From an optimization exercise on the open Yosys and OpenROAD flow, aimed at small area, a short achievable clock period and few clock cycles per item; shortcuts taken in it are not production practice.
RTL that was checked went through simulation tests only; none was proved equivalent to the original.
Not every run is shown, and edits may drop behaviour that the tests do not exercise.
The RTL of runs 3 to 8 was laid out without a check of its function.

## config.mk

```make
export PLATFORM = sky130hd
export DESIGN_NAME = cordic
export DESIGN_NICKNAME = cordic
export VERILOG_FILES = /design/flow/design.v
export SDC_FILE = /design/flow/constraint.sdc
export NUM_CORES = 4
export LEC_CHECK = 0
export CAP_MARGIN = 20
export CORE_MARGIN = 2
export CORE_UTILIZATION = 40
export SLEW_MARGIN = 20
```

## constraint.sdc

```tcl
create_clock -name core_clock -period 9.0 [get_ports {clk}]
set_input_delay 1.8000 -clock core_clock [delete_from_list [all_inputs] [get_ports {clk}]]
set_output_delay 1.8000 -clock core_clock [all_outputs]
set_load 0.01 [all_outputs]
```

## design.v

```verilog
module cordic #(
    parameter WIDTH = 16,
    parameter ITERATIONS = 16,
    parameter FRAC_BITS = 14
) (
    input wire clk,
    input wire rst,
    input wire start,
    input wire signed [WIDTH-1:0] theta,
    output wire signed [WIDTH-1:0] cos_out,
    output wire signed [WIDTH-1:0] sin_out,
    output reg done
);
    reg signed [15:0] x, y, z;
    reg [3:0] cnt;           
    wire busy = |cnt;
    assign cos_out = x;
    assign sin_out = y;
    reg signed [15:0] atab;
    always @(*) begin
        case (cnt)
            4'd2:  atab = 16'h1DAC;
            4'd3:  atab = 16'h0FAD;
            4'd4:  atab = 16'h07F5;
            4'd5:  atab = 16'h03FE;
            4'd6:  atab = 16'h01FF;
            4'd7:  atab = 16'h00FF;
            4'd8:  atab = 16'h007F;
            4'd9:  atab = 16'h003F;
            4'd10: atab = 16'h001F;
            4'd11: atab = 16'h000F;
            4'd12: atab = 16'h0007;
            4'd13: atab = 16'h0003;
            4'd14: atab = 16'h0001;
            default: atab = 16'h0000;
        endcase
    end
    wire d0n = theta[15];
    wire signed [15:0] z1 = d0n ? theta + 16'sh3243 : theta - 16'sh3243;
    wire d1n = z1[15];
    wire signed [15:0] x2 = (d0n ^ d1n) ? 16'sh7497 : 16'sh26DD;
    wire signed [15:0] y2 = d0n ? (d1n ? 16'sh8B69 : 16'shD923)
                                : (d1n ? 16'sh26DD : 16'sh7497);
    wire signed [15:0] zn = z[15] ? z + atab : z - atab;
    wire dn = zn[15];
    wire signed [15:0] xs = x >>> cnt;
    wire signed [15:0] ys = y >>> cnt;
    wire signed [15:0] xn = dn ? x + ys : x - ys;
    wire signed [15:0] yn = dn ? y - xs : y + xs;
    always @(posedge clk or posedge rst) begin
        if (rst) begin
            cnt <= 4'd0;
            done <= 1'b0;
        end else if (start && !busy) begin
            cnt <= 4'd2;
            done <= 1'b0;
        end else if (busy) begin
            cnt <= cnt + 4'd1;
            if (cnt == 4'd15) done <= 1'b1;
        end
    end
    always @(posedge clk) begin
        if (start && !busy) begin
            x <= x2;
            y <= y2;
            z <= z1;
        end else if (busy) begin
            x <= xn;
            y <= yn;
            z <= zn;
        end
    end
endmodule
```

## run.sh

```bash
#!/bin/bash
# synth_recipe.tcl (not shown) runs the flow's synth.tcl, then flattens the netlist and writes it again
# the make line also repeats each setting of config.mk as NAME=value (left out here)
make -C /OpenROAD-flow-scripts/flow DESIGN_CONFIG=/design/flow/config.mk WORK_HOME=/design/flow/orfs CLKGATE_MAP_FILE= SYNTH_SCRIPT=/design/flow/synth_recipe.tcl finish
```

### Selected gate families, run 1

(3 px per micron)
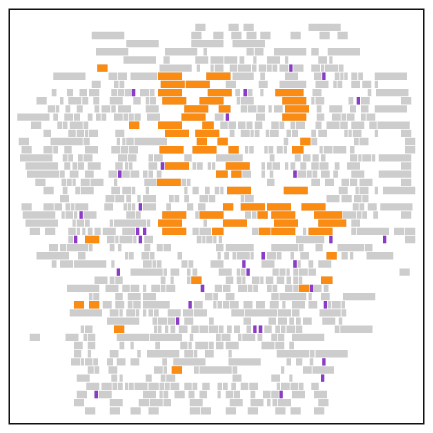
Key: orange = multiplexers [cells 62, most used mux4_2]; purple = inverters [cells 33, most used inv_1]

### Routed clock nets over the placement, run 1

(3 px per micron)
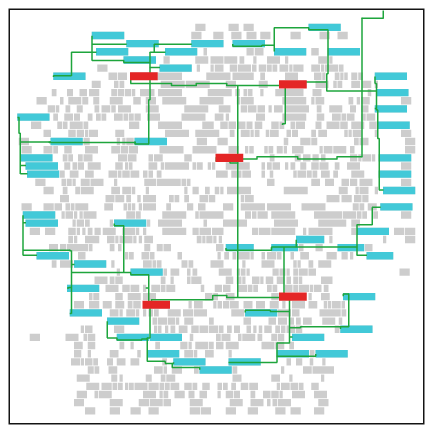
Key: green = clock wires [length 1,010 microns]; cyan = flip-flops [count 53]; red = cells driving clock nets [count 5]
There are 6 routed clock nets. Position of the flops: all over the die.

### Wiring by layer, run 1

(6 px per micron)
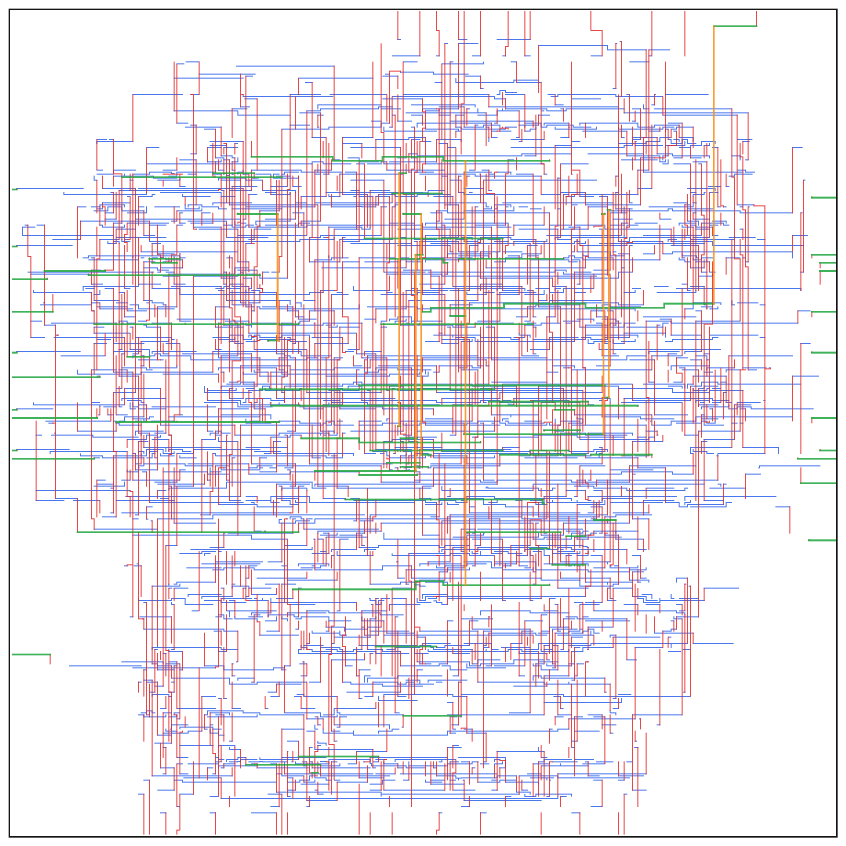
Key: blue = met1 [wire length 9,690 microns]; red = met2 [wire length 8,260 microns]; green = met3 [wire length 973 microns]; orange = met4 [wire length 324 microns]

run 1: metrics by stage:
step / util [%] / std cells
finish: 46.1 / 1048
global route: 46.1 / 1048
CTS: 46.1 / 1048
detailed placement: 45.3 / 1040
global placement: 45.3 / 1040
floorplan: - / 787
run 1: synth_stat cells (6+ instances only):
library cell / instances
sky130_fd_sc_hd__a21oi_1: 51
sky130_fd_sc_hd__xor2_1: 35
sky130_fd_sc_hd__nand2b_1: 11
sky130_fd_sc_hd__o21bai_1: 6
sky130_fd_sc_hd__a21o_1: 21
sky130_fd_sc_hd__mux2_2: 6
sky130_fd_sc_hd__a21boi_0: 6
sky130_fd_sc_hd__a211oi_1: 8
sky130_fd_sc_hd__o21ai_0: 49
sky130_fd_sc_hd__nand3_1: 21
sky130_fd_sc_hd__a31oi_1: 10
sky130_fd_sc_hd__or3_1: 9
sky130_fd_sc_hd__o21a_1: 13
sky130_fd_sc_hd__nand2_1: 70
sky130_fd_sc_hd__nor3_1: 19
sky130_fd_sc_hd__nor2_1: 55
sky130_fd_sc_hd__mux2i_1: 17
sky130_fd_sc_hd__xnor2_1: 49
sky130_fd_sc_hd__ha_1: 66
sky130_fd_sc_hd__o21ai_1: 13
sky130_fd_sc_hd__mux4_2: 35
sky130_fd_sc_hd__buf_2: 8
sky130_fd_sc_hd__o31ai_1: 13
sky130_fd_sc_hd__edfxtp_1: 48
sky130_fd_sc_hd__inv_1: 31
sky130_fd_sc_hd__clkbuf_1: 17
run 1: logic make-up after synthesis:
family | share of synthesized area (%)
DFF | 21.9
and+or+nand+nor | 15.5
xor gates and xnor gates | 10.3
AOI/OAI and AO/OA | 20.1
buffers and inverters | 3.92
adders and majority gates | 12.7
muxes | 15.6
run 1: area by class of cell:
class	count	area (sq um)	area share, %
Clock inverter	1	5.00	0.0625
Sequential cell	53	1570	19.6
Tap cell	225	282	3.52
Timing Repair Buffer	61	586	7.31
Inverter	33	124	1.55
Clock buffer	7	133	1.66
Multi-Input combinational cell	668	5310	66.3
run 1: worst min-delay path by stage:
| stage | from | endpoint | slack (ns) |
|---|---|---|---|
| final | done | done | 0.54 |
| after global routing | done | done | 0.60 |
| after CTS | done | done | 0.53 |
| after detailed placement | done | done | 0.52 |
| after global placement | done | done | 0.50 |
| after floorplan | done | done | 0.53 |
run 1: registers in the layout, indices dropped and copies added, names as in the netlist:
name and cells:
z 16, y 16, done 1, x 16
cnt 4
run 1: per-layer routing:
| metal | track usage [%] | up-vias | part of all wire, % |
|---|---|---|---|
| met4 | 4.88 | 0 | 1.7 |
| met2 | 31.4 | 141 | 43 |
| li1 | - | 3039 | - |
| met1 | 32.0 | 3009 | 50 |
| met5 | 0 | - | 0 |
| met3 | 4.27 | 17 | 5.1 |
run 1: worst reg2reg max path: stages (launching register included):
cell and delay (ns):
sky130_fd_sc_hd__dfrtp_2 0.97, sky130_fd_sc_hd__inv_1 0.32, sky130_fd_sc_hd__ha_1 0.38, sky130_fd_sc_hd__nor3_1 0.20, sky130_fd_sc_hd__a211oi_1 0.07, sky130_fd_sc_hd__buf_4 0.18, sky130_fd_sc_hd__or3_1 0.35, sky130_fd_sc_hd__nand2_1 0.07
sky130_fd_sc_hd__ha_1 0.29, sky130_fd_sc_hd__and4_1 0.23, sky130_fd_sc_hd__a32oi_1 0.14, sky130_fd_sc_hd__inv_1 0.05, sky130_fd_sc_hd__a311o_1 0.39, sky130_fd_sc_hd__a211o_1 0.32, sky130_fd_sc_hd__nand3_1 0.47, sky130_fd_sc_hd__o21ai_0 0.26
sky130_fd_sc_hd__xor2_1 0.20, sky130_fd_sc_hd__ha_1 0.24, sky130_fd_sc_hd__a2111oi_0 0.41, sky130_fd_sc_hd__a2bb2oi_1 0.20, sky130_fd_sc_hd__o41ai_1 0.35, sky130_fd_sc_hd__o21ai_0 0.23, sky130_fd_sc_hd__mux2i_1 0.18, sky130_fd_sc_hd__a2111oi_0 0.41
sky130_fd_sc_hd__a311oi_1 0.09
==> flow_summary.html, run 1 <==
<table>
<tr><th>Metric</th><th>Value</th></tr>
<tr><th colspan="2">Yosys</th></tr>
<tr><td>Fraction of registers with async set/reset</td><td>around a tenth</td></tr>
<tr><td>Count of warnings emitted by yosys</td><td>1</td></tr>
<tr><td>Total of flip-flops plus latches after synthesis</td><td>53</td></tr>
<tr><td>Top cell type's share of synthesized area</td><td>roughly a fifth</td></tr>
<tr><td>Number of distinct standard cells referenced by the synthesized netlist</td><td>just over 70</td></tr>
<tr><td>Sequential-to-total area share from yosys stat</td><td>21.9%</td></tr>
<tr><td>Leading register cell type out of synthesis</td><td>sky130_fd_sc_hd__edfxtp_1</td></tr>
<tr><td>Nets in the synthesized netlist</td><td>876</td></tr>
<tr><td>Yosys top cell by area</td><td>sky130_fd_sc_hd__edfxtp_1</td></tr>
<tr><td>Largest cells by area after synthesis</td><td>sky130_fd_sc_hd__edfxtp_1, sky130_fd_sc_hd__ha_1, sky130_fd_sc_hd__mux4_2</td></tr>
<tr><td>Number of enable-type register cells in the synthesized netlist</td><td>48</td></tr>
<tr><td>Gate Count Post-Synth</td><td>just under 800</td></tr>
<tr><td>Synth Area per Inst</td><td>around 9.1 sq um</td></tr>
<tr><td>Syn Std Cell Area</td><td>a little over 0.007 sq mm</td></tr>
<tr><th colspan="2">Worst setup path</th></tr>
<tr><td>Worst-path cell with the longest stage delay</td><td>sky130_fd_sc_hd__dfrtp_2</td></tr>
<tr><td>Length in cells of the worst reg-to-reg path</td><td>24</td></tr>
<tr><td>Worst EP arrival</td><td>about 7.3 ns</td></tr>
<tr><td>Critical Path Stages</td><td>24</td></tr>
<tr><td>Critical Path Max Stage Delay</td><td>slightly below 1 ns</td></tr>
<tr><td>R2R setup slack</td><td>~1.7 ns</td></tr>
<tr><td>Worst setup path endpoint</td><td>y[15]</td></tr>
<tr><td>Max FO, Critical Path</td><td>41</td></tr>
<tr><td>Most frequent cell on the critical path</td><td>sky130_fd_sc_hd__ha_1</td></tr>
<tr><td>Worst Path Buf+Inv</td><td>3</td></tr>
<tr><td>Endpoint of the most critical register-to-register path</td><td>y[15]</td></tr>
<tr><td>Cell family contributing the most delay on the critical path</td><td>compound AO/OA/AOI/OAI gates</td></tr>
<tr><td>Crit path cell chain</td><td>inv_1 -&gt; ha_1 -&gt; nor3_1 -&gt; a211oi_1 -&gt; buf_4 -&gt; or3_1 -&gt; nand2_1 -&gt; ha_1 -&gt; and4_1 -&gt; a32oi_1 -&gt; inv_1 -&gt; a311o_1 -&gt; a211o_1 -&gt; nand3_1 -&gt; o21ai_0 -&gt; xor2_1 -&gt; ha_1 -&gt; a2111oi_0 -&gt; a2bb2oi_1 -&gt; o41ai_1 -&gt; o21ai_0 -&gt; mux2i_1 -&gt; a2111oi_0 -&gt; a311oi_1</td></tr>
<tr><td>Setup crit end kind</td><td>flip-flop</td></tr>
<tr><td>Critical path type</td><td>flip-flop to flip-flop</td></tr>
<tr><td>Required arrival time at the worst endpoint</td><td>~9 ns</td></tr>
<tr><td>Worst setup startpoint</td><td>cnt[0]</td></tr>
<tr><td>Reg2reg start</td><td>cnt[0]</td></tr>
<tr><td>Kind of launch point of the worst setup path</td><td>flip-flop</td></tr>
<tr><th colspan="2">GRT</th></tr>
<tr><td>Largest net degree at the start of global routing</td><td>between 40 and 50</td></tr>
<tr><td>First-pass GRT wire length</td><td>31,100 microns</td></tr>
<tr><td>Vias in the first global route</td><td>between 5,000 and 6,000</td></tr>
<tr><td>Leftover overflow at the end of global routing</td><td>0</td></tr>
<tr><td>GRT Overall Usage</td><td>between 20% and 30%</td></tr>
<tr><td>Initial antenna violation count</td><td>0</td></tr>
<tr><th colspan="2">Clocking</th></tr>
<tr><td>Cells resized by post-CTS repair</td><td>0</td></tr>
<tr><td>Number of buffers on the longest clock path</td><td>2</td></tr>
<tr><td>Clk pin slew, worst setup/hold paths</td><td>approximately 0.080 ns</td></tr>
<tr><td>CTS tree</td><td>yes</td></tr>
<tr><td>Clock latency at the later pin of the worst-skew pair</td><td>approximately 0.32 ns</td></tr>
<tr><td>H-tree depth reported by CTS</td><td>2</td></tr>
<tr><td>Count of hold buffers inserted by post-cts repair</td><td>0</td></tr>
<tr><td>Post-CTS setup buffer count</td><td>0</td></tr>
<tr><td>Number of clock buffers inserted by TritonCTS</td><td>5</td></tr>
<tr><td>Total number of clock tree sinks</td><td>53</td></tr>
<tr><td>Clock tree root driver cell</td><td>sky130_fd_sc_hd__clkbuf_16</td></tr>
<tr><th colspan="2">Die</th></tr>
<tr><td>Row cnt</td><td>48</td></tr>
<tr><td>Core box area</td><td>0.0174 sq mm</td></tr>
<tr><td>Number of ports placed on the die boundary</td><td>52</td></tr>
<tr><td>Floorplan die height</td><td>~140 microns</td></tr>
<tr><td>Die width</td><td>between 100 and 150 microns</td></tr>
<tr><td>Initial core utilization</td><td>about two fifths</td></tr>
<tr><td>Die area</td><td>0.0190 sq mm</td></tr>
<tr><th colspan="2">STA</th></tr>
<tr><td>Unrepaired setup endpoints after global routing</td><td>false</td></tr>
<tr><td>Setup Viol. Count Final</td><td>0</td></tr>
<tr><td>Slew at the pin closest to its max-slew limit</td><td>just over 0.9 ns</td></tr>
<tr><td>Worst path setup slack after routing</td><td>between 1.5 and 2 ns</td></tr>
<tr><td>Period minus WS final</td><td>7.29 ns</td></tr>
<tr><td>Hold_ws</td><td>0.538 ns</td></tr>
<tr><td>Post-route clock period utilization</td><td>81.0%</td></tr>
<tr><td>Worst Clk Skew</td><td>0.00982 ns</td></tr>
<tr><td>TNS Setup</td><td>0 ns</td></tr>
<tr><td>Highest clock frequency the design can meet</td><td>0.137 GHz</td></tr>
<tr><td>Pins over their slew limit</td><td>0</td></tr>
<tr><td>Final hold violation count</td><td>0</td></tr>
<tr><td>Relative slew margins</td><td>between 30% and 40%</td></tr>
<tr><th colspan="2">Routing</th></tr>
<tr><td>Count of routing violations after the opening detailed-route iteration</td><td>476</td></tr>
<tr><td>Count of vias placed by the detailed router</td><td>6,206</td></tr>
<tr><td>Total routed wirelength</td><td>roughly 19,000 microns</td></tr>
<tr><td>Post-detailed-route DRC marker count</td><td>0</td></tr>
<tr><td>Average vias per placed instance</td><td>approximately 5.9</td></tr>
<tr><td>Total iterations of the first detailed-routing run</td><td>5</td></tr>
<tr><td>Post-DR wirelength/cell</td><td>18.4 microns</td></tr>
<tr><td>Number of nets with antenna violations after detailed routing</td><td>0</td></tr>
<tr><th colspan="2">Placed design</th></tr>
<tr><td>Post-detail-place hpwl</td><td>between 10,000 and 15,000 microns</td></tr>
<tr><td>Worst setup timing slack at the placement stage</td><td>roughly 1.8 ns</td></tr>
<tr><td>Buffers on Ports</td><td>51</td></tr>
<tr><td>Gpl congestion</td><td>0.926</td></tr>
<tr><td>Area after DPL</td><td>approximately 0.0079 sq mm</td></tr>
<tr><th colspan="2">Finish</th></tr>
<tr><td>Number of fill cells in the layout</td><td>1,700</td></tr>
<tr><td>Synthesis-to-finish area growth</td><td>12.0%</td></tr>
<tr><td>Antenna diodes</td><td>0</td></tr>
<tr><td>Layout cell share with drive strength beyond 1</td><td>under 10%</td></tr>
<tr><td>Fin area</td><td>0.00801 sq mm</td></tr>
<tr><td>Commonest cells after routing, fill and taps aside</td><td>sky130_fd_sc_hd__nand2_1, sky130_fd_sc_hd__ha_1, sky130_fd_sc_hd__nor2_1</td></tr>
<tr><td>Final net count</td><td>911</td></tr>
<tr><td>Most common library cell in the layout ignoring fill and taps</td><td>sky130_fd_sc_hd__nand2_1</td></tr>
<tr><th colspan="2">Outcome</th></tr>
<tr><td>Run status</td><td>finished clean</td></tr>
<tr><th colspan="2">Worst hold path</th></tr>
<tr><td>Hold depth</td><td>2</td></tr>
<tr><td>Path category of the worst min-delay check</td><td>flip-flop to flip-flop</td></tr>
<tr><th colspan="2">Flow run</th></tr>
<tr><td>Maximum Capacitance Violations</td><td>0</td></tr>
</table>
Testbench counts for the RTL of run 1, summed over its fixed seeds: cycles 48,000, items 3,200.
### Cell density map, run 1

(3 px per micron) 14 x 14 tiles, from dark blue (low) to red (high), 0 to 100% covered.
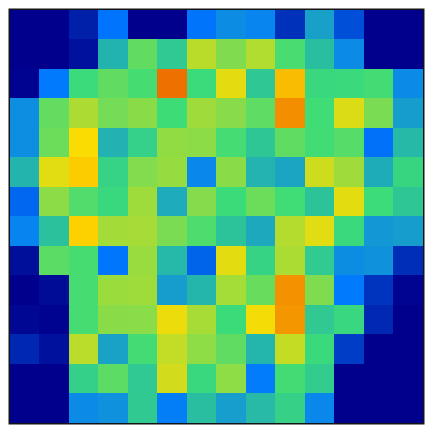

==> inputs of run 2 (changes only) <==
--- a/config.mk
+++ b/config.mk
@@ -5,7 +5,9 @@
 export SDC_FILE = /design/flow/constraint.sdc
 export NUM_CORES = 4
 export LEC_CHECK = 0
+export ABC_CLOCK_PERIOD_IN_PS = 3000
 export CAP_MARGIN = 20
 export CORE_MARGIN = 2
 export CORE_UTILIZATION = 40
+export SETUP_SLACK_MARGIN = 5.0
 export SLEW_MARGIN = 20
### Cell density map, run 2

(3 px per micron) 14 x 14 tiles, from dark blue (low) to red (high), 0 to 100% covered.
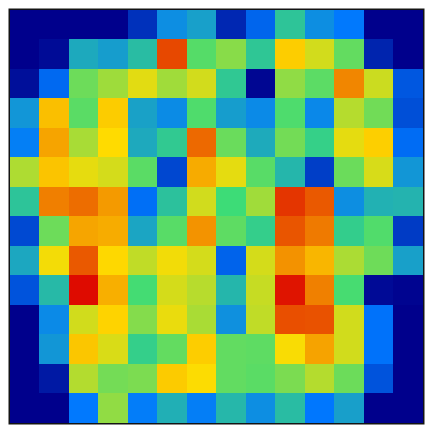
The densest ninth of the die: west. The mean over all tiles is 48%. The emptiest ninth of the die: north-west. 10% of the tiles are nearly empty.
core box area: 0.0174 sq mm
core occupancy in the finished layout: 54.1%
initial core utilization: 41.2%

### Wiring by layer, run 2

(6 px per micron)
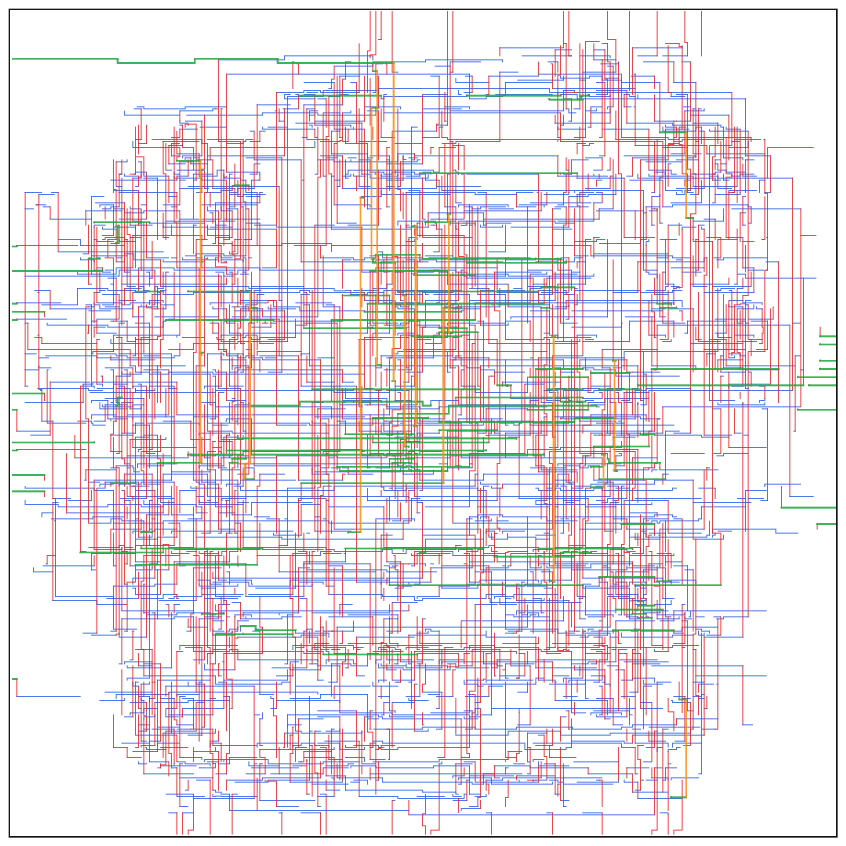
Key: blue = met1 [wire length 10,700 microns]; orange = met4 [wire length 468 microns]; red = met2 [wire length 11,000 microns]; green = met3 [wire length 1,340 microns]

==> flow_summary.html, run 2 <==
<table>
<tr><th>Metric</th><th>Value</th></tr>
<tr><th colspan="2">Outcome</th></tr>
<tr><td>Run status</td><td>finished clean</td></tr>
<tr><th colspan="2">Yosys</th></tr>
<tr><td>Yosys top cell by area</td><td>sky130_fd_sc_hd__edfxtp_1</td></tr>
<tr><td>Ranking of synthesized cells by instance count</td><td>sky130_fd_sc_hd__nand2_1, sky130_fd_sc_hd__ha_1, sky130_fd_sc_hd__nor2_1</td></tr>
<tr><td>Library cell with the highest instance count after synthesis</td><td>sky130_fd_sc_hd__nand2_1</td></tr>
<tr><td>Fraction of registers with async set/reset</td><td>9.43%</td></tr>
<tr><td>Number of enable-type register cells in the synthesized netlist</td><td>48</td></tr>
<tr><td>Syn Std Cell Area</td><td>between 0.007 and 0.008 sq mm</td></tr>
<tr><td>Top cell type's share of synthesized area</td><td>20.2%</td></tr>
<tr><td>Synth Area per Inst</td><td>between 9 and 10 sq um</td></tr>
<tr><td>Total of flip-flops plus latches after synthesis</td><td>53</td></tr>
<tr><td>Leading register cell type out of synthesis</td><td>sky130_fd_sc_hd__edfxtp_1</td></tr>
<tr><td>Count of warnings emitted by yosys</td><td>1</td></tr>
<tr><td>Number of distinct standard cells referenced by the synthesized netlist</td><td>around 70</td></tr>
<tr><td>Sequential-to-total area share from yosys stat</td><td>a little over a fifth</td></tr>
<tr><td>Nets in the synthesized netlist</td><td>between 800 and 900</td></tr>
<tr><td>Largest cells by area after synthesis</td><td>sky130_fd_sc_hd__edfxtp_1, sky130_fd_sc_hd__ha_1, sky130_fd_sc_hd__mux4_2</td></tr>
<tr><td>Gate Count Post-Synth</td><td>roughly 800</td></tr>
<tr><th colspan="2">Die</th></tr>
<tr><td>Row cnt</td><td>48</td></tr>
<tr><td>Number of ports placed on the die boundary</td><td>52</td></tr>
<tr><td>Die width</td><td>138 microns</td></tr>
<tr><td>Die area</td><td>approximately 0.019 sq mm</td></tr>
<tr><td>Floorplan die height</td><td>~140 microns</td></tr>
<tr><th colspan="2">Clocking</th></tr>
<tr><td>Clk pin slew, worst setup/hold paths</td><td>~0.070 ns</td></tr>
<tr><td>Clock tree root driver cell</td><td>sky130_fd_sc_hd__clkbuf_16</td></tr>
<tr><td>Total number of clock tree sinks</td><td>53</td></tr>
<tr><td>Count of hold buffers inserted by post-cts repair</td><td>0</td></tr>
<tr><td>Number of clock buffers inserted by TritonCTS</td><td>5</td></tr>
<tr><td>Number of buffers on the longest clock path</td><td>2</td></tr>
<tr><td>CTS tree</td><td>yes</td></tr>
<tr><td>H-tree depth reported by CTS</td><td>2</td></tr>
<tr><th colspan="2">STA</th></tr>
<tr><td>Slew at the pin closest to its max-slew limit</td><td>around 0.72 ns</td></tr>
<tr><td>Unrepaired setup endpoints after global routing</td><td>true</td></tr>
<tr><td>TNS Setup</td><td>0 ns</td></tr>
<tr><td>Setup Viol. Count Final</td><td>0</td></tr>
<tr><td>Pins over their slew limit</td><td>0</td></tr>
<tr><td>Period minus WS final</td><td>approximately 5.7 ns</td></tr>
<tr><td>Final hold violation count</td><td>0</td></tr>
<tr><td>Relative slew margins</td><td>~52%</td></tr>
<tr><td>Worst Clk Skew</td><td>around 0.0054 ns</td></tr>
<tr><td>Highest clock frequency the design can meet</td><td>about 0.18 GHz</td></tr>
<tr><td>Post-route clock period utilization</td><td>between 60% and 70%</td></tr>
<tr><th colspan="2">Worst setup path</th></tr>
<tr><td>Kind of launch point of the worst setup path</td><td>flip-flop</td></tr>
<tr><td>Worst setup startpoint</td><td>cnt[1]</td></tr>
<tr><td>Critical path type</td><td>flip-flop to flip-flop</td></tr>
<tr><td>R2R setup slack</td><td>3.31 ns</td></tr>
<tr><td>Required arrival time at the worst endpoint</td><td>9.06 ns</td></tr>
<tr><td>Worst EP arrival</td><td>between 5 and 6 ns</td></tr>
<tr><td>Setup crit end kind</td><td>flip-flop</td></tr>
<tr><td>Max FO, Critical Path</td><td>6</td></tr>
<tr><td>Reg2reg start</td><td>cnt[1]</td></tr>
<tr><th colspan="2">Finish</th></tr>
<tr><td>Layout cell share with drive strength beyond 1</td><td>~28%</td></tr>
<tr><td>Antenna diodes</td><td>0</td></tr>
<tr><td>Most common library cell in the layout ignoring fill and taps</td><td>sky130_fd_sc_hd__nand2_1</td></tr>
<tr><td>Commonest cells after routing, fill and taps aside</td><td>sky130_fd_sc_hd__nand2_1, sky130_fd_sc_hd__buf_4, sky130_fd_sc_hd__ha_1</td></tr>
<tr><td>Synthesis-to-finish area growth</td><td>31.2%</td></tr>
<tr><td>Final net count</td><td>980</td></tr>
<tr><td>Registers with the most flip-flops</td><td>x: 16 flops, y: 16 flops, z: 16 flops</td></tr>
<tr><th colspan="2">Worst hold path</th></tr>
<tr><td>Beginning of the worst hold path</td><td>done</td></tr>
<tr><td>Path category of the worst min-delay check</td><td>flip-flop to flip-flop</td></tr>
<tr><th colspan="2">Routing</th></tr>
<tr><td>Count of vias placed by the detailed router</td><td>a little under 7,000</td></tr>
<tr><td>Metal2 WL</td><td>~11,000 microns</td></tr>
<tr><td>Number of nets with antenna violations after detailed routing</td><td>0</td></tr>
<tr><td>Met3 Routed Length</td><td>about 1300 microns</td></tr>
<tr><td>Post-detailed-route DRC marker count</td><td>0</td></tr>
<tr><td>Count of routing violations after the opening detailed-route iteration</td><td>approximately 600</td></tr>
<tr><td>Post-DR wirelength/cell</td><td>roughly 21 microns</td></tr>
<tr><td>Average vias per placed instance</td><td>roughly 6.1</td></tr>
<tr><td>Length of routed wiring on met1</td><td>~11,000 microns</td></tr>
<tr><td>Total iterations of the first detailed-routing run</td><td>4</td></tr>
<tr><td>Top layer reached by signal wires</td><td>met4</td></tr>
<tr><td>Total routed wirelength</td><td>23,500 microns</td></tr>
<tr><th colspan="2">Placed design</th></tr>
<tr><td>Gpl congestion</td><td>between 0.8 and 0.9</td></tr>
<tr><td>Post-detail-place hpwl</td><td>between 15,000 and 20,000 microns</td></tr>
<tr><td>Buffers on Ports</td><td>between 50 and 60</td></tr>
<tr><th colspan="2">Flow run</th></tr>
<tr><td>Maximum Capacitance Violations</td><td>0</td></tr>
<tr><th colspan="2">GRT</th></tr>
<tr><td>Largest net degree at the start of global routing</td><td>50</td></tr>
<tr><td>GRT Overall Usage</td><td>around 25%</td></tr>
<tr><td>Vias in the first global route</td><td>~6,600</td></tr>
<tr><td>Leftover overflow at the end of global routing</td><td>0</td></tr>
<tr><td>First-pass GRT wire length</td><td>36,200 microns</td></tr>
<tr><td>Initial antenna violation count</td><td>0</td></tr>
</table>
### Routed clock nets over the placement, run 2

(3 px per micron)
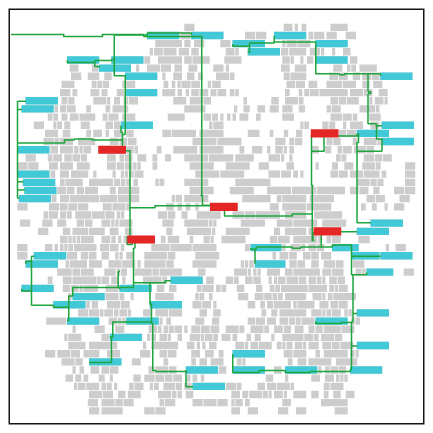
Key: green = clock wires [length 991 microns]; cyan = flip-flops [count 53]; red = cells driving clock nets [count 5]
Position of the flops: all over the die.
clock latency at the later pin of the worst-skew pair: 0.31 ns

run 2: area by class of cell:
class	count	area, sq um
clock inverter	1	7.51
tap	225	282
fill	1510	7970
timing repair buffer	127	1210
clock buffer	7	133
timing repair inverter	1	5.00
sequential	53	1580
inverter	33	140
multi-input combinational	670	6030
run 2: through the flow:
step                      setup slack, ns  instance area, sq um  util (%)  std cells  hold WS [ns]
after detailed placement             2.18                  7980      46.0       1036         0.491
after global routing                 3.11                  9380      54.1       1117         0.554
final                                3.31                  9380      54.1       1117         0.508
after floorplan                      3.59                  7350         -        787         0.529
after global placement               2.37                  7980      46.0       1036         0.490
after CTS                            3.39                  8840      50.9       1090         0.509
run 2: logic make-up after synthesis:
logic type | Yosys count | synth area share [%]
flip-flops | 53 | 21.9
adder cells (fa/ha/maj) | 70 | 12.7
AND/OR/NAND/NOR | 228 | 15.5
buffers and inverters | 66 | 3.92
XOR/XNOR | 84 | 10.3
multiplexers | 62 | 15.6
AO/OA/AOI/OAI | 224 | 20.1
run 2: final timing paths:
| path | to | cells after the start |
|---|---|---|
| min in group asynchronous | done | 2 |
| worst max register to register | y[14] | 26 |
| worst min-delay path | done | 2 |
| worst max-delay path | y[14] | 26 |
| max in group asynchronous | cnt[1] | 2 |
| worst min register to register | done | 2 |
run 2: worst max-delay path, cell delays in order, from the launching register on:
cell	delay, ns
sky130_fd_sc_hd__dfrtp_4	0.51
sky130_fd_sc_hd__buf_12	0.14
sky130_fd_sc_hd__ha_4	0.14
sky130_fd_sc_hd__or4_4	0.43
sky130_fd_sc_hd__o31ai_4	0.07
sky130_fd_sc_hd__and2_4	0.20
sky130_fd_sc_hd__nor2_4	0.05
sky130_fd_sc_hd__xor2_1	0.18
sky130_fd_sc_hd__ha_1	0.34
sky130_fd_sc_hd__and4_1	0.18
sky130_fd_sc_hd__a32oi_1	0.14
sky130_fd_sc_hd__inv_1	0.05
sky130_fd_sc_hd__a311o_1	0.36
sky130_fd_sc_hd__a211o_4	0.39
sky130_fd_sc_hd__nand3_4	0.13
sky130_fd_sc_hd__buf_4	0.14
sky130_fd_sc_hd__nor2_2	0.04
sky130_fd_sc_hd__a21o_1	0.17
sky130_fd_sc_hd__fa_2	0.37
sky130_fd_sc_hd__nor2b_4	0.14
sky130_fd_sc_hd__o21ai_4	0.08
sky130_fd_sc_hd__a21boi_4	0.19
sky130_fd_sc_hd__o21ai_2	0.10
sky130_fd_sc_hd__a211oi_2	0.25
sky130_fd_sc_hd__o311a_1	0.22
sky130_fd_sc_hd__nor3_1	0.06
sky130_fd_sc_hd__or3b_4	0.36
run 2: timing repair:
item | 4_1_cts | 5_1_grt
pin swaps | 33 | 69
gates cloned | 3 | 1
setup buffers | 43 | 26
setup endpoints to repair | 42 | 36
gates resized for setup | 74 | 83
run 2: layer usage:
metal  track usage, %  vias to the layer above
met5                0                        -
met4             5.44                        0
met3             3.86                       33
met2             39.3                      239
met1             35.9                     3382
li1                 -                     3185
### Placement view, run 2

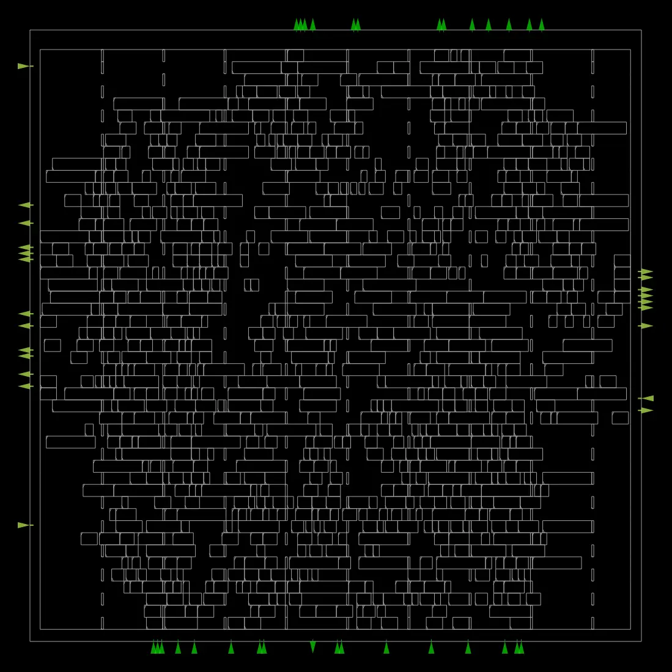

==> inputs of run 3 (changes only) <==
==> design.v (replaced) <==
module cordic #(
    parameter WIDTH = 16,
    parameter ITERATIONS = 16,
    parameter FRAC_BITS = 14
) (
    input wire clk,
    input wire rst,
    input wire start,
    input wire signed [WIDTH-1:0] theta,
    output wire signed [WIDTH-1:0] cos_out,
    output wire signed [WIDTH-1:0] sin_out,
    output reg done
);
    reg signed [15:0] x, y, z;
    reg [3:0] cnt;           
    wire busy = |cnt;
    assign cos_out = x;
    assign sin_out = y;
    reg signed [15:0] atab;
    always @(*) begin
        case (cnt)
            4'd1:  atab = 16'h1DAC;
            4'd2:  atab = 16'h0FAD;
            4'd3:  atab = 16'h07F5;
            4'd4:  atab = 16'h03FE;
            4'd5:  atab = 16'h01FF;
            4'd6:  atab = 16'h00FF;
            4'd7:  atab = 16'h007F;
            4'd8:  atab = 16'h003F;
            4'd9:  atab = 16'h001F;
            4'd10: atab = 16'h000F;
            4'd11: atab = 16'h0007;
            4'd12: atab = 16'h0003;
            4'd13: atab = 16'h0001;
            default: atab = 16'h0000;
        endcase
    end
    wire d0n = theta[15];
    wire signed [15:0] z1 = theta + (d0n ? 16'sh3243 : -16'sh3243);
    wire signed [15:0] y1 = d0n ? -16'sh4DBA : 16'sh4DBA;
    wire dn = z[15];
    wire signed [15:0] zn = z + (atab ^ {16{~dn}}) + {15'd0, ~dn};
    wire signed [15:0] xs = x >>> cnt;
    wire signed [15:0] ys = y >>> cnt;
    wire signed [15:0] xn = x + (ys ^ {16{~dn}}) + {15'd0, ~dn};
    wire signed [15:0] yn = y + (xs ^ {16{dn}}) + {15'd0, dn};
    always @(posedge clk or posedge rst) begin
        if (rst) begin
            cnt <= 4'd0;
            done <= 1'b0;
        end else if (start && !busy) begin
            cnt <= 4'd1;
            done <= 1'b0;
        end else if (busy) begin
            cnt <= cnt + 4'd1;
            if (cnt == 4'd15) done <= 1'b1;
        end
    end
    always @(posedge clk) begin
        if (start && !busy) begin
            x <= 16'sh4DBA;
            y <= y1;
            z <= z1;
        end else if (busy) begin
            x <= xn;
            y <= yn;
            z <= zn;
        end
    end
endmodule
### Placement view, run 3

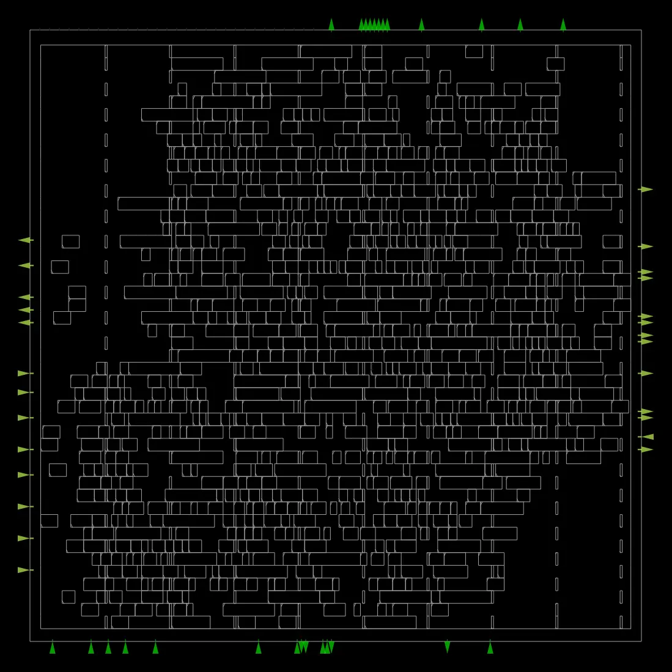
core box area: 0.0158 sq mm
sequential portion of the cell area: 17.3%
Tap Cells: 216
number of fill cells in the layout: 1,450

### Wiring by layer, run 3

(6 px per micron)
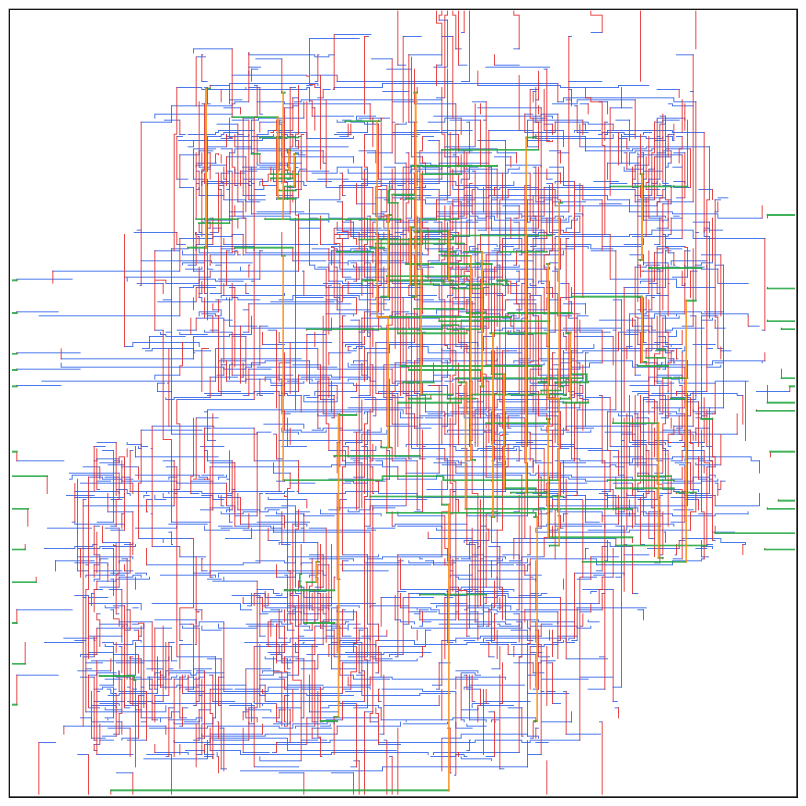
Key: green = met3 [wire length 1,020 microns]; blue = met1 [wire length 8,740 microns]; orange = met4 [wire length 788 microns]; red = met2 [wire length 8,910 microns]

### Cell density map, run 3

(3 px per micron) 13 x 13 tiles, from dark blue (low) to red (high), 0 to 100% covered.
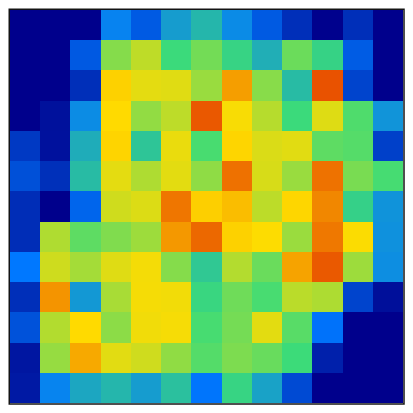
14% of the tiles are over 75% full. 12% of the tiles are nearly empty. The mean over all tiles is 46%.
initial core utilization: 40.8%
core occupancy in the finished layout: 51.6%

==> flow_summary.html, run 3 <==
<table>
<tr><th>Metric</th><th>Value</th></tr>
<tr><th colspan="2">Worst setup path</th></tr>
<tr><td>Required arrival time at the worst endpoint</td><td>about 9 ns</td></tr>
<tr><td>Worst-path cell with the longest stage delay</td><td>sky130_fd_sc_hd__dfrtp_4</td></tr>
<tr><td>Critical path type</td><td>flip-flop to flip-flop</td></tr>
<tr><td>Cell family contributing the most delay on the critical path</td><td>compound AO/OA/AOI/OAI gates</td></tr>
<tr><td>Crit path cell chain</td><td>buf_8 -&gt; mux2i_4 -&gt; nand2_2 -&gt; nand2_2 -&gt; mux2i_2 -&gt; mux2i_1 -&gt; xnor2_1 -&gt; ha_1 -&gt; a21o_1 -&gt; a21oi_2 -&gt; mux2_4 -&gt; o32a_1 -&gt; a21oi_2 -&gt; o31a_1 -&gt; o311a_1 -&gt; mux2i_1 -&gt; nand3_1</td></tr>
<tr><td>Worst Path Buf+Inv</td><td>1</td></tr>
<tr><td>Max FO, Critical Path</td><td>7</td></tr>
<tr><td>Kind of launch point of the worst setup path</td><td>flip-flop</td></tr>
<tr><td>Worst EP arrival</td><td>4.01 ns</td></tr>
<tr><td>Setup crit end kind</td><td>flip-flop</td></tr>
<tr><td>Critical Path Max Stage Delay</td><td>around 0.55 ns</td></tr>
<tr><th colspan="2">Finish</th></tr>
<tr><td>Layout cell share with drive strength beyond 1</td><td>around 19%</td></tr>
<tr><td>Antenna diodes</td><td>0</td></tr>
<tr><td>Synthesis-to-finish area growth</td><td>26.4%</td></tr>
<tr><td>Most common library cell in the layout ignoring fill and taps</td><td>sky130_fd_sc_hd__xnor2_1</td></tr>
<tr><td>Final net count</td><td>957</td></tr>
<tr><td>Commonest cells after routing, fill and taps aside</td><td>sky130_fd_sc_hd__xnor2_1, sky130_fd_sc_hd__a21oi_1, sky130_fd_sc_hd__nand2_1</td></tr>
<tr><td>Registers with the most flip-flops</td><td>x: 16 flops, y: 16 flops, z: 16 flops</td></tr>
<tr><th colspan="2">STA</th></tr>
<tr><td>Worst Clk Skew</td><td>between 0.008 and 0.009 ns</td></tr>
<tr><td>Relative slew margins</td><td>a little over a third</td></tr>
<tr><td>Hold_ws</td><td>roughly 0.54 ns</td></tr>
<tr><td>TNS Setup</td><td>0 ns</td></tr>
<tr><td>Final hold violation count</td><td>0</td></tr>
<tr><td>Unrepaired setup endpoints after global routing</td><td>true</td></tr>
<tr><td>Pins over their slew limit</td><td>0</td></tr>
<tr><td>Highest clock frequency the design can meet</td><td>approximately 0.25 GHz</td></tr>
<tr><td>Period minus WS final</td><td>between 3 and 4 ns</td></tr>
<tr><td>Setup Viol. Count Final</td><td>0</td></tr>
<tr><td>Post-route clock period utilization</td><td>44.0%</td></tr>
<tr><td>Slew at the pin closest to its max-slew limit</td><td>0.968 ns</td></tr>
<tr><th colspan="2">GRT</th></tr>
<tr><td>Leftover overflow at the end of global routing</td><td>0</td></tr>
<tr><td>First-pass GRT wire length</td><td>30,300 microns</td></tr>
<tr><td>Initial antenna violation count</td><td>0</td></tr>
<tr><td>GRT busiest layer</td><td>met2</td></tr>
<tr><td>Largest net degree at the start of global routing</td><td>42</td></tr>
<tr><td>Global-route track usage on met3</td><td>under 10%</td></tr>
<tr><td>Global-route track usage on met1</td><td>just under 30%</td></tr>
<tr><td>GRT Overall Usage</td><td>roughly 22%</td></tr>
<tr><td>Vias in the first global route</td><td>6,081</td></tr>
<tr><td>Met2 usage</td><td>36.3%</td></tr>
<tr><th colspan="2">Yosys</th></tr>
<tr><td>Count of warnings emitted by yosys</td><td>1</td></tr>
<tr><td>Library cell with the highest instance count after synthesis</td><td>sky130_fd_sc_hd__a21oi_1</td></tr>
<tr><td>Sequential-to-total area share from yosys stat</td><td>a little over a fifth</td></tr>
<tr><td>Nets in the synthesized netlist</td><td>867</td></tr>
<tr><td>Leading register cell type out of synthesis</td><td>sky130_fd_sc_hd__edfxtp_1</td></tr>
<tr><td>Total of flip-flops plus latches after synthesis</td><td>53</td></tr>
<tr><td>Yosys top cell by area</td><td>sky130_fd_sc_hd__edfxtp_1</td></tr>
<tr><td>Fraction of registers with async set/reset</td><td>9.43%</td></tr>
<tr><td>Largest cells by area after synthesis</td><td>sky130_fd_sc_hd__edfxtp_1, sky130_fd_sc_hd__ha_1, sky130_fd_sc_hd__xnor2_1</td></tr>
<tr><td>Number of distinct standard cells referenced by the synthesized netlist</td><td>62</td></tr>
<tr><td>Gate Count Post-Synth</td><td>780</td></tr>
<tr><td>Synth Area per Inst</td><td>about 8.3 sq um</td></tr>
<tr><td>Top cell type's share of synthesized area</td><td>14.9%</td></tr>
<tr><td>Ranking of synthesized cells by instance count</td><td>sky130_fd_sc_hd__a21oi_1, sky130_fd_sc_hd__o21ai_0, sky130_fd_sc_hd__xnor2_1</td></tr>
<tr><td>Syn Std Cell Area</td><td>around 0.0065 sq mm</td></tr>
<tr><td>Number of enable-type register cells in the synthesized netlist</td><td>32</td></tr>
<tr><th colspan="2">Outcome</th></tr>
<tr><td>Run status</td><td>finished clean</td></tr>
<tr><th colspan="2">Clocking</th></tr>
<tr><td>Number of buffers on the longest clock path</td><td>2</td></tr>
<tr><td>Count of hold buffers inserted by post-cts repair</td><td>0</td></tr>
<tr><td>Clock latency at the later pin of the worst-skew pair</td><td>between 0.3 and 0.4 ns</td></tr>
<tr><td>Clk pin slew, worst setup/hold paths</td><td>about 0.08 ns</td></tr>
<tr><td>H-tree depth reported by CTS</td><td>2</td></tr>
<tr><td>CTS tree</td><td>yes</td></tr>
<tr><td>Number of clock buffers inserted by TritonCTS</td><td>5</td></tr>
<tr><td>Total number of clock tree sinks</td><td>53</td></tr>
<tr><td>Clock tree root driver cell</td><td>sky130_fd_sc_hd__clkbuf_16</td></tr>
<tr><th colspan="2">Placed design</th></tr>
<tr><td>Post-detail-place hpwl</td><td>~13,000 microns</td></tr>
<tr><td>Buffers on Ports</td><td>just over 50</td></tr>
<tr><td>Gpl congestion</td><td>between 0.9 and 1</td></tr>
<tr><th colspan="2">Routing</th></tr>
<tr><td>Total iterations of the first detailed-routing run</td><td>5</td></tr>
<tr><td>Count of vias placed by the detailed router</td><td>around 6,200</td></tr>
<tr><td>Post-DR wirelength/cell</td><td>approximately 18 microns</td></tr>
<tr><td>Number of nets with antenna violations after detailed routing</td><td>0</td></tr>
<tr><td>Post-detailed-route DRC marker count</td><td>0</td></tr>
<tr><td>Count of routing violations after the opening detailed-route iteration</td><td>between 400 and 500</td></tr>
<tr><td>Total routed wirelength</td><td>approximately 19,000 microns</td></tr>
<tr><td>Average vias per placed instance</td><td>between 5 and 6</td></tr>
<tr><th colspan="2">Die</th></tr>
<tr><td>Die area</td><td>about 0.017 sq mm</td></tr>
<tr><td>Row cnt</td><td>46</td></tr>
<tr><td>Number of ports placed on the die boundary</td><td>52</td></tr>
<tr><td>Die width</td><td>around 130 microns</td></tr>
<tr><td>Floorplan die height</td><td>131 microns</td></tr>
<tr><th colspan="2">Flow run</th></tr>
<tr><td>Maximum Capacitance Violations</td><td>0</td></tr>
<tr><th colspan="2">Worst hold path</th></tr>
<tr><td>Path category of the worst min-delay check</td><td>flip-flop to flip-flop</td></tr>
</table>
[run 3: cell types whose count changed after synthesis, moves of 9 or more]
| cell | delta |
|---|---|
| sky130_fd_sc_hd__mux2i_1 | +15 |
| sky130_fd_sc_hd__o21ai_0 | +25 |
| sky130_fd_sc_hd__nand3_1 | -10 |
| sky130_fd_sc_hd__a21o_1 | -10 |
| sky130_fd_sc_hd__mux4_2 | -20 |
| sky130_fd_sc_hd__dfxtp_1 | +16 |
| sky130_fd_sc_hd__xor2_1 | -19 |
| sky130_fd_sc_hd__o21a_1 | -11 |
| sky130_fd_sc_hd__edfxtp_1 | -16 |
| sky130_fd_sc_hd__xnor2_1 | +25 |
| sky130_fd_sc_hd__a21oi_1 | +25 |
| sky130_fd_sc_hd__buf_1 | +9 |
[run 3: path summary, 6_finish.rpt]
kind,endpoint,cells after the start,start,slack [ns]
worst max-delay path,y[15],17,cnt[1],5.04
worst min-delay path,done,2,done,0.54
worst max register to register,y[15],17,cnt[1],5.04
worst min register to register,done,2,done,0.54
max in group asynchronous,cnt[1],2,rst,7.11
min in group asynchronous,done,2,rst,1.69
[run 3: logic make-up (layout without fill, tap and decap cells)]
logic type	count (synthesis)	after routing	share of synthesized area, %
xor+xnor	90	90	12.2
buf+inv	71	162	4.30
flops	53	53	21.8
fa+ha+maj	68	68	13.6
compound gates	235	235	21.6
simple gates	208	208	14.9
mux	55	55	11.6
[run 3: metal layers]
metal  wire length, microns  vias to the layer above
li1                       -                     3010
met1                   8740                     2935
met2                   8910                      233
met5                      0                        -
met4                    788                        0
met3                   1020                       64
[run 3: what timing repair did]
item / 4_1_cts / 5_1_grt
gates cloned: 2 / 2
setup endpoints to repair: 30 / 21
setup buffers: 29 / 26
resized for setup: 35 / 67
pin swaps: 11 / 42
[run 3: metrics by stage]
step / area, sq um / setup slack (ns) / utilization [%] / std cells
6_report: 8160 / 5.04 / 51.6 / 1087
5_1_grt: 8160 / 4.85 / 51.6 / 1087
4_1_cts: 7640 / 4.97 / 48.3 / 1059
3_5_place_dp: 7170 / 3.83 / 45.3 / 1020
3_3_place_gp: 7170 / 3.90 / 45.3 / 1020
2_1_floorplan: 6470 / 5.01 / - / 780
[run 3: final cells by class]
class	instances	area, sq um
fillers	1450	7660
multi-input cells	656	5060
flip-flops and latches	53	1410
repair buffers	116	1100
well taps	216	270
inverters	36	158
clock buffers	6	129
clock inverters	2	13.8
repair inverters	2	12.5
[run 3: worst register-to-register path, delay by kind of cell (launching register included)]
family / cells / cell delay [ns]
AOI/OAI and AO/OA: 6 / 1.22
muxes: 5 / 1.00
DFF: 1 / 0.55
adders and majority gates: 1 / 0.36
and+or+nand+nor: 3 / 0.25
buffers and inverters: 1 / 0.17
xor gates and xnor gates: 1 / 0.17
### Selected gate families, run 3

(4 px per micron)
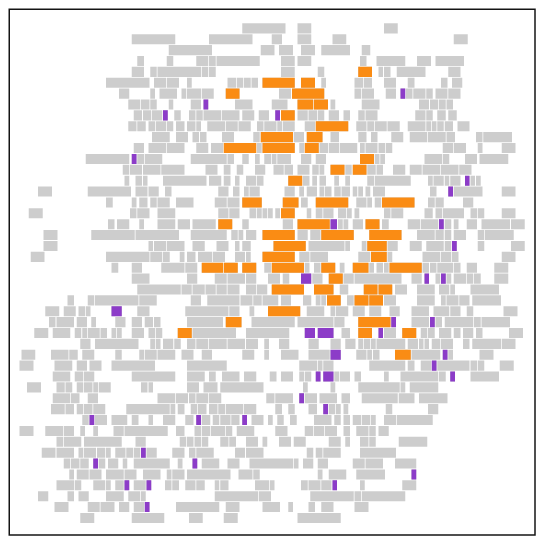

==> inputs of run 4 (changes only) <==
--- a/config.mk
+++ b/config.mk
@@ -5,9 +5,7 @@
 export SDC_FILE = /design/flow/constraint.sdc
 export NUM_CORES = 4
 export LEC_CHECK = 0
-export ABC_CLOCK_PERIOD_IN_PS = 3000
 export CAP_MARGIN = 20
 export CORE_MARGIN = 2
 export CORE_UTILIZATION = 40
-export SETUP_SLACK_MARGIN = 5.0
 export SLEW_MARGIN = 20
### Selected gate families, run 4

(4 px per micron)
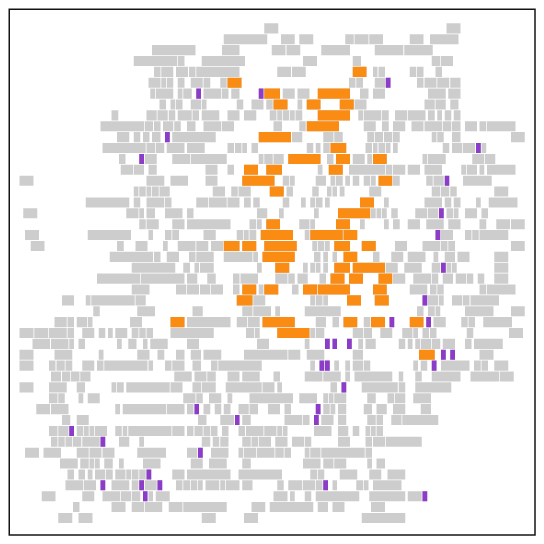
Key: orange = multiplexers [cells 55, most used mux2i_1]; purple = inverters [cells 36, most used inv_1]

### Wiring by layer, run 4

(6 px per micron)
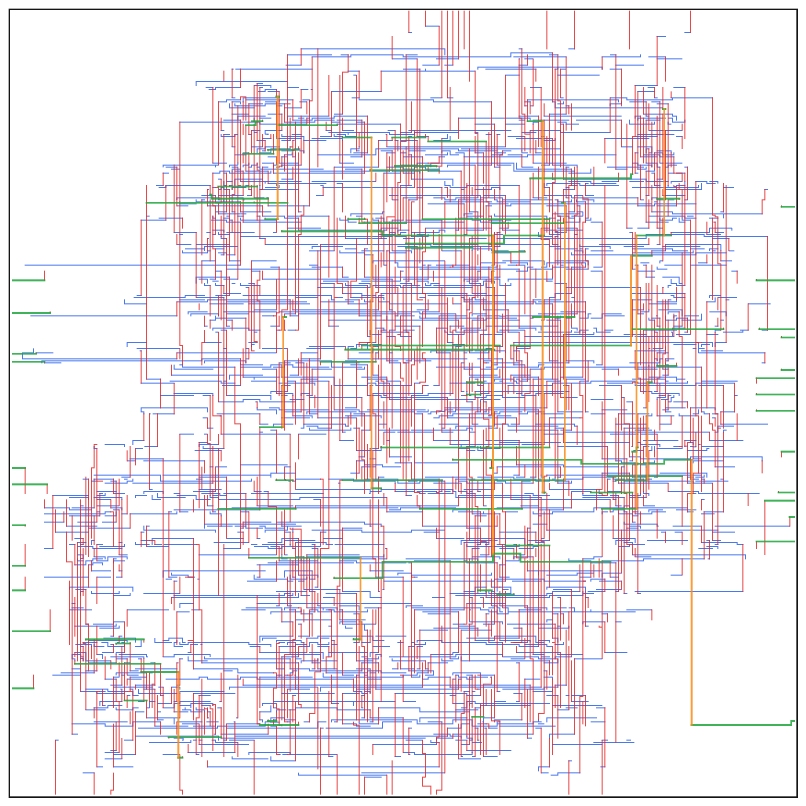
Key: blue = met1 [wire length 8,340 microns]; orange = met4 [wire length 428 microns]; green = met3 [wire length 794 microns]; red = met2 [wire length 8,160 microns]

==> flow_summary.html, run 4 <==
<table>
<tr><th>Metric</th><th>Value</th></tr>
<tr><th colspan="2">Outcome</th></tr>
<tr><td>Run status</td><td>finished clean</td></tr>
<tr><th colspan="2">Finish</th></tr>
<tr><td>Number of fill cells in the layout</td><td>1,540</td></tr>
<tr><td>Most common library cell in the layout ignoring fill and taps</td><td>sky130_fd_sc_hd__a21oi_1</td></tr>
<tr><td>Area of the multi-input gates</td><td>0.00478 sq mm</td></tr>
<tr><td>Layout Cells excl Fill</td><td>around 1,000</td></tr>
<tr><td>Layout cell share with drive strength beyond 1</td><td>5.91%</td></tr>
<tr><td>Sequential cell area</td><td>0.00141 sq mm</td></tr>
<tr><td>Commonest cells after routing, fill and taps aside</td><td>sky130_fd_sc_hd__a21oi_1, sky130_fd_sc_hd__o21ai_0, sky130_fd_sc_hd__xnor2_1</td></tr>
<tr><td>Registers with the most flip-flops</td><td>x: 16 flops, y: 16 flops, z: 16 flops</td></tr>
<tr><th colspan="2">STA</th></tr>
<tr><td>Highest clock frequency the design can meet</td><td>between 0.2 and 0.25 GHz</td></tr>
<tr><td>Worst Clk Skew</td><td>roughly 0.012 ns</td></tr>
<tr><td>Pins over their slew limit</td><td>0</td></tr>
<tr><td>TNS Setup</td><td>0 ns</td></tr>
<tr><td>Worst path setup slack after routing</td><td>between 4 and 5 ns</td></tr>
<tr><td>Period minus WS final</td><td>between 4 and 5 ns</td></tr>
<tr><td>Relative slew margins</td><td>33.8%</td></tr>
<tr><td>Unrepaired setup endpoints after global routing</td><td>false</td></tr>
<tr><td>Setup Viol. Count Final</td><td>0</td></tr>
<tr><td>Slew at the pin closest to its max-slew limit</td><td>just under 1 ns</td></tr>
<tr><th colspan="2">Placed design</th></tr>
<tr><td>Gpl congestion</td><td>approximately 0.91</td></tr>
<tr><td>Post-detail-place hpwl</td><td>between 10,000 and 15,000 microns</td></tr>
<tr><td>Worst setup timing slack at the placement stage</td><td>3.78 ns</td></tr>
<tr><td>Placed Cells</td><td>slightly above 1,000</td></tr>
<tr><th colspan="2">Worst setup path</th></tr>
<tr><td>Critical path type</td><td>input port to flip-flop</td></tr>
<tr><td>Reg2reg start</td><td>cnt[1]</td></tr>
<tr><td>Kind of launch point of the worst setup path</td><td>input port</td></tr>
<tr><td>Length in cells of the worst reg-to-reg path</td><td>15</td></tr>
<tr><td>Worst setup path endpoint</td><td>z[14]</td></tr>
<tr><td>Setup crit end kind</td><td>flip-flop</td></tr>
<tr><td>Max FO, Critical Path</td><td>11</td></tr>
<tr><td>Worst EP arrival</td><td>a little under 5 ns</td></tr>
<tr><td>Required arrival time at the worst endpoint</td><td>between 9 and 10 ns</td></tr>
<tr><td>Worst setup startpoint</td><td>theta[15]</td></tr>
<tr><td>R2R setup slack</td><td>about 4.1 ns</td></tr>
<tr><th colspan="2">Clocking</th></tr>
<tr><td>H-tree depth reported by CTS</td><td>2</td></tr>
<tr><td>Clock tree root driver cell</td><td>sky130_fd_sc_hd__clkbuf_16</td></tr>
<tr><td>CTS tree</td><td>yes</td></tr>
<tr><td>Number of clock buffers inserted by TritonCTS</td><td>5</td></tr>
<tr><td>Clock latency at the later pin of the worst-skew pair</td><td>between 0.3 and 0.4 ns</td></tr>
<tr><td>Number of buffers on the longest clock path</td><td>2</td></tr>
<tr><td>Post-CTS setup buffer count</td><td>0</td></tr>
<tr><td>Count of hold buffers inserted by post-cts repair</td><td>0</td></tr>
<tr><td>Cells resized by post-CTS repair</td><td>0</td></tr>
<tr><th colspan="2">Routing</th></tr>
<tr><td>Total routed wirelength</td><td>between 15,000 and 20,000 microns</td></tr>
<tr><td>Average vias per placed instance</td><td>~5.7</td></tr>
<tr><td>Number of nets with antenna violations after detailed routing</td><td>0</td></tr>
<tr><td>Total iterations of the first detailed-routing run</td><td>4</td></tr>
<tr><td>Post-detailed-route DRC marker count</td><td>0</td></tr>
<tr><td>Count of vias placed by the detailed router</td><td>just under 6,000</td></tr>
<tr><td>Count of routing violations after the opening detailed-route iteration</td><td>between 300 and 400</td></tr>
<tr><td>Post-DR wirelength/cell</td><td>17.2 microns</td></tr>
<tr><th colspan="2">GRT</th></tr>
<tr><td>Leftover overflow at the end of global routing</td><td>0</td></tr>
<tr><td>GRT Overall Usage</td><td>a little over a fifth</td></tr>
<tr><td>Initial antenna violation count</td><td>0</td></tr>
<tr><td>Largest net degree at the start of global routing</td><td>49</td></tr>
<tr><td>Vias in the first global route</td><td>5,607</td></tr>
<tr><td>First-pass GRT wire length</td><td>between 20,000 and 30,000 microns</td></tr>
<tr><th colspan="2">Yosys</th></tr>
<tr><td>Count of warnings emitted by yosys</td><td>1</td></tr>
<tr><td>Syn Std Cell Area</td><td>~0.0065 sq mm</td></tr>
<tr><td>Ranking of synthesized cells by instance count</td><td>sky130_fd_sc_hd__a21oi_1, sky130_fd_sc_hd__o21ai_0, sky130_fd_sc_hd__xnor2_1</td></tr>
<tr><td>Library cell with the highest instance count after synthesis</td><td>sky130_fd_sc_hd__a21oi_1</td></tr>
<tr><td>Top cell type's share of synthesized area</td><td>14.9%</td></tr>
<tr><td>Number of enable-type register cells in the synthesized netlist</td><td>32</td></tr>
<tr><td>Largest cells by area after synthesis</td><td>sky130_fd_sc_hd__edfxtp_1, sky130_fd_sc_hd__ha_1, sky130_fd_sc_hd__xnor2_1</td></tr>
<tr><td>Leading register cell type out of synthesis</td><td>sky130_fd_sc_hd__edfxtp_1</td></tr>
<tr><td>Synth Area per Inst</td><td>about 8.3 sq um</td></tr>
<tr><td>Total of flip-flops plus latches after synthesis</td><td>53</td></tr>
<tr><th colspan="2">Die</th></tr>
<tr><td>Number of ports placed on the die boundary</td><td>52</td></tr>
<tr><td>Core box area</td><td>around 0.016 sq mm</td></tr>
<tr><td>Row cnt</td><td>46</td></tr>
<tr><td>Initial core utilization</td><td>between 40% and 50%</td></tr>
<tr><td>Die width</td><td>approximately 130 microns</td></tr>
<tr><td>Floorplan die height</td><td>around 130 microns</td></tr>
<tr><td>Die area</td><td>between 0.015 and 0.02 sq mm</td></tr>
</table>
### Cell density map, run 4

(3 px per micron) 13 x 13 tiles, from dark blue (low) to red (high), 0 to 100% covered.
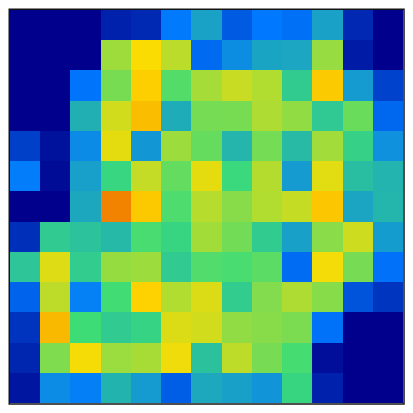
12% of the tiles are nearly empty. The mean over all tiles is 41%. 4.7% of the tiles are over 75% full.
core occupancy in the finished layout: 46.1%

==> run 4: cell types whose count changed in the layout (fill, tap and decap cells not counted), sizes merged, moves of 2 or more <==
cell	before	now
clkinvlp	6	1
clkbuf	8	6
buf	63	8
inv	33	37
clkdlybuf4s50	48	51
==> run 4: layer usage <==
layer  part of all wire, %  track usage [%]  vias up
met5                     0                0        -
li1                      -                -     2896
met3                   4.5             3.04       29
met4                   2.4             6.76        0
met1                    47             29.1     2792
met2                    46             34.4      154
==> run 4: final cells by class <==
cell class,count,share of cell area [%]
tap,216,3.70
multi-input combinational,656,65.4
sequential,53,19.3
clock inverter,2,0.188
timing repair buffer,59,7.81
clock buffer,6,1.76
inverter,36,1.85
==> run 4: cells by family (layout without fill, tap and decap cells) <==
group           after synthesis  count (layout)  synth area share [%]
xor+xnor                     90              90                  12.2
flops                        53              53                  21.8
buf+inv                      71             103                  4.30
mux                          55              55                  11.6
compound gates              235             235                  21.6
simple gates                208             208                  14.9
fa+ha+maj                    68              68                  13.6
==> run 4: critical path, stage by stage <==
cell and delay (ns):
sky130_fd_sc_hd__clkdlybuf4s50_1 0.64, sky130_fd_sc_hd__inv_1 0.29, sky130_fd_sc_hd__ha_1 0.39, sky130_fd_sc_hd__nor2b_1 0.14, sky130_fd_sc_hd__o21ai_0 0.18, sky130_fd_sc_hd__a21boi_0 0.18, sky130_fd_sc_hd__o311ai_0 0.47, sky130_fd_sc_hd__a21oi_1 0.16
sky130_fd_sc_hd__o211ai_1 0.27, sky130_fd_sc_hd__o21ai_0 0.15, sky130_fd_sc_hd__xnor2_1 0.13, sky130_fd_sc_hd__o21ai_0 0.09
==> run 4: worst min path at each step <==
| stage | from | end | cells after the start |
|---|---|---|---|
| global placement | done | done | 2 |
| detailed placement | done | done | 2 |
| global route | x[0] | x[0] | 1 |
| finish | done | done | 2 |
| floorplan | x[9] | x[9] | 2 |
| CTS | done | done | 2 |
==> run 4: through the flow <==
step / cell area [sq um] / hold WS (ns)
after global routing: 7300 / 0.596
after CTS: 7300 / 0.540
after detailed placement: 7160 / 0.526
after floorplan: 6460 / 0.514
after global placement: 7160 / 0.512
final: 7300 / 0.533
### Placement view, run 4

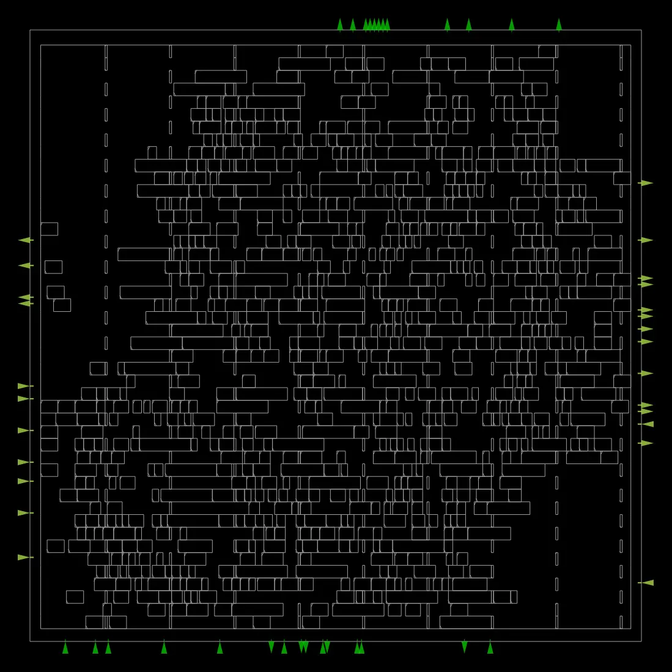

==> inputs of run 5 (changes only) <==
--- a/config.mk
+++ b/config.mk
@@ -5,7 +5,9 @@
 export SDC_FILE = /design/flow/constraint.sdc
 export NUM_CORES = 4
 export LEC_CHECK = 0
+export ABC_AREA = 1
 export CAP_MARGIN = 20
 export CORE_MARGIN = 2
 export CORE_UTILIZATION = 40
+export SETUP_SLACK_MARGIN = 5.0
 export SLEW_MARGIN = 20
### Placement view, run 5

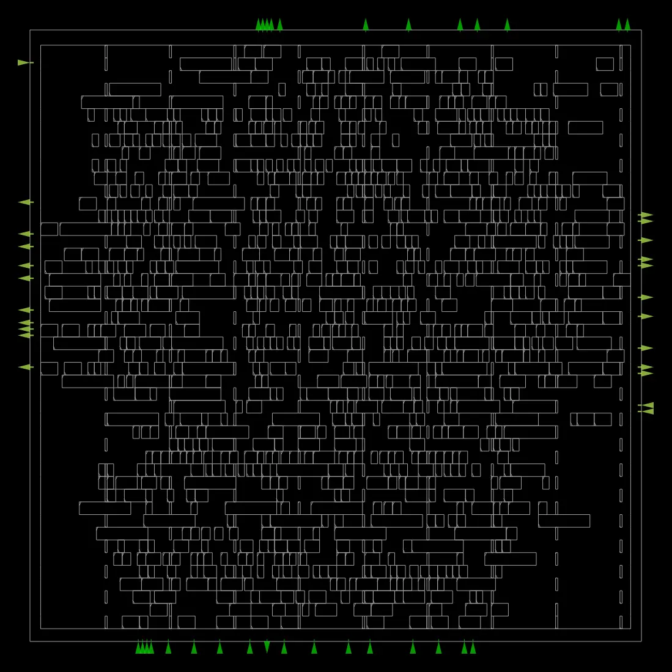
row cnt: 46
number of fill cells in the layout: 1,685
Layout Cells excl Fill: 1,217

### Cell density map, run 5

(3 px per micron) 13 x 13 tiles, from dark blue (low) to red (high), 0 to 100% covered.
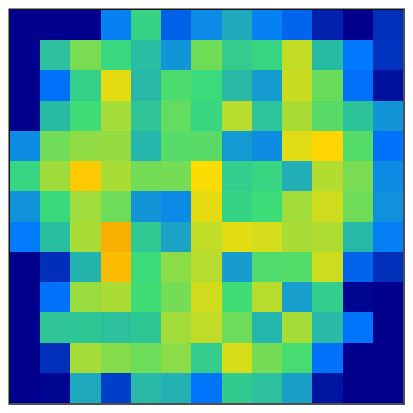
The fullest tile reaches 80%. The emptiest ninth of the die: south-east. The mean over all tiles is 41%. 2.4% of the tiles are over 75% full. 12% of the tiles are nearly empty.
initial core utilization: 40.8%
core occupancy in the finished layout: 46.5%

==> flow_summary.html, run 5 <==
<table>
<tr><th>Metric</th><th>Value</th></tr>
<tr><th colspan="2">Clocking</th></tr>
<tr><td>Total number of clock tree sinks</td><td>53</td></tr>
<tr><td>Count of hold buffers inserted by post-cts repair</td><td>0</td></tr>
<tr><td>H-tree depth reported by CTS</td><td>2</td></tr>
<tr><td>Number of clock buffers inserted by TritonCTS</td><td>5</td></tr>
<tr><td>Clk pin slew, worst setup/hold paths</td><td>about 0.07 ns</td></tr>
<tr><td>Clock latency at the later pin of the worst-skew pair</td><td>around 0.30 ns</td></tr>
<tr><td>Number of buffers on the longest clock path</td><td>2</td></tr>
<tr><td>CTS tree</td><td>yes</td></tr>
<tr><td>Clock tree root driver cell</td><td>sky130_fd_sc_hd__clkbuf_16</td></tr>
<tr><th colspan="2">Yosys</th></tr>
<tr><td>Yosys top cell by area</td><td>sky130_fd_sc_hd__nand2_1</td></tr>
<tr><td>Library cell with the highest instance count after synthesis</td><td>sky130_fd_sc_hd__nand2_1</td></tr>
<tr><td>Fraction of registers with async set/reset</td><td>9.43%</td></tr>
<tr><td>Gate Count Post-Synth</td><td>between 900 and 1,000</td></tr>
<tr><td>Syn Std Cell Area</td><td>around 0.0065 sq mm</td></tr>
<tr><td>Number of enable-type register cells in the synthesized netlist</td><td>32</td></tr>
<tr><td>Total of flip-flops plus latches after synthesis</td><td>53</td></tr>
<tr><td>Leading register cell type out of synthesis</td><td>sky130_fd_sc_hd__edfxtp_1</td></tr>
<tr><td>Top cell type's share of synthesized area</td><td>~15%</td></tr>
<tr><td>Sequential-to-total area share from yosys stat</td><td>around 22%</td></tr>
<tr><td>Synth Area per Inst</td><td>~6.7 sq um</td></tr>
<tr><td>Number of distinct standard cells referenced by the synthesized netlist</td><td>52</td></tr>
<tr><td>Largest cells by area after synthesis</td><td>sky130_fd_sc_hd__nand2_1, sky130_fd_sc_hd__edfxtp_1, sky130_fd_sc_hd__ha_1</td></tr>
<tr><td>Count of warnings emitted by yosys</td><td>1</td></tr>
<tr><td>Nets in the synthesized netlist</td><td>roughly 1,100</td></tr>
<tr><td>Ranking of synthesized cells by instance count</td><td>sky130_fd_sc_hd__nand2_1, sky130_fd_sc_hd__o21ai_0, sky130_fd_sc_hd__a21oi_1</td></tr>
<tr><th colspan="2">Worst setup path</th></tr>
<tr><td>Most frequent cell on the critical path</td><td>sky130_fd_sc_hd__o21ai_0</td></tr>
<tr><td>R2R setup slack</td><td>5.29 ns</td></tr>
<tr><td>Kind of launch point of the worst setup path</td><td>flip-flop</td></tr>
<tr><td>Worst setup startpoint</td><td>cnt[0]</td></tr>
<tr><td>Length in cells of the worst reg-to-reg path</td><td>18</td></tr>
<tr><td>Worst EP arrival</td><td>roughly 3.8 ns</td></tr>
<tr><td>Required arrival time at the worst endpoint</td><td>about 9.0 ns</td></tr>
<tr><td>Critical Path Max Stage Delay</td><td>~0.43 ns</td></tr>
<tr><td>Max FO, Critical Path</td><td>34</td></tr>
<tr><td>Endpoint of the most critical register-to-register path</td><td>y[12]</td></tr>
<tr><td>Setup crit end kind</td><td>flip-flop</td></tr>
<tr><td>Crit path cell chain</td><td>buf_8 -&gt; inv_6 -&gt; nand2_1 -&gt; o21ai_1 -&gt; o21ai_0 -&gt; nand2_1 -&gt; o21ai_0 -&gt; a32oi_1 -&gt; xor2_1 -&gt; fa_1 -&gt; nand3_1 -&gt; nand2_1 -&gt; a21oi_2 -&gt; o21ai_1 -&gt; a21boi_1 -&gt; o21ai_0 -&gt; xor2_1 -&gt; o21ai_0</td></tr>
<tr><td>Critical path type</td><td>flip-flop to flip-flop</td></tr>
<tr><td>Reg2reg start</td><td>cnt[0]</td></tr>
<tr><td>Worst setup path endpoint</td><td>y[12]</td></tr>
<tr><td>Worst-path cell with the longest stage delay</td><td>sky130_fd_sc_hd__fa_1</td></tr>
<tr><th colspan="2">Routing</th></tr>
<tr><td>Average vias per placed instance</td><td>roughly 5.3</td></tr>
<tr><td>Total routed wirelength</td><td>between 15,000 and 20,000 microns</td></tr>
<tr><td>Count of vias placed by the detailed router</td><td>between 6,000 and 7,000</td></tr>
<tr><td>Post-DR wirelength/cell</td><td>15.1 microns</td></tr>
<tr><td>Number of nets with antenna violations after detailed routing</td><td>0</td></tr>
<tr><td>Post-detailed-route DRC marker count</td><td>0</td></tr>
<tr><td>Count of routing violations after the opening detailed-route iteration</td><td>roughly 550</td></tr>
<tr><td>Total iterations of the first detailed-routing run</td><td>5</td></tr>
<tr><th colspan="2">Placed design</th></tr>
<tr><td>Post-detail-place hpwl</td><td>~14,000 microns</td></tr>
<tr><td>Gpl congestion</td><td>0.925</td></tr>
<tr><td>Buffers on Ports</td><td>51</td></tr>
<tr><th colspan="2">STA</th></tr>
<tr><td>Pins over their slew limit</td><td>0</td></tr>
<tr><td>Highest clock frequency the design can meet</td><td>0.269 GHz</td></tr>
<tr><td>Final hold violation count</td><td>0</td></tr>
<tr><td>TNS Setup</td><td>0 ns</td></tr>
<tr><td>Period minus WS final</td><td>between 3 and 4 ns</td></tr>
<tr><td>Slew at the pin closest to its max-slew limit</td><td>between 0.9 and 1 ns</td></tr>
<tr><td>Relative slew margins</td><td>between 30% and 40%</td></tr>
<tr><td>Post-route clock period utilization</td><td>between 40% and 50%</td></tr>
<tr><td>Unrepaired setup endpoints after global routing</td><td>false</td></tr>
<tr><td>Worst Clk Skew</td><td>around 0.0044 ns</td></tr>
<tr><td>Setup Viol. Count Final</td><td>0</td></tr>
<tr><th colspan="2">Worst hold path</th></tr>
<tr><td>Path category of the worst min-delay check</td><td>flip-flop to flip-flop</td></tr>
<tr><td>Hold depth</td><td>2</td></tr>
<tr><th colspan="2">GRT</th></tr>
<tr><td>First-pass GRT wire length</td><td>30,300 microns</td></tr>
<tr><td>Initial antenna violation count</td><td>0</td></tr>
<tr><td>GRT Overall Usage</td><td>between 20% and 30%</td></tr>
<tr><td>Vias in the first global route</td><td>around 5,900</td></tr>
<tr><td>Leftover overflow at the end of global routing</td><td>0</td></tr>
<tr><td>Largest net degree at the start of global routing</td><td>44</td></tr>
<tr><th colspan="2">Finish</th></tr>
<tr><td>Antenna diodes</td><td>0</td></tr>
<tr><td>Registers with the most flip-flops</td><td>x: 16 flops, y: 16 flops, z: 16 flops</td></tr>
<tr><td>Layout cell share with drive strength beyond 1</td><td>under 10%</td></tr>
<tr><td>Synthesis-to-finish area growth</td><td>13.8%</td></tr>
<tr><td>Final net count</td><td>between 1,000 and 1,500</td></tr>
<tr><td>Commonest cells after routing, fill and taps aside</td><td>sky130_fd_sc_hd__nand2_1, sky130_fd_sc_hd__a21oi_1, sky130_fd_sc_hd__o21ai_0</td></tr>
<tr><td>Most common library cell in the layout ignoring fill and taps</td><td>sky130_fd_sc_hd__nand2_1</td></tr>
<tr><th colspan="2">Die</th></tr>
<tr><td>Core box area</td><td>0.0158 sq mm</td></tr>
<tr><td>Die area</td><td>between 0.015 and 0.02 sq mm</td></tr>
<tr><td>Number of ports placed on the die boundary</td><td>52</td></tr>
<tr><td>Floorplan die height</td><td>~130 microns</td></tr>
<tr><td>Die width</td><td>between 100 and 150 microns</td></tr>
<tr><th colspan="2">Flow run</th></tr>
<tr><td>Maximum Capacitance Violations</td><td>0</td></tr>
<tr><th colspan="2">Outcome</th></tr>
<tr><td>Run status</td><td>finished clean</td></tr>
</table>
### Wiring by layer, run 5

(6 px per micron)
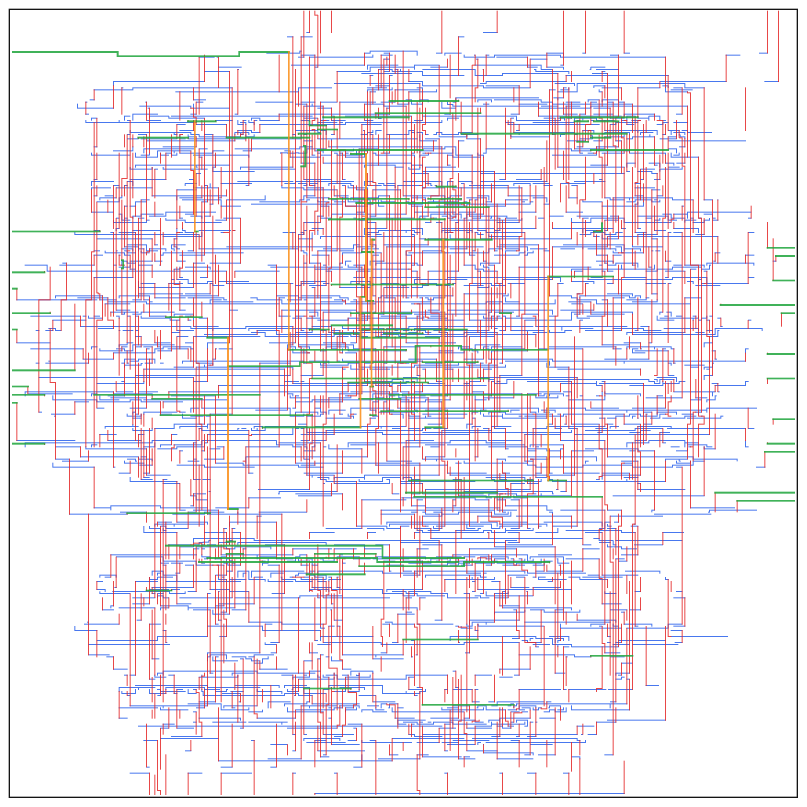
Key: red = met2 [wire length 7,840 microns]; orange = met4 [wire length 233 microns]; green = met3 [wire length 1,110 microns]; blue = met1 [wire length 9,260 microns]

## run 5: what timing repair did
item / 4_1_cts / 5_1_grt
endpoints found under the hold margin: 0 / 0
pin swaps: 0 / 2
gates resized for setup: 13 / 24
buffers inserted: 0 / 5
endpoints found under the setup margin: 21 / 8
## run 5: critical path, delay by kind of cell, from the launching register on
kind / cells / cell delay (ns)
buf+inv: 2 / 0.41
fa+ha+maj: 1 / 0.43
compound gates: 9 / 1.50
flops: 1 / 0.40
xor+xnor: 2 / 0.34
simple gates: 4 / 0.34
## run 5: per-stage QoR
stage                     cell area [sq um]  instances  setup slack [ns]  hold WS, ns  utilization [%]
after global placement                 7090       1203              4.14        0.518             44.8
after floorplan                        6460        965              5.23        0.512                -
after global routing                   7360       1217              5.01        0.558             46.5
after detailed placement               7090       1203              4.06        0.528             44.8
after CTS                              7260       1211              5.00        0.539             45.9
final                                  7360       1217              5.29        0.542             46.5
## run 5: area by class of cell
type	count	area [sq um]	share of cell area (%)
multi-input combinational	796	4590	62.4
timing repair buffer	60	609	8.28
clock buffer	8	146	1.99
inverter	84	330	4.49
sequential	53	1410	19.2
tap	216	270	3.67
## run 5: worst min path at each step
| stage | endpoint | from | slack [ns] |
|---|---|---|---|
| after floorplan | x[13] | x[13] | 0.51 |
| after global placement | x[12] | x[12] | 0.52 |
| after detailed placement | x[6] | x[6] | 0.53 |
| after CTS | x[6] | x[6] | 0.54 |
| after global routing | done | done | 0.56 |
| final | x[6] | x[6] | 0.54 |
## run 5: routing by layer
| metal | GRT usage (%) | part of all wire [%] | wire length (microns) |
|---|---|---|---|
| met1 | 32.2 | 50 | 9260 |
| met2 | 32.0 | 43 | 7840 |
| met3 | 2.93 | 6.0 | 1110 |
| met4 | 4.95 | 1.3 | 232 |
| met5 | 0 | 0 | 0 |
## run 5: kinds of logic (layout without fill, tap and decap cells)
family	after synthesis	in the layout	share of synthesized area [%]
simple gates	419	419	27.6
flops	53	53	21.8
fa+ha+maj	68	68	13.6
buf+inv	116	152	7.57
mux	3	3	0.465
xor+xnor	60	60	8.13
compound gates	246	246	20.9
### Routed clock nets over the placement, run 5

(4 px per micron)
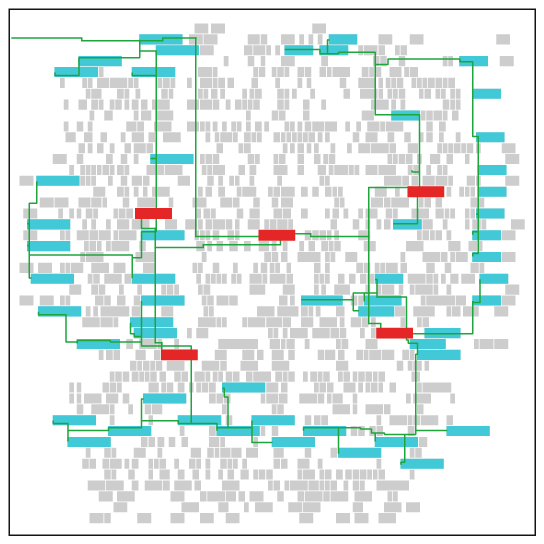

==> inputs of run 6 (changes only) <==
--- a/config.mk
+++ b/config.mk
@@ -5,7 +5,7 @@
 export SDC_FILE = /design/flow/constraint.sdc
 export NUM_CORES = 4
 export LEC_CHECK = 0
-export ABC_AREA = 1
+export ABC_CLOCK_PERIOD_IN_PS = 2000
 export CAP_MARGIN = 20
 export CORE_MARGIN = 2
 export CORE_UTILIZATION = 40
### Routed clock nets over the placement, run 6

(4 px per micron)
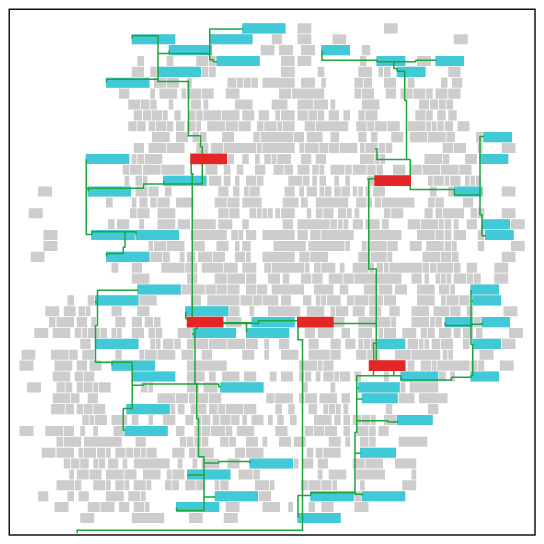
Key: red = cells driving clock nets [count 5]; cyan = flip-flops [count 53]; green = clock wires [length 876 microns]
Position of the flops: all over the die.
Worst Clk Skew: 0.00863 ns

==> flow_summary.html, run 6 <==
<table>
<tr><th>Metric</th><th>Value</th></tr>
<tr><th colspan="2">Outcome</th></tr>
<tr><td>Run status</td><td>finished clean</td></tr>
<tr><th colspan="2">Yosys</th></tr>
<tr><td>Number of enable-type register cells in the synthesized netlist</td><td>32</td></tr>
<tr><td>Compound-cell area share of the yosys netlist</td><td>21.6%</td></tr>
<tr><td>Number of distinct standard cells referenced by the synthesized netlist</td><td>just over 60</td></tr>
<tr><td>Yosys top cell by area</td><td>sky130_fd_sc_hd__edfxtp_1</td></tr>
<tr><td>Count of warnings emitted by yosys</td><td>1</td></tr>
<tr><td>Synth Area in Simple Gates</td><td>14.9%</td></tr>
<tr><td>Ranking of synthesized cells by instance count</td><td>sky130_fd_sc_hd__a21oi_1, sky130_fd_sc_hd__o21ai_0, sky130_fd_sc_hd__xnor2_1</td></tr>
<tr><td>Total of flip-flops plus latches after synthesis</td><td>53</td></tr>
<tr><td>Multiplexer fraction of the synthesized cell area</td><td>between 10% and 20%</td></tr>
<tr><td>Combinational family with the most area after synthesis</td><td>compound AO/OA/AOI/OAI gates</td></tr>
<tr><td>Top cell type's share of synthesized area</td><td>between 10% and 20%</td></tr>
<tr><td>Largest cells by area after synthesis</td><td>sky130_fd_sc_hd__edfxtp_1, sky130_fd_sc_hd__ha_1, sky130_fd_sc_hd__xnor2_1</td></tr>
<tr><td>Leading register cell type out of synthesis</td><td>sky130_fd_sc_hd__edfxtp_1</td></tr>
<tr><td>Sequential-to-total area share from yosys stat</td><td>a little over a fifth</td></tr>
<tr><td>Nets in the synthesized netlist</td><td>~870</td></tr>
<tr><td>Synth Area in XOR/XNOR</td><td>12.2%</td></tr>
<tr><td>Syn Std Cell Area</td><td>~0.0065 sq mm</td></tr>
<tr><td>Fraction of registers with async set/reset</td><td>a little under a tenth</td></tr>
<tr><td>Gate Count Post-Synth</td><td>780</td></tr>
<tr><td>Adder and majority cell fraction of the synthesized area</td><td>between 10 and 15%</td></tr>
<tr><td>Library cell with the highest instance count after synthesis</td><td>sky130_fd_sc_hd__a21oi_1</td></tr>
<tr><td>Synth Area per Inst</td><td>between 8 and 9 sq um</td></tr>
<tr><th colspan="2">STA</th></tr>
<tr><td>Setup Viol. Count Final</td><td>0</td></tr>
<tr><td>Relative slew margins</td><td>around a third</td></tr>
<tr><td>Period minus WS final</td><td>3.96 ns</td></tr>
<tr><td>Slew at the pin closest to its max-slew limit</td><td>0.968 ns</td></tr>
<tr><td>Pins over their slew limit</td><td>0</td></tr>
<tr><td>Hold_ws</td><td>about 0.54 ns</td></tr>
<tr><td>Unrepaired setup endpoints after global routing</td><td>true</td></tr>
<tr><td>Final hold violation count</td><td>0</td></tr>
<tr><td>TNS Setup</td><td>0 ns</td></tr>
<tr><td>Post-route clock period utilization</td><td>44.0%</td></tr>
<tr><td>Highest clock frequency the design can meet</td><td>0.252 GHz</td></tr>
<tr><th colspan="2">Routing</th></tr>
<tr><td>Post-detailed-route DRC marker count</td><td>0</td></tr>
<tr><td>Post-DR wirelength/cell</td><td>around 18 microns</td></tr>
<tr><td>Number of nets with antenna violations after detailed routing</td><td>0</td></tr>
<tr><td>Count of routing violations after the opening detailed-route iteration</td><td>approximately 430</td></tr>
<tr><td>Total routed wirelength</td><td>19,500 microns</td></tr>
<tr><td>Total iterations of the first detailed-routing run</td><td>5</td></tr>
<tr><td>Average vias per placed instance</td><td>between 5 and 6</td></tr>
<tr><td>Count of vias placed by the detailed router</td><td>around 6,200</td></tr>
<tr><th colspan="2">Worst setup path</th></tr>
<tr><td>Setup crit end kind</td><td>flip-flop</td></tr>
<tr><td>Reg2reg start</td><td>cnt[1]</td></tr>
<tr><td>Worst EP arrival</td><td>4.01 ns</td></tr>
<tr><td>R2R setup slack</td><td>slightly above 5 ns</td></tr>
<tr><td>Required arrival time at the worst endpoint</td><td>9.05 ns</td></tr>
<tr><td>Kind of launch point of the worst setup path</td><td>flip-flop</td></tr>
<tr><td>Max FO, Critical Path</td><td>7</td></tr>
<tr><td>Endpoint of the most critical register-to-register path</td><td>y[15]</td></tr>
<tr><td>Critical path type</td><td>flip-flop to flip-flop</td></tr>
<tr><td>Length in cells of the worst reg-to-reg path</td><td>17</td></tr>
<tr><th colspan="2">Placed design</th></tr>
<tr><td>Placed Cells</td><td>~1,000</td></tr>
<tr><td>Area after DPL</td><td>around 0.0072 sq mm</td></tr>
<tr><td>Buffers on Ports</td><td>51</td></tr>
<tr><td>Post-detail-place hpwl</td><td>roughly 13,000 microns</td></tr>
<tr><td>Gpl congestion</td><td>roughly 0.93</td></tr>
<tr><th colspan="2">Die</th></tr>
<tr><td>Row cnt</td><td>46</td></tr>
<tr><td>Die area</td><td>between 0.015 and 0.02 sq mm</td></tr>
<tr><td>Core box area</td><td>between 0.015 and 0.02 sq mm</td></tr>
<tr><td>Number of ports placed on the die boundary</td><td>52</td></tr>
<tr><td>Initial core utilization</td><td>about two fifths</td></tr>
<tr><td>Floorplan die height</td><td>between 100 and 150 microns</td></tr>
<tr><td>Die width</td><td>131 microns</td></tr>
<tr><th colspan="2">Clocking</th></tr>
<tr><td>Number of buffers on the longest clock path</td><td>2</td></tr>
<tr><td>Number of clock buffers inserted by TritonCTS</td><td>5</td></tr>
<tr><td>Clock latency at the later pin of the worst-skew pair</td><td>a little over 0.3 ns</td></tr>
<tr><td>H-tree depth reported by CTS</td><td>2</td></tr>
<tr><td>CTS tree</td><td>yes</td></tr>
<tr><td>Count of hold buffers inserted by post-cts repair</td><td>0</td></tr>
<tr><td>Total number of clock tree sinks</td><td>53</td></tr>
<tr><td>Clk pin slew, worst setup/hold paths</td><td>roughly 0.080 ns</td></tr>
<tr><td>Clock tree root driver cell</td><td>sky130_fd_sc_hd__clkbuf_16</td></tr>
<tr><th colspan="2">Worst hold path</th></tr>
<tr><td>Path category of the worst min-delay check</td><td>flip-flop to flip-flop</td></tr>
<tr><td>Hold Path End</td><td>done</td></tr>
<tr><td>Beginning of the worst hold path</td><td>done</td></tr>
<tr><td>Hold depth</td><td>2</td></tr>
<tr><th colspan="2">Finish</th></tr>
<tr><td>Commonest cells after routing, fill and taps aside</td><td>sky130_fd_sc_hd__xnor2_1, sky130_fd_sc_hd__a21oi_1, sky130_fd_sc_hd__nand2_1</td></tr>
<tr><td>Area of the multi-input gates</td><td>0.00506 sq mm</td></tr>
<tr><td>Layout Cells excl Fill</td><td>~1,100</td></tr>
<tr><td>Antenna diodes</td><td>0</td></tr>
<tr><td>Final net count</td><td>about 960</td></tr>
<tr><td>Layout cell share with drive strength beyond 1</td><td>between 10% and 20%</td></tr>
<tr><td>Synthesis-to-finish area growth</td><td>26.4%</td></tr>
<tr><td>Sequential cell area</td><td>around 0.0014 sq mm</td></tr>
<tr><td>Registers with the most flip-flops</td><td>x: 16 flops, y: 16 flops, z: 16 flops</td></tr>
<tr><td>Number of fill cells in the layout</td><td>roughly 1,500</td></tr>
<tr><td>Most common library cell in the layout ignoring fill and taps</td><td>sky130_fd_sc_hd__xnor2_1</td></tr>
<tr><td>Fin area</td><td>0.00816 sq mm</td></tr>
<tr><th colspan="2">GRT</th></tr>
<tr><td>Initial antenna violation count</td><td>0</td></tr>
<tr><td>First-pass GRT wire length</td><td>about 30,000 microns</td></tr>
<tr><td>GRT Overall Usage</td><td>22.3%</td></tr>
<tr><td>Largest net degree at the start of global routing</td><td>42</td></tr>
<tr><td>Vias in the first global route</td><td>6,081</td></tr>
<tr><td>Leftover overflow at the end of global routing</td><td>0</td></tr>
<tr><th colspan="2">Flow run</th></tr>
<tr><td>Maximum Capacitance Violations</td><td>0</td></tr>
</table>
run 6: worst max path at each step:
stage / slack (ns) / from / endpoint
after floorplan: 5.01 / cnt[1] / y[15]
after detailed placement: 3.83 / theta[15] / z[14]
final: 5.04 / cnt[1] / y[15]
after global placement: 3.90 / theta[15] / z[14]
after CTS: 4.97 / cnt[0] / y[14]
after global routing: 4.85 / cnt[1] / y[15]
run 6: metal layers:
| layer | routed length, microns | track usage (%) |
|---|---|---|
| met5 | 0 | 0 |
| met4 | 788 | 9.45 |
| met3 | 1020 | 2.92 |
| met2 | 8910 | 36.3 |
| met1 | 8740 | 29.8 |
run 6: repair_timing:
item,CTS,global route
endpoints found under the setup margin,30,21
pin swaps,11,42
buffers inserted,29,26
gates cloned,2,2
gates resized for setup,35,67
run 6: cells by family after synthesis:
logic type,count (synthesis)
compound gates,235
xor+xnor,90
simple gates,208
fa+ha+maj,68
flops,53
mux,55
buf+inv,71
run 6: layout make-up:
type,instances,area share [%]
multi-input combinational,656,62.0
sequential,53,17.3
timing repair buffer,116,13.5
tap,216,3.31
inverter,36,1.93
clock buffer,6,1.58
clock inverter,2,0.169
timing repair inverter,2,0.153
run 6: worst max-delay path, cell delays in order (launching register included):
cell	delay, ns
sky130_fd_sc_hd__dfrtp_4	0.55
sky130_fd_sc_hd__buf_8	0.17
sky130_fd_sc_hd__mux2i_4	0.19
sky130_fd_sc_hd__nand2_2	0.08
sky130_fd_sc_hd__nand2_2	0.08
sky130_fd_sc_hd__mux2i_2	0.21
sky130_fd_sc_hd__mux2i_1	0.13
sky130_fd_sc_hd__xnor2_1	0.17
sky130_fd_sc_hd__ha_1	0.36
sky130_fd_sc_hd__a21o_1	0.18
sky130_fd_sc_hd__a21oi_2	0.07
sky130_fd_sc_hd__mux2_4	0.27
sky130_fd_sc_hd__o32a_1	0.37
sky130_fd_sc_hd__a21oi_2	0.21
sky130_fd_sc_hd__o31a_1	0.21
sky130_fd_sc_hd__o311a_1	0.18
sky130_fd_sc_hd__mux2i_1	0.19
sky130_fd_sc_hd__nand3_1	0.09
run 6: per-stage QoR:
step	util (%)	worst slack, ns
final	51.6	5.04
after global routing	51.6	4.85
after CTS	48.3	4.97
after detailed placement	45.3	3.83
after global placement	45.3	3.90
after floorplan	-	5.01
==> inputs of run 7 (changes only) <==
==> flow/run.sh (new file) <==
#!/bin/bash
# The standard layout, with repair_timing aiming at a tighter period
# than the clock's (the SDC and everything else stay as they are).
set -euo pipefail
bash standard.sh SETUP_SLACK_MARGIN=6.0 finish > flow_make.log 2>&1
==> standard.sh (new file) <==
#!/bin/bash
# synth_recipe.tcl (not shown) runs the flow's synth.tcl, then flattens the netlist and writes it again
# the make line also repeats each setting of config.mk as NAME=value (left out here)
make -C /OpenROAD-flow-scripts/flow DESIGN_CONFIG=/design/flow/config.mk WORK_HOME=/design/flow/orfs CLKGATE_MAP_FILE= SYNTH_SCRIPT=/design/flow/synth_recipe.tcl "${@:-finish}"
--- a/config.mk
+++ b/config.mk
@@ -5,7 +5,7 @@
 export SDC_FILE = /design/flow/constraint.sdc
 export NUM_CORES = 4
 export LEC_CHECK = 0
-export ABC_CLOCK_PERIOD_IN_PS = 2000
+export ABC_AREA = 1
 export CAP_MARGIN = 20
 export CORE_MARGIN = 2
 export CORE_UTILIZATION = 40
removed: run.sh
### Cell density map, run 7

(3 px per micron) 13 x 13 tiles, from dark blue (low) to red (high), 0 to 100% covered.
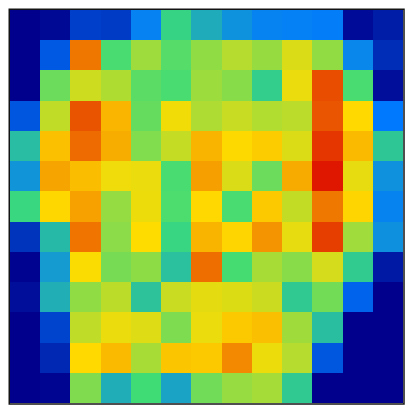
The mean over all tiles is 52%. The fullest tile reaches 98%. 23% of the tiles are over 75% full. The emptiest ninth of the die: south-east. 10% of the tiles are nearly empty.
core occupancy in the finished layout: 58.3%

### Routed clock nets over the placement, run 7

(4 px per micron)
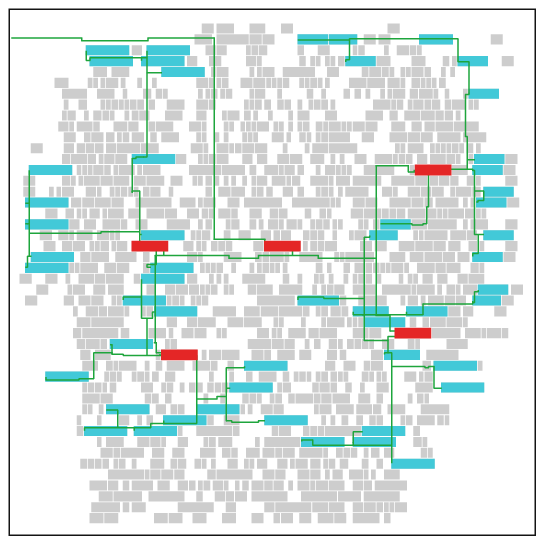
Key: cyan = flip-flops [count 53]; red = cells driving clock nets [count 5]; green = clock wires [length 926 microns]
There are 6 routed clock nets.

==> flow_summary.html, run 7 <==
<table>
<tr><th>Metric</th><th>Value</th></tr>
<tr><th colspan="2">Die</th></tr>
<tr><td>Row cnt</td><td>46</td></tr>
<tr><td>Die area</td><td>between 0.015 and 0.02 sq mm</td></tr>
<tr><td>Initial core utilization</td><td>between 40% and 50%</td></tr>
<tr><td>Die width</td><td>approximately 130 microns</td></tr>
<tr><td>Floorplan die height</td><td>between 100 and 150 microns</td></tr>
<tr><td>Number of ports placed on the die boundary</td><td>between 50 and 60</td></tr>
<tr><td>Core box area</td><td>about 0.016 sq mm</td></tr>
<tr><th colspan="2">Clocking</th></tr>
<tr><td>Count of hold buffers inserted by post-cts repair</td><td>0</td></tr>
<tr><td>Number of buffers on the longest clock path</td><td>2</td></tr>
<tr><td>Clock tree root driver cell</td><td>sky130_fd_sc_hd__clkbuf_16</td></tr>
<tr><td>H-tree depth reported by CTS</td><td>2</td></tr>
<tr><td>Clk pin slew, worst setup/hold paths</td><td>around 0.070 ns</td></tr>
<tr><td>Total number of clock tree sinks</td><td>between 50 and 60</td></tr>
<tr><td>CTS tree</td><td>yes</td></tr>
<tr><td>Number of clock buffers inserted by TritonCTS</td><td>5</td></tr>
<tr><td>Clock latency at the later pin of the worst-skew pair</td><td>approximately 0.31 ns</td></tr>
<tr><th colspan="2">Worst setup path</th></tr>
<tr><td>Reg2reg start</td><td>cnt[0]</td></tr>
<tr><td>Critical path type</td><td>input port to flip-flop</td></tr>
<tr><td>Setup crit end kind</td><td>flip-flop</td></tr>
<tr><td>Max FO, Critical Path</td><td>5</td></tr>
<tr><td>Most frequent cell on the critical path</td><td>sky130_fd_sc_hd__nand2_1</td></tr>
<tr><td>Critical Path Max Stage Delay</td><td>approximately 0.22 ns</td></tr>
<tr><td>Required arrival time at the worst endpoint</td><td>9.06 ns</td></tr>
<tr><td>Crit path cell chain</td><td>buf_12 -&gt; clkinvlp_4 -&gt; buf_6 -&gt; buf_6 -&gt; ha_4 -&gt; a21oi_2 -&gt; o21ai_2 -&gt; nand2_1 -&gt; nand4_1 -&gt; nand3_1 -&gt; nand2_1 -&gt; xor2_1 -&gt; nand2_1 -&gt; o21ai_1</td></tr>
<tr><td>Worst setup startpoint</td><td>theta[15]</td></tr>
<tr><td>Worst EP arrival</td><td>~3.5 ns</td></tr>
<tr><td>Endpoint of the most critical register-to-register path</td><td>y[12]</td></tr>
<tr><td>Length in cells of the worst reg-to-reg path</td><td>20</td></tr>
<tr><td>Worst setup path endpoint</td><td>z[13]</td></tr>
<tr><td>Worst-path cell with the longest stage delay</td><td>sky130_fd_sc_hd__ha_4</td></tr>
<tr><td>Critical Path Stages</td><td>14</td></tr>
<tr><td>R2R setup slack</td><td>~5.7 ns</td></tr>
<tr><td>Cell family contributing the most delay on the critical path</td><td>buffers and inverters</td></tr>
<tr><td>Kind of launch point of the worst setup path</td><td>input port</td></tr>
<tr><td>Worst Path Buf+Inv</td><td>4</td></tr>
<tr><th colspan="2">STA</th></tr>
<tr><td>Final hold violation count</td><td>0</td></tr>
<tr><td>Highest clock frequency the design can meet</td><td>~0.30 GHz</td></tr>
<tr><td>Relative slew margins</td><td>a little over three fifths</td></tr>
<tr><td>Unrepaired setup endpoints after global routing</td><td>true</td></tr>
<tr><td>Worst Clk Skew</td><td>0.00781 ns</td></tr>
<tr><td>Period minus WS final</td><td>3.38 ns</td></tr>
<tr><td>Slew at the pin closest to its max-slew limit</td><td>roughly 0.56 ns</td></tr>
<tr><td>Post-route clock period utilization</td><td>between 30% and 40%</td></tr>
<tr><td>Setup Viol. Count Final</td><td>0</td></tr>
<tr><td>TNS Setup</td><td>0 ns</td></tr>
<tr><td>Pins over their slew limit</td><td>0</td></tr>
<tr><th colspan="2">GRT</th></tr>
<tr><td>Vias in the first global route</td><td>6,689</td></tr>
<tr><td>GRT Overall Usage</td><td>around 25%</td></tr>
<tr><td>Initial antenna violation count</td><td>0</td></tr>
<tr><td>First-pass GRT wire length</td><td>between 30,000 and 40,000 microns</td></tr>
<tr><td>Largest net degree at the start of global routing</td><td>between 40 and 50</td></tr>
<tr><td>Leftover overflow at the end of global routing</td><td>0</td></tr>
<tr><th colspan="2">Routing</th></tr>
<tr><td>Count of vias placed by the detailed router</td><td>around 7,200</td></tr>
<tr><td>Count of routing violations after the opening detailed-route iteration</td><td>525</td></tr>
<tr><td>Number of nets with antenna violations after detailed routing</td><td>0</td></tr>
<tr><td>Total iterations of the first detailed-routing run</td><td>5</td></tr>
<tr><td>Average vias per placed instance</td><td>5.46</td></tr>
<tr><td>Total routed wirelength</td><td>roughly 22,000 microns</td></tr>
<tr><td>Post-DR wirelength/cell</td><td>~17 microns</td></tr>
<tr><td>Post-detailed-route DRC marker count</td><td>0</td></tr>
<tr><th colspan="2">Placed design</th></tr>
<tr><td>Gpl congestion</td><td>roughly 0.95</td></tr>
<tr><td>Post-detail-place hpwl</td><td>14,000 microns</td></tr>
<tr><td>Buffers on Ports</td><td>51</td></tr>
<tr><td>Area after DPL</td><td>0.00712 sq mm</td></tr>
<tr><td>Placed Cells</td><td>between 1,000 and 1,500</td></tr>
<tr><th colspan="2">Finish</th></tr>
<tr><td>Layout cell share with drive strength beyond 1</td><td>between 30% and 40%</td></tr>
<tr><td>Registers with the most flip-flops</td><td>x: 16 flops, y: 16 flops, z: 16 flops</td></tr>
<tr><td>Number of fill cells in the layout</td><td>roughly 1,400</td></tr>
<tr><td>Final net count</td><td>about 1,200</td></tr>
<tr><td>Commonest cells after routing, fill and taps aside</td><td>sky130_fd_sc_hd__nand2_1, sky130_fd_sc_hd__buf_4, sky130_fd_sc_hd__a21oi_1</td></tr>
<tr><td>Fin area</td><td>around 0.009 sq mm</td></tr>
<tr><td>Synthesis-to-finish area growth</td><td>42.8%</td></tr>
<tr><td>Antenna diodes</td><td>0</td></tr>
<tr><th colspan="2">Yosys</th></tr>
<tr><td>Count of warnings emitted by yosys</td><td>1</td></tr>
<tr><td>Fraction of registers with async set/reset</td><td>approximately a tenth</td></tr>
<tr><td>Leading register cell type out of synthesis</td><td>sky130_fd_sc_hd__edfxtp_1</td></tr>
<tr><td>Ranking of synthesized cells by instance count</td><td>sky130_fd_sc_hd__nand2_1, sky130_fd_sc_hd__o21ai_0, sky130_fd_sc_hd__a21oi_1</td></tr>
<tr><td>Top cell type's share of synthesized area</td><td>between 15 and 20%</td></tr>
<tr><td>Gate Count Post-Synth</td><td>slightly below 1,000</td></tr>
<tr><td>Number of distinct standard cells referenced by the synthesized netlist</td><td>52</td></tr>
<tr><td>Sequential-to-total area share from yosys stat</td><td>21.8%</td></tr>
<tr><td>Total of flip-flops plus latches after synthesis</td><td>53</td></tr>
<tr><td>Number of enable-type register cells in the synthesized netlist</td><td>32</td></tr>
<tr><td>Largest cells by area after synthesis</td><td>sky130_fd_sc_hd__nand2_1, sky130_fd_sc_hd__edfxtp_1, sky130_fd_sc_hd__ha_1</td></tr>
<tr><td>Yosys top cell by area</td><td>sky130_fd_sc_hd__nand2_1</td></tr>
<tr><td>Library cell with the highest instance count after synthesis</td><td>sky130_fd_sc_hd__nand2_1</td></tr>
<tr><td>Nets in the synthesized netlist</td><td>around 1,100</td></tr>
<tr><td>Syn Std Cell Area</td><td>about 0.0065 sq mm</td></tr>
<tr><td>Synth Area per Inst</td><td>~6.7 sq um</td></tr>
<tr><th colspan="2">Worst hold path</th></tr>
<tr><td>Path category of the worst min-delay check</td><td>flip-flop to flip-flop</td></tr>
<tr><th colspan="2">Flow run</th></tr>
<tr><td>Maximum Capacitance Violations</td><td>0</td></tr>
<tr><th colspan="2">Outcome</th></tr>
<tr><td>Run status</td><td>finished clean</td></tr>
</table>
### Selected gate families, run 7

(4 px per micron)
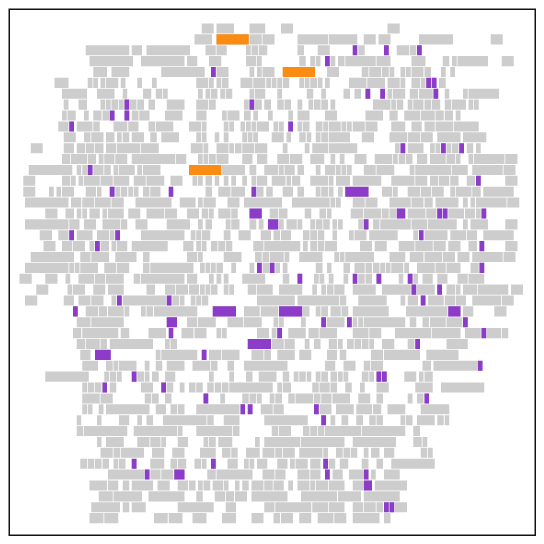
Key: orange = multiplexers [cells 3, most used mux2i_4]; purple = inverters [cells 86, most used inv_1, where all over the die]
most common library cell in the layout ignoring fill and taps: sky130_fd_sc_hd__nand2_1
multi-input logic portion of the cell area: 60.2%
Layout Cells excl Fill: 1,315

## run 7: cell types whose count changed after synthesis, moves of 19 or more
cell | previous run | this run
sky130_fd_sc_hd__xnor2_1 | 74 | 4
sky130_fd_sc_hd__nand2_1 | 68 | 263
sky130_fd_sc_hd__o21ai_0 | 74 | 96
sky130_fd_sc_hd__mux2i_1 | 32 | 3
sky130_fd_sc_hd__inv_1 | 34 | 75
sky130_fd_sc_hd__nand3_1 | 11 | 73
sky130_fd_sc_hd__a21oi_1 | 76 | 95
sky130_fd_sc_hd__xor2_1 | 16 | 56
## run 7: kinds of logic after synthesis
group	after synthesis	share of synthesized area, %
fa+ha+maj	68	13.6
simple gates	419	27.6
xor+xnor	60	8.13
flops	53	21.8
compound gates	246	20.9
buf+inv	116	7.57
mux	3	0.465
## run 7: timing repair
| action | in CTS | in global routing |
|---|---|---|
| endpoints found under the setup margin | 114 | 54 |
| gates cloned | 3 | 0 |
| buffers inserted | 77 | 25 |
| endpoints found under the hold margin | 0 | 0 |
| resized for setup | 271 | 114 |
| pin swaps | 61 | 76 |
## run 7: worst min path at each step
stage,slack (ns),depth (start not counted),from,endpoint
2_1_floorplan,0.51,2,x[13],x[13]
3_3_place_gp,0.52,2,x[12],x[12]
3_5_place_dp,0.52,2,x[12],x[12]
4_1_cts,0.50,2,x[9],x[9]
5_1_grt,0.54,2,x[15],x[15]
6_report,0.50,2,x[9],x[9]
## run 7: routing by layer
layer  share of wire, %  vias up  global-route usage, %
li1                   -     3558                      -
met3                6.1       46                   3.32
met1                 47     3332                   35.6
met4                2.4        0                   6.40
met2                 45      241                   38.5
met5                  0        -                      0
## run 7: layout make-up
cell class | instances | area [sq um] | share of cell area (%)
flip-flops and latches | 53 | 1440 | 15.6
clock buffers | 8 | 136 | 1.48
repair buffers | 155 | 1420 | 15.4
well taps | 216 | 270 | 2.93
inverters | 84 | 390 | 4.23
multi-input cells | 797 | 5560 | 60.2
repair inverters | 2 | 16.3 | 0.176
## run 7: metrics by stage
step,hold WS (ns),utilization (%),setup WS [ns]
after global routing,0.537,58.3,5.48
after floorplan,0.512,-,5.48
after CTS,0.499,54.5,5.57
final,0.500,58.3,5.62
after detailed placement,0.521,45.0,4.23
after global placement,0.520,45.0,4.30
## run 7: tightest hold or removal path, cell delays in order (launching register included)
cell,delay (ns)
sky130_fd_sc_hd__dfxtp_2,0.35
sky130_fd_sc_hd__nand2_1,0.07
sky130_fd_sc_hd__nand2_1,0.04
### Wiring by layer, run 7

(6 px per micron)
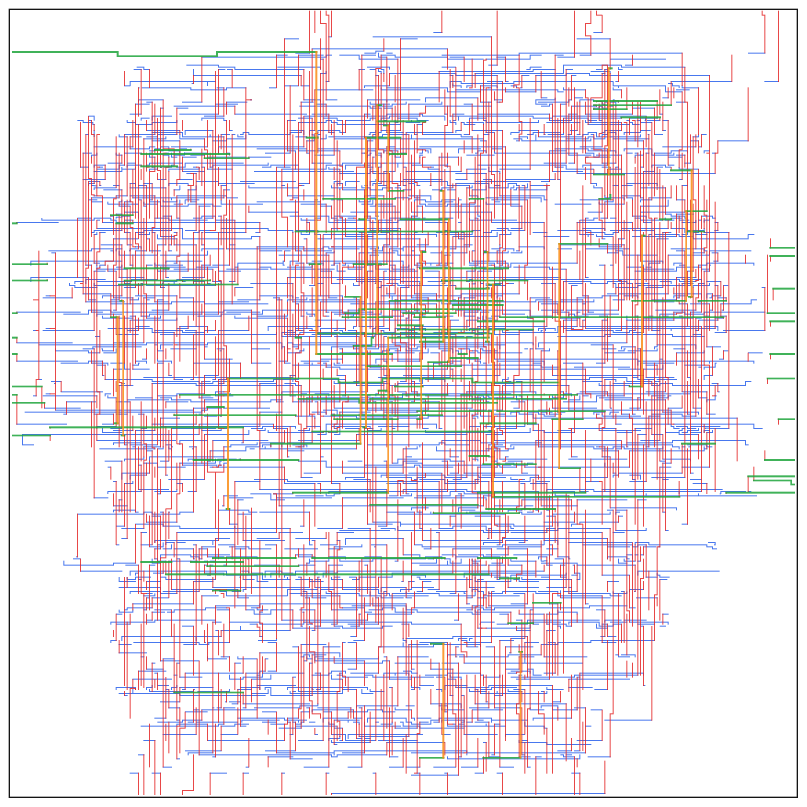

==> inputs of run 8 (changes only) <==
==> flow/run.sh (replaced) <==
#!/bin/bash
# The standard layout, with repair_timing aiming at a tighter period
# than the clock's and plain buffers on the ports (the SDC and everything
# else stay as they are).
set -euo pipefail
bash standard.sh SETUP_SLACK_MARGIN=6.0 "BUFFER_PORTS_ARGS=-buffer_cell sky130_fd_sc_hd__buf_2" finish > flow_make.log 2>&1
### Wiring by layer, run 8

(6 px per micron)
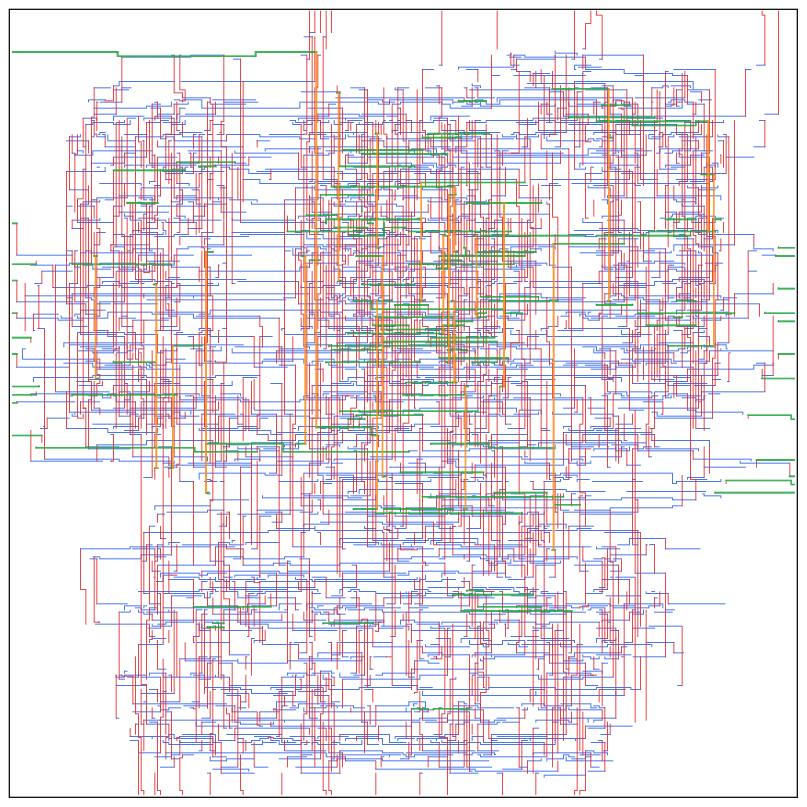
Key: blue = met1 [wire length 10,300 microns]; red = met2 [wire length 9,800 microns]; green = met3 [wire length 1,180 microns]; orange = met4 [wire length 612 microns]
total routed wirelength: 21,900 microns
count of vias placed by the detailed router: 7,081
post-DR wirelength/cell: 17.0 microns
GRT Overall Usage: 23.5%

### Selected gate families, run 8

(4 px per micron)
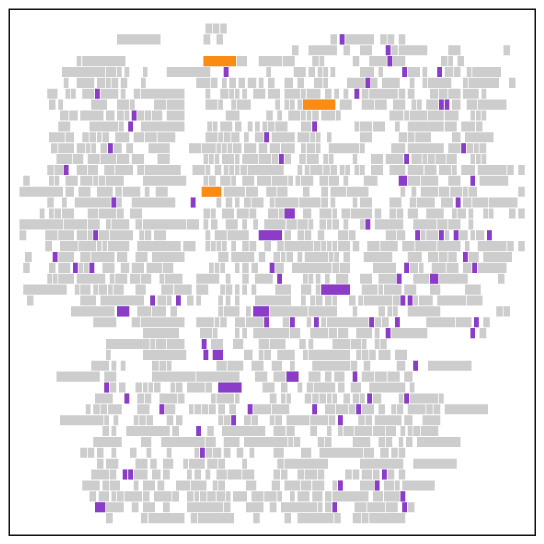
Key: purple = inverters [cells 86, most used inv_1, where all over the die]; orange = multiplexers [cells 3, most used mux2i_4]

==> flow_summary.html, run 8 <==
<table>
<tr><th>Metric</th><th>Value</th></tr>
<tr><th colspan="2">Outcome</th></tr>
<tr><td>Run status</td><td>finished clean</td></tr>
<tr><th colspan="2">Worst setup path</th></tr>
<tr><td>Worst EP arrival</td><td>~3.5 ns</td></tr>
<tr><td>Worst-path cell with the longest stage delay</td><td>sky130_fd_sc_hd__fa_2</td></tr>
<tr><td>Max FO, Critical Path</td><td>6</td></tr>
<tr><td>Critical path type</td><td>input port to flip-flop</td></tr>
<tr><th colspan="2">Finish</th></tr>
<tr><td>Final net count</td><td>1,157</td></tr>
<tr><td>Most common library cell in the layout ignoring fill and taps</td><td>sky130_fd_sc_hd__nand2_1</td></tr>
<tr><th colspan="2">Die</th></tr>
<tr><td>Row cnt</td><td>46</td></tr>
<tr><td>Die width</td><td>131 microns</td></tr>
<tr><th colspan="2">Yosys</th></tr>
<tr><td>Leading register cell type out of synthesis</td><td>sky130_fd_sc_hd__edfxtp_1</td></tr>
<tr><td>Library cell with the highest instance count after synthesis</td><td>sky130_fd_sc_hd__nand2_1</td></tr>
<tr><td>Total of flip-flops plus latches after synthesis</td><td>53</td></tr>
<tr><th colspan="2">STA</th></tr>
<tr><td>Period minus WS final</td><td>~3.5 ns</td></tr>
<tr><td>Slew at the pin closest to its max-slew limit</td><td>roughly 0.6 ns</td></tr>
<tr><th colspan="2">Clocking</th></tr>
<tr><td>CTS tree</td><td>yes</td></tr>
<tr><th colspan="2">Routing</th></tr>
<tr><td>Count of routing violations after the opening detailed-route iteration</td><td>510</td></tr>
</table>
### Placement view, run 8

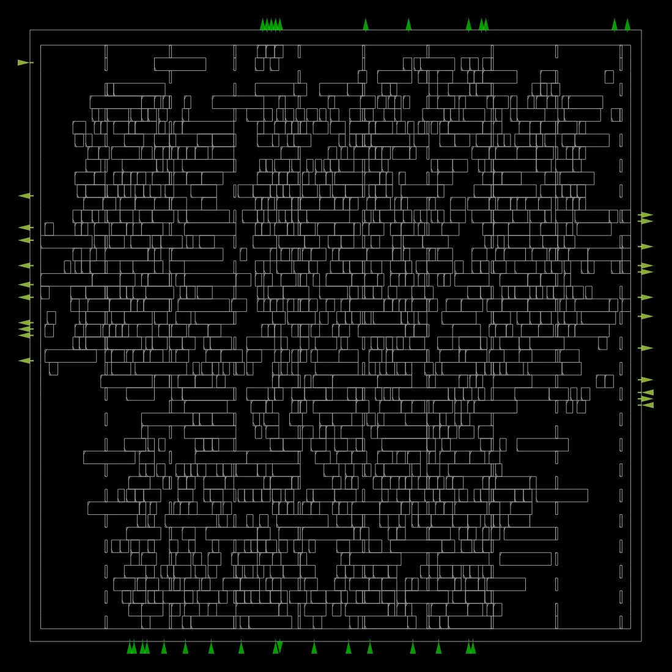
core occupancy in the finished layout: 55.6%
sequential portion of the cell area: 16.1%
number of fill cells in the layout: 1,462
Layout Cells excl Fill: 1,287

==> run 8: path summary, 6_finish.rpt <==
path	startpoint	end	slack, ns	depth (start not counted)
min in group asynchronous	rst	cnt[3]	1.38	2
worst min-delay path	x[6]	x[6]	0.55	2
worst max register to register	cnt[3]	z[12]	5.74	14
worst min register to register	x[6]	x[6]	0.55	2
max in group asynchronous	rst	cnt[0]	7.40	2
worst max-delay path	theta[15]	z[12]	5.55	15
==> run 8: metrics by stage <==
step | hold WS, ns | utilization [%]
6_report | 0.550 | 55.6
5_1_grt | 0.582 | 55.6
4_1_cts | 0.545 | 49.9
3_5_place_dp | 0.526 | 43.4
3_3_place_gp | 0.524 | 43.4
2_1_floorplan | 0.512 | -
==> run 8: cell families after synthesis <==
kind of cell,share of synthesized area (%)
XOR/XNOR,8.13
flip-flops,21.8
multiplexers,0.465
AND/OR/NAND/NOR,27.6
AO/OA/AOI/OAI,20.9
buffers and inverters,7.57
adder cells (fa/ha/maj),13.6
==> run 8: layer usage <==
| metal | GRT usage (%) | part of all wire, % | vias to the layer above |
|---|---|---|---|
| met3 | 2.93 | 5.4 | 52 |
| met4 | 7.61 | 2.8 | 0 |
| met5 | 0 | 0 | - |
| met1 | 34.3 | 47 | 3288 |
| met2 | 35.9 | 45 | 240 |
| li1 | - | - | 3501 |
==> run 8: final cells by class <==
class	instances	area, sq um	share of cell area [%]
Multi-Input combinational cell	796	5570	63.3
Sequential cell	53	1420	16.1
Timing Repair Buffer	128	986	11.2
Inverter	84	374	4.25
Tap cell	216	270	3.07
Clock buffer	6	129	1.46
Clock inverter	2	33.8	0.384
Timing Repair inverter	2	23.8	0.270
==> run 8: what timing repair did <==
item	CTS	global route
buffers inserted	47	26
cloned	2	1
setup endpoints to repair	80	36
resized for setup	152	177
pin swaps	43	83
==> run 8: critical path: cells and delay by family <==
| family | cells | cell delay (ns) |
|---|---|---|
| AO/OA/AOI/OAI | 5 | 0.55 |
| adder cells (fa/ha/maj) | 1 | 0.41 |
| buffers and inverters | 4 | 0.38 |
| AND/OR/NAND/NOR | 5 | 0.38 |

[static timing again, ports no longer ideal]
In the flow no input, the clock included, has a driving cell. The finished layouts below were timed again as built, in two steps.
Step 1 (the two cells are an assumption about what drives the block):
set clk [get_ports {clk}]
set_driving_cell -lib_cell sky130_fd_sc_hd__clkbuf_16 $clk
set_driving_cell -lib_cell sky130_fd_sc_hd__buf_2 [delete_from_list [all_inputs] $clk]
Step 2 times the ports against the registers' clock, not the clock port: input delays grow and output delays shrink by t, the midpoint of the rising clock arrivals with the driver on.
a / b / c = ideal / step 1 / step 2; a / b = the first two.
| run | t, ns | slack for setup (ns) | worst setup path at the end |
|---|---|---|---|
| run 1 | 0.352 | 1.706 / 1.706 / 1.706 | register to register |
| run 2 | 0.348 | 3.313 / 3.313 / 3.313 | register to register |
| run 3 | 0.341 | 5.037 / 5.037 / 4.799 | input to register |
| run 4 | 0.342 | 4.124 / 4.127 / 3.796 | input to register |
| run 5 | 0.345 | 5.289 / 5.289 / 5.003 | input to register |
| run 6 | 0.341 | 5.037 / 5.037 / 4.799 | input to register |
| run 7 | 0.347 | 5.618 / 5.598 / 5.251 | input to register |
| run 8 | 0.355 | 5.549 / 5.519 / 5.164 | input to register |
After both steps every run listed still meets setup and hold. The setup slack of run 8, which loses most, moves by -0.030 ns with the drivers and by -0.385 ns with both steps.
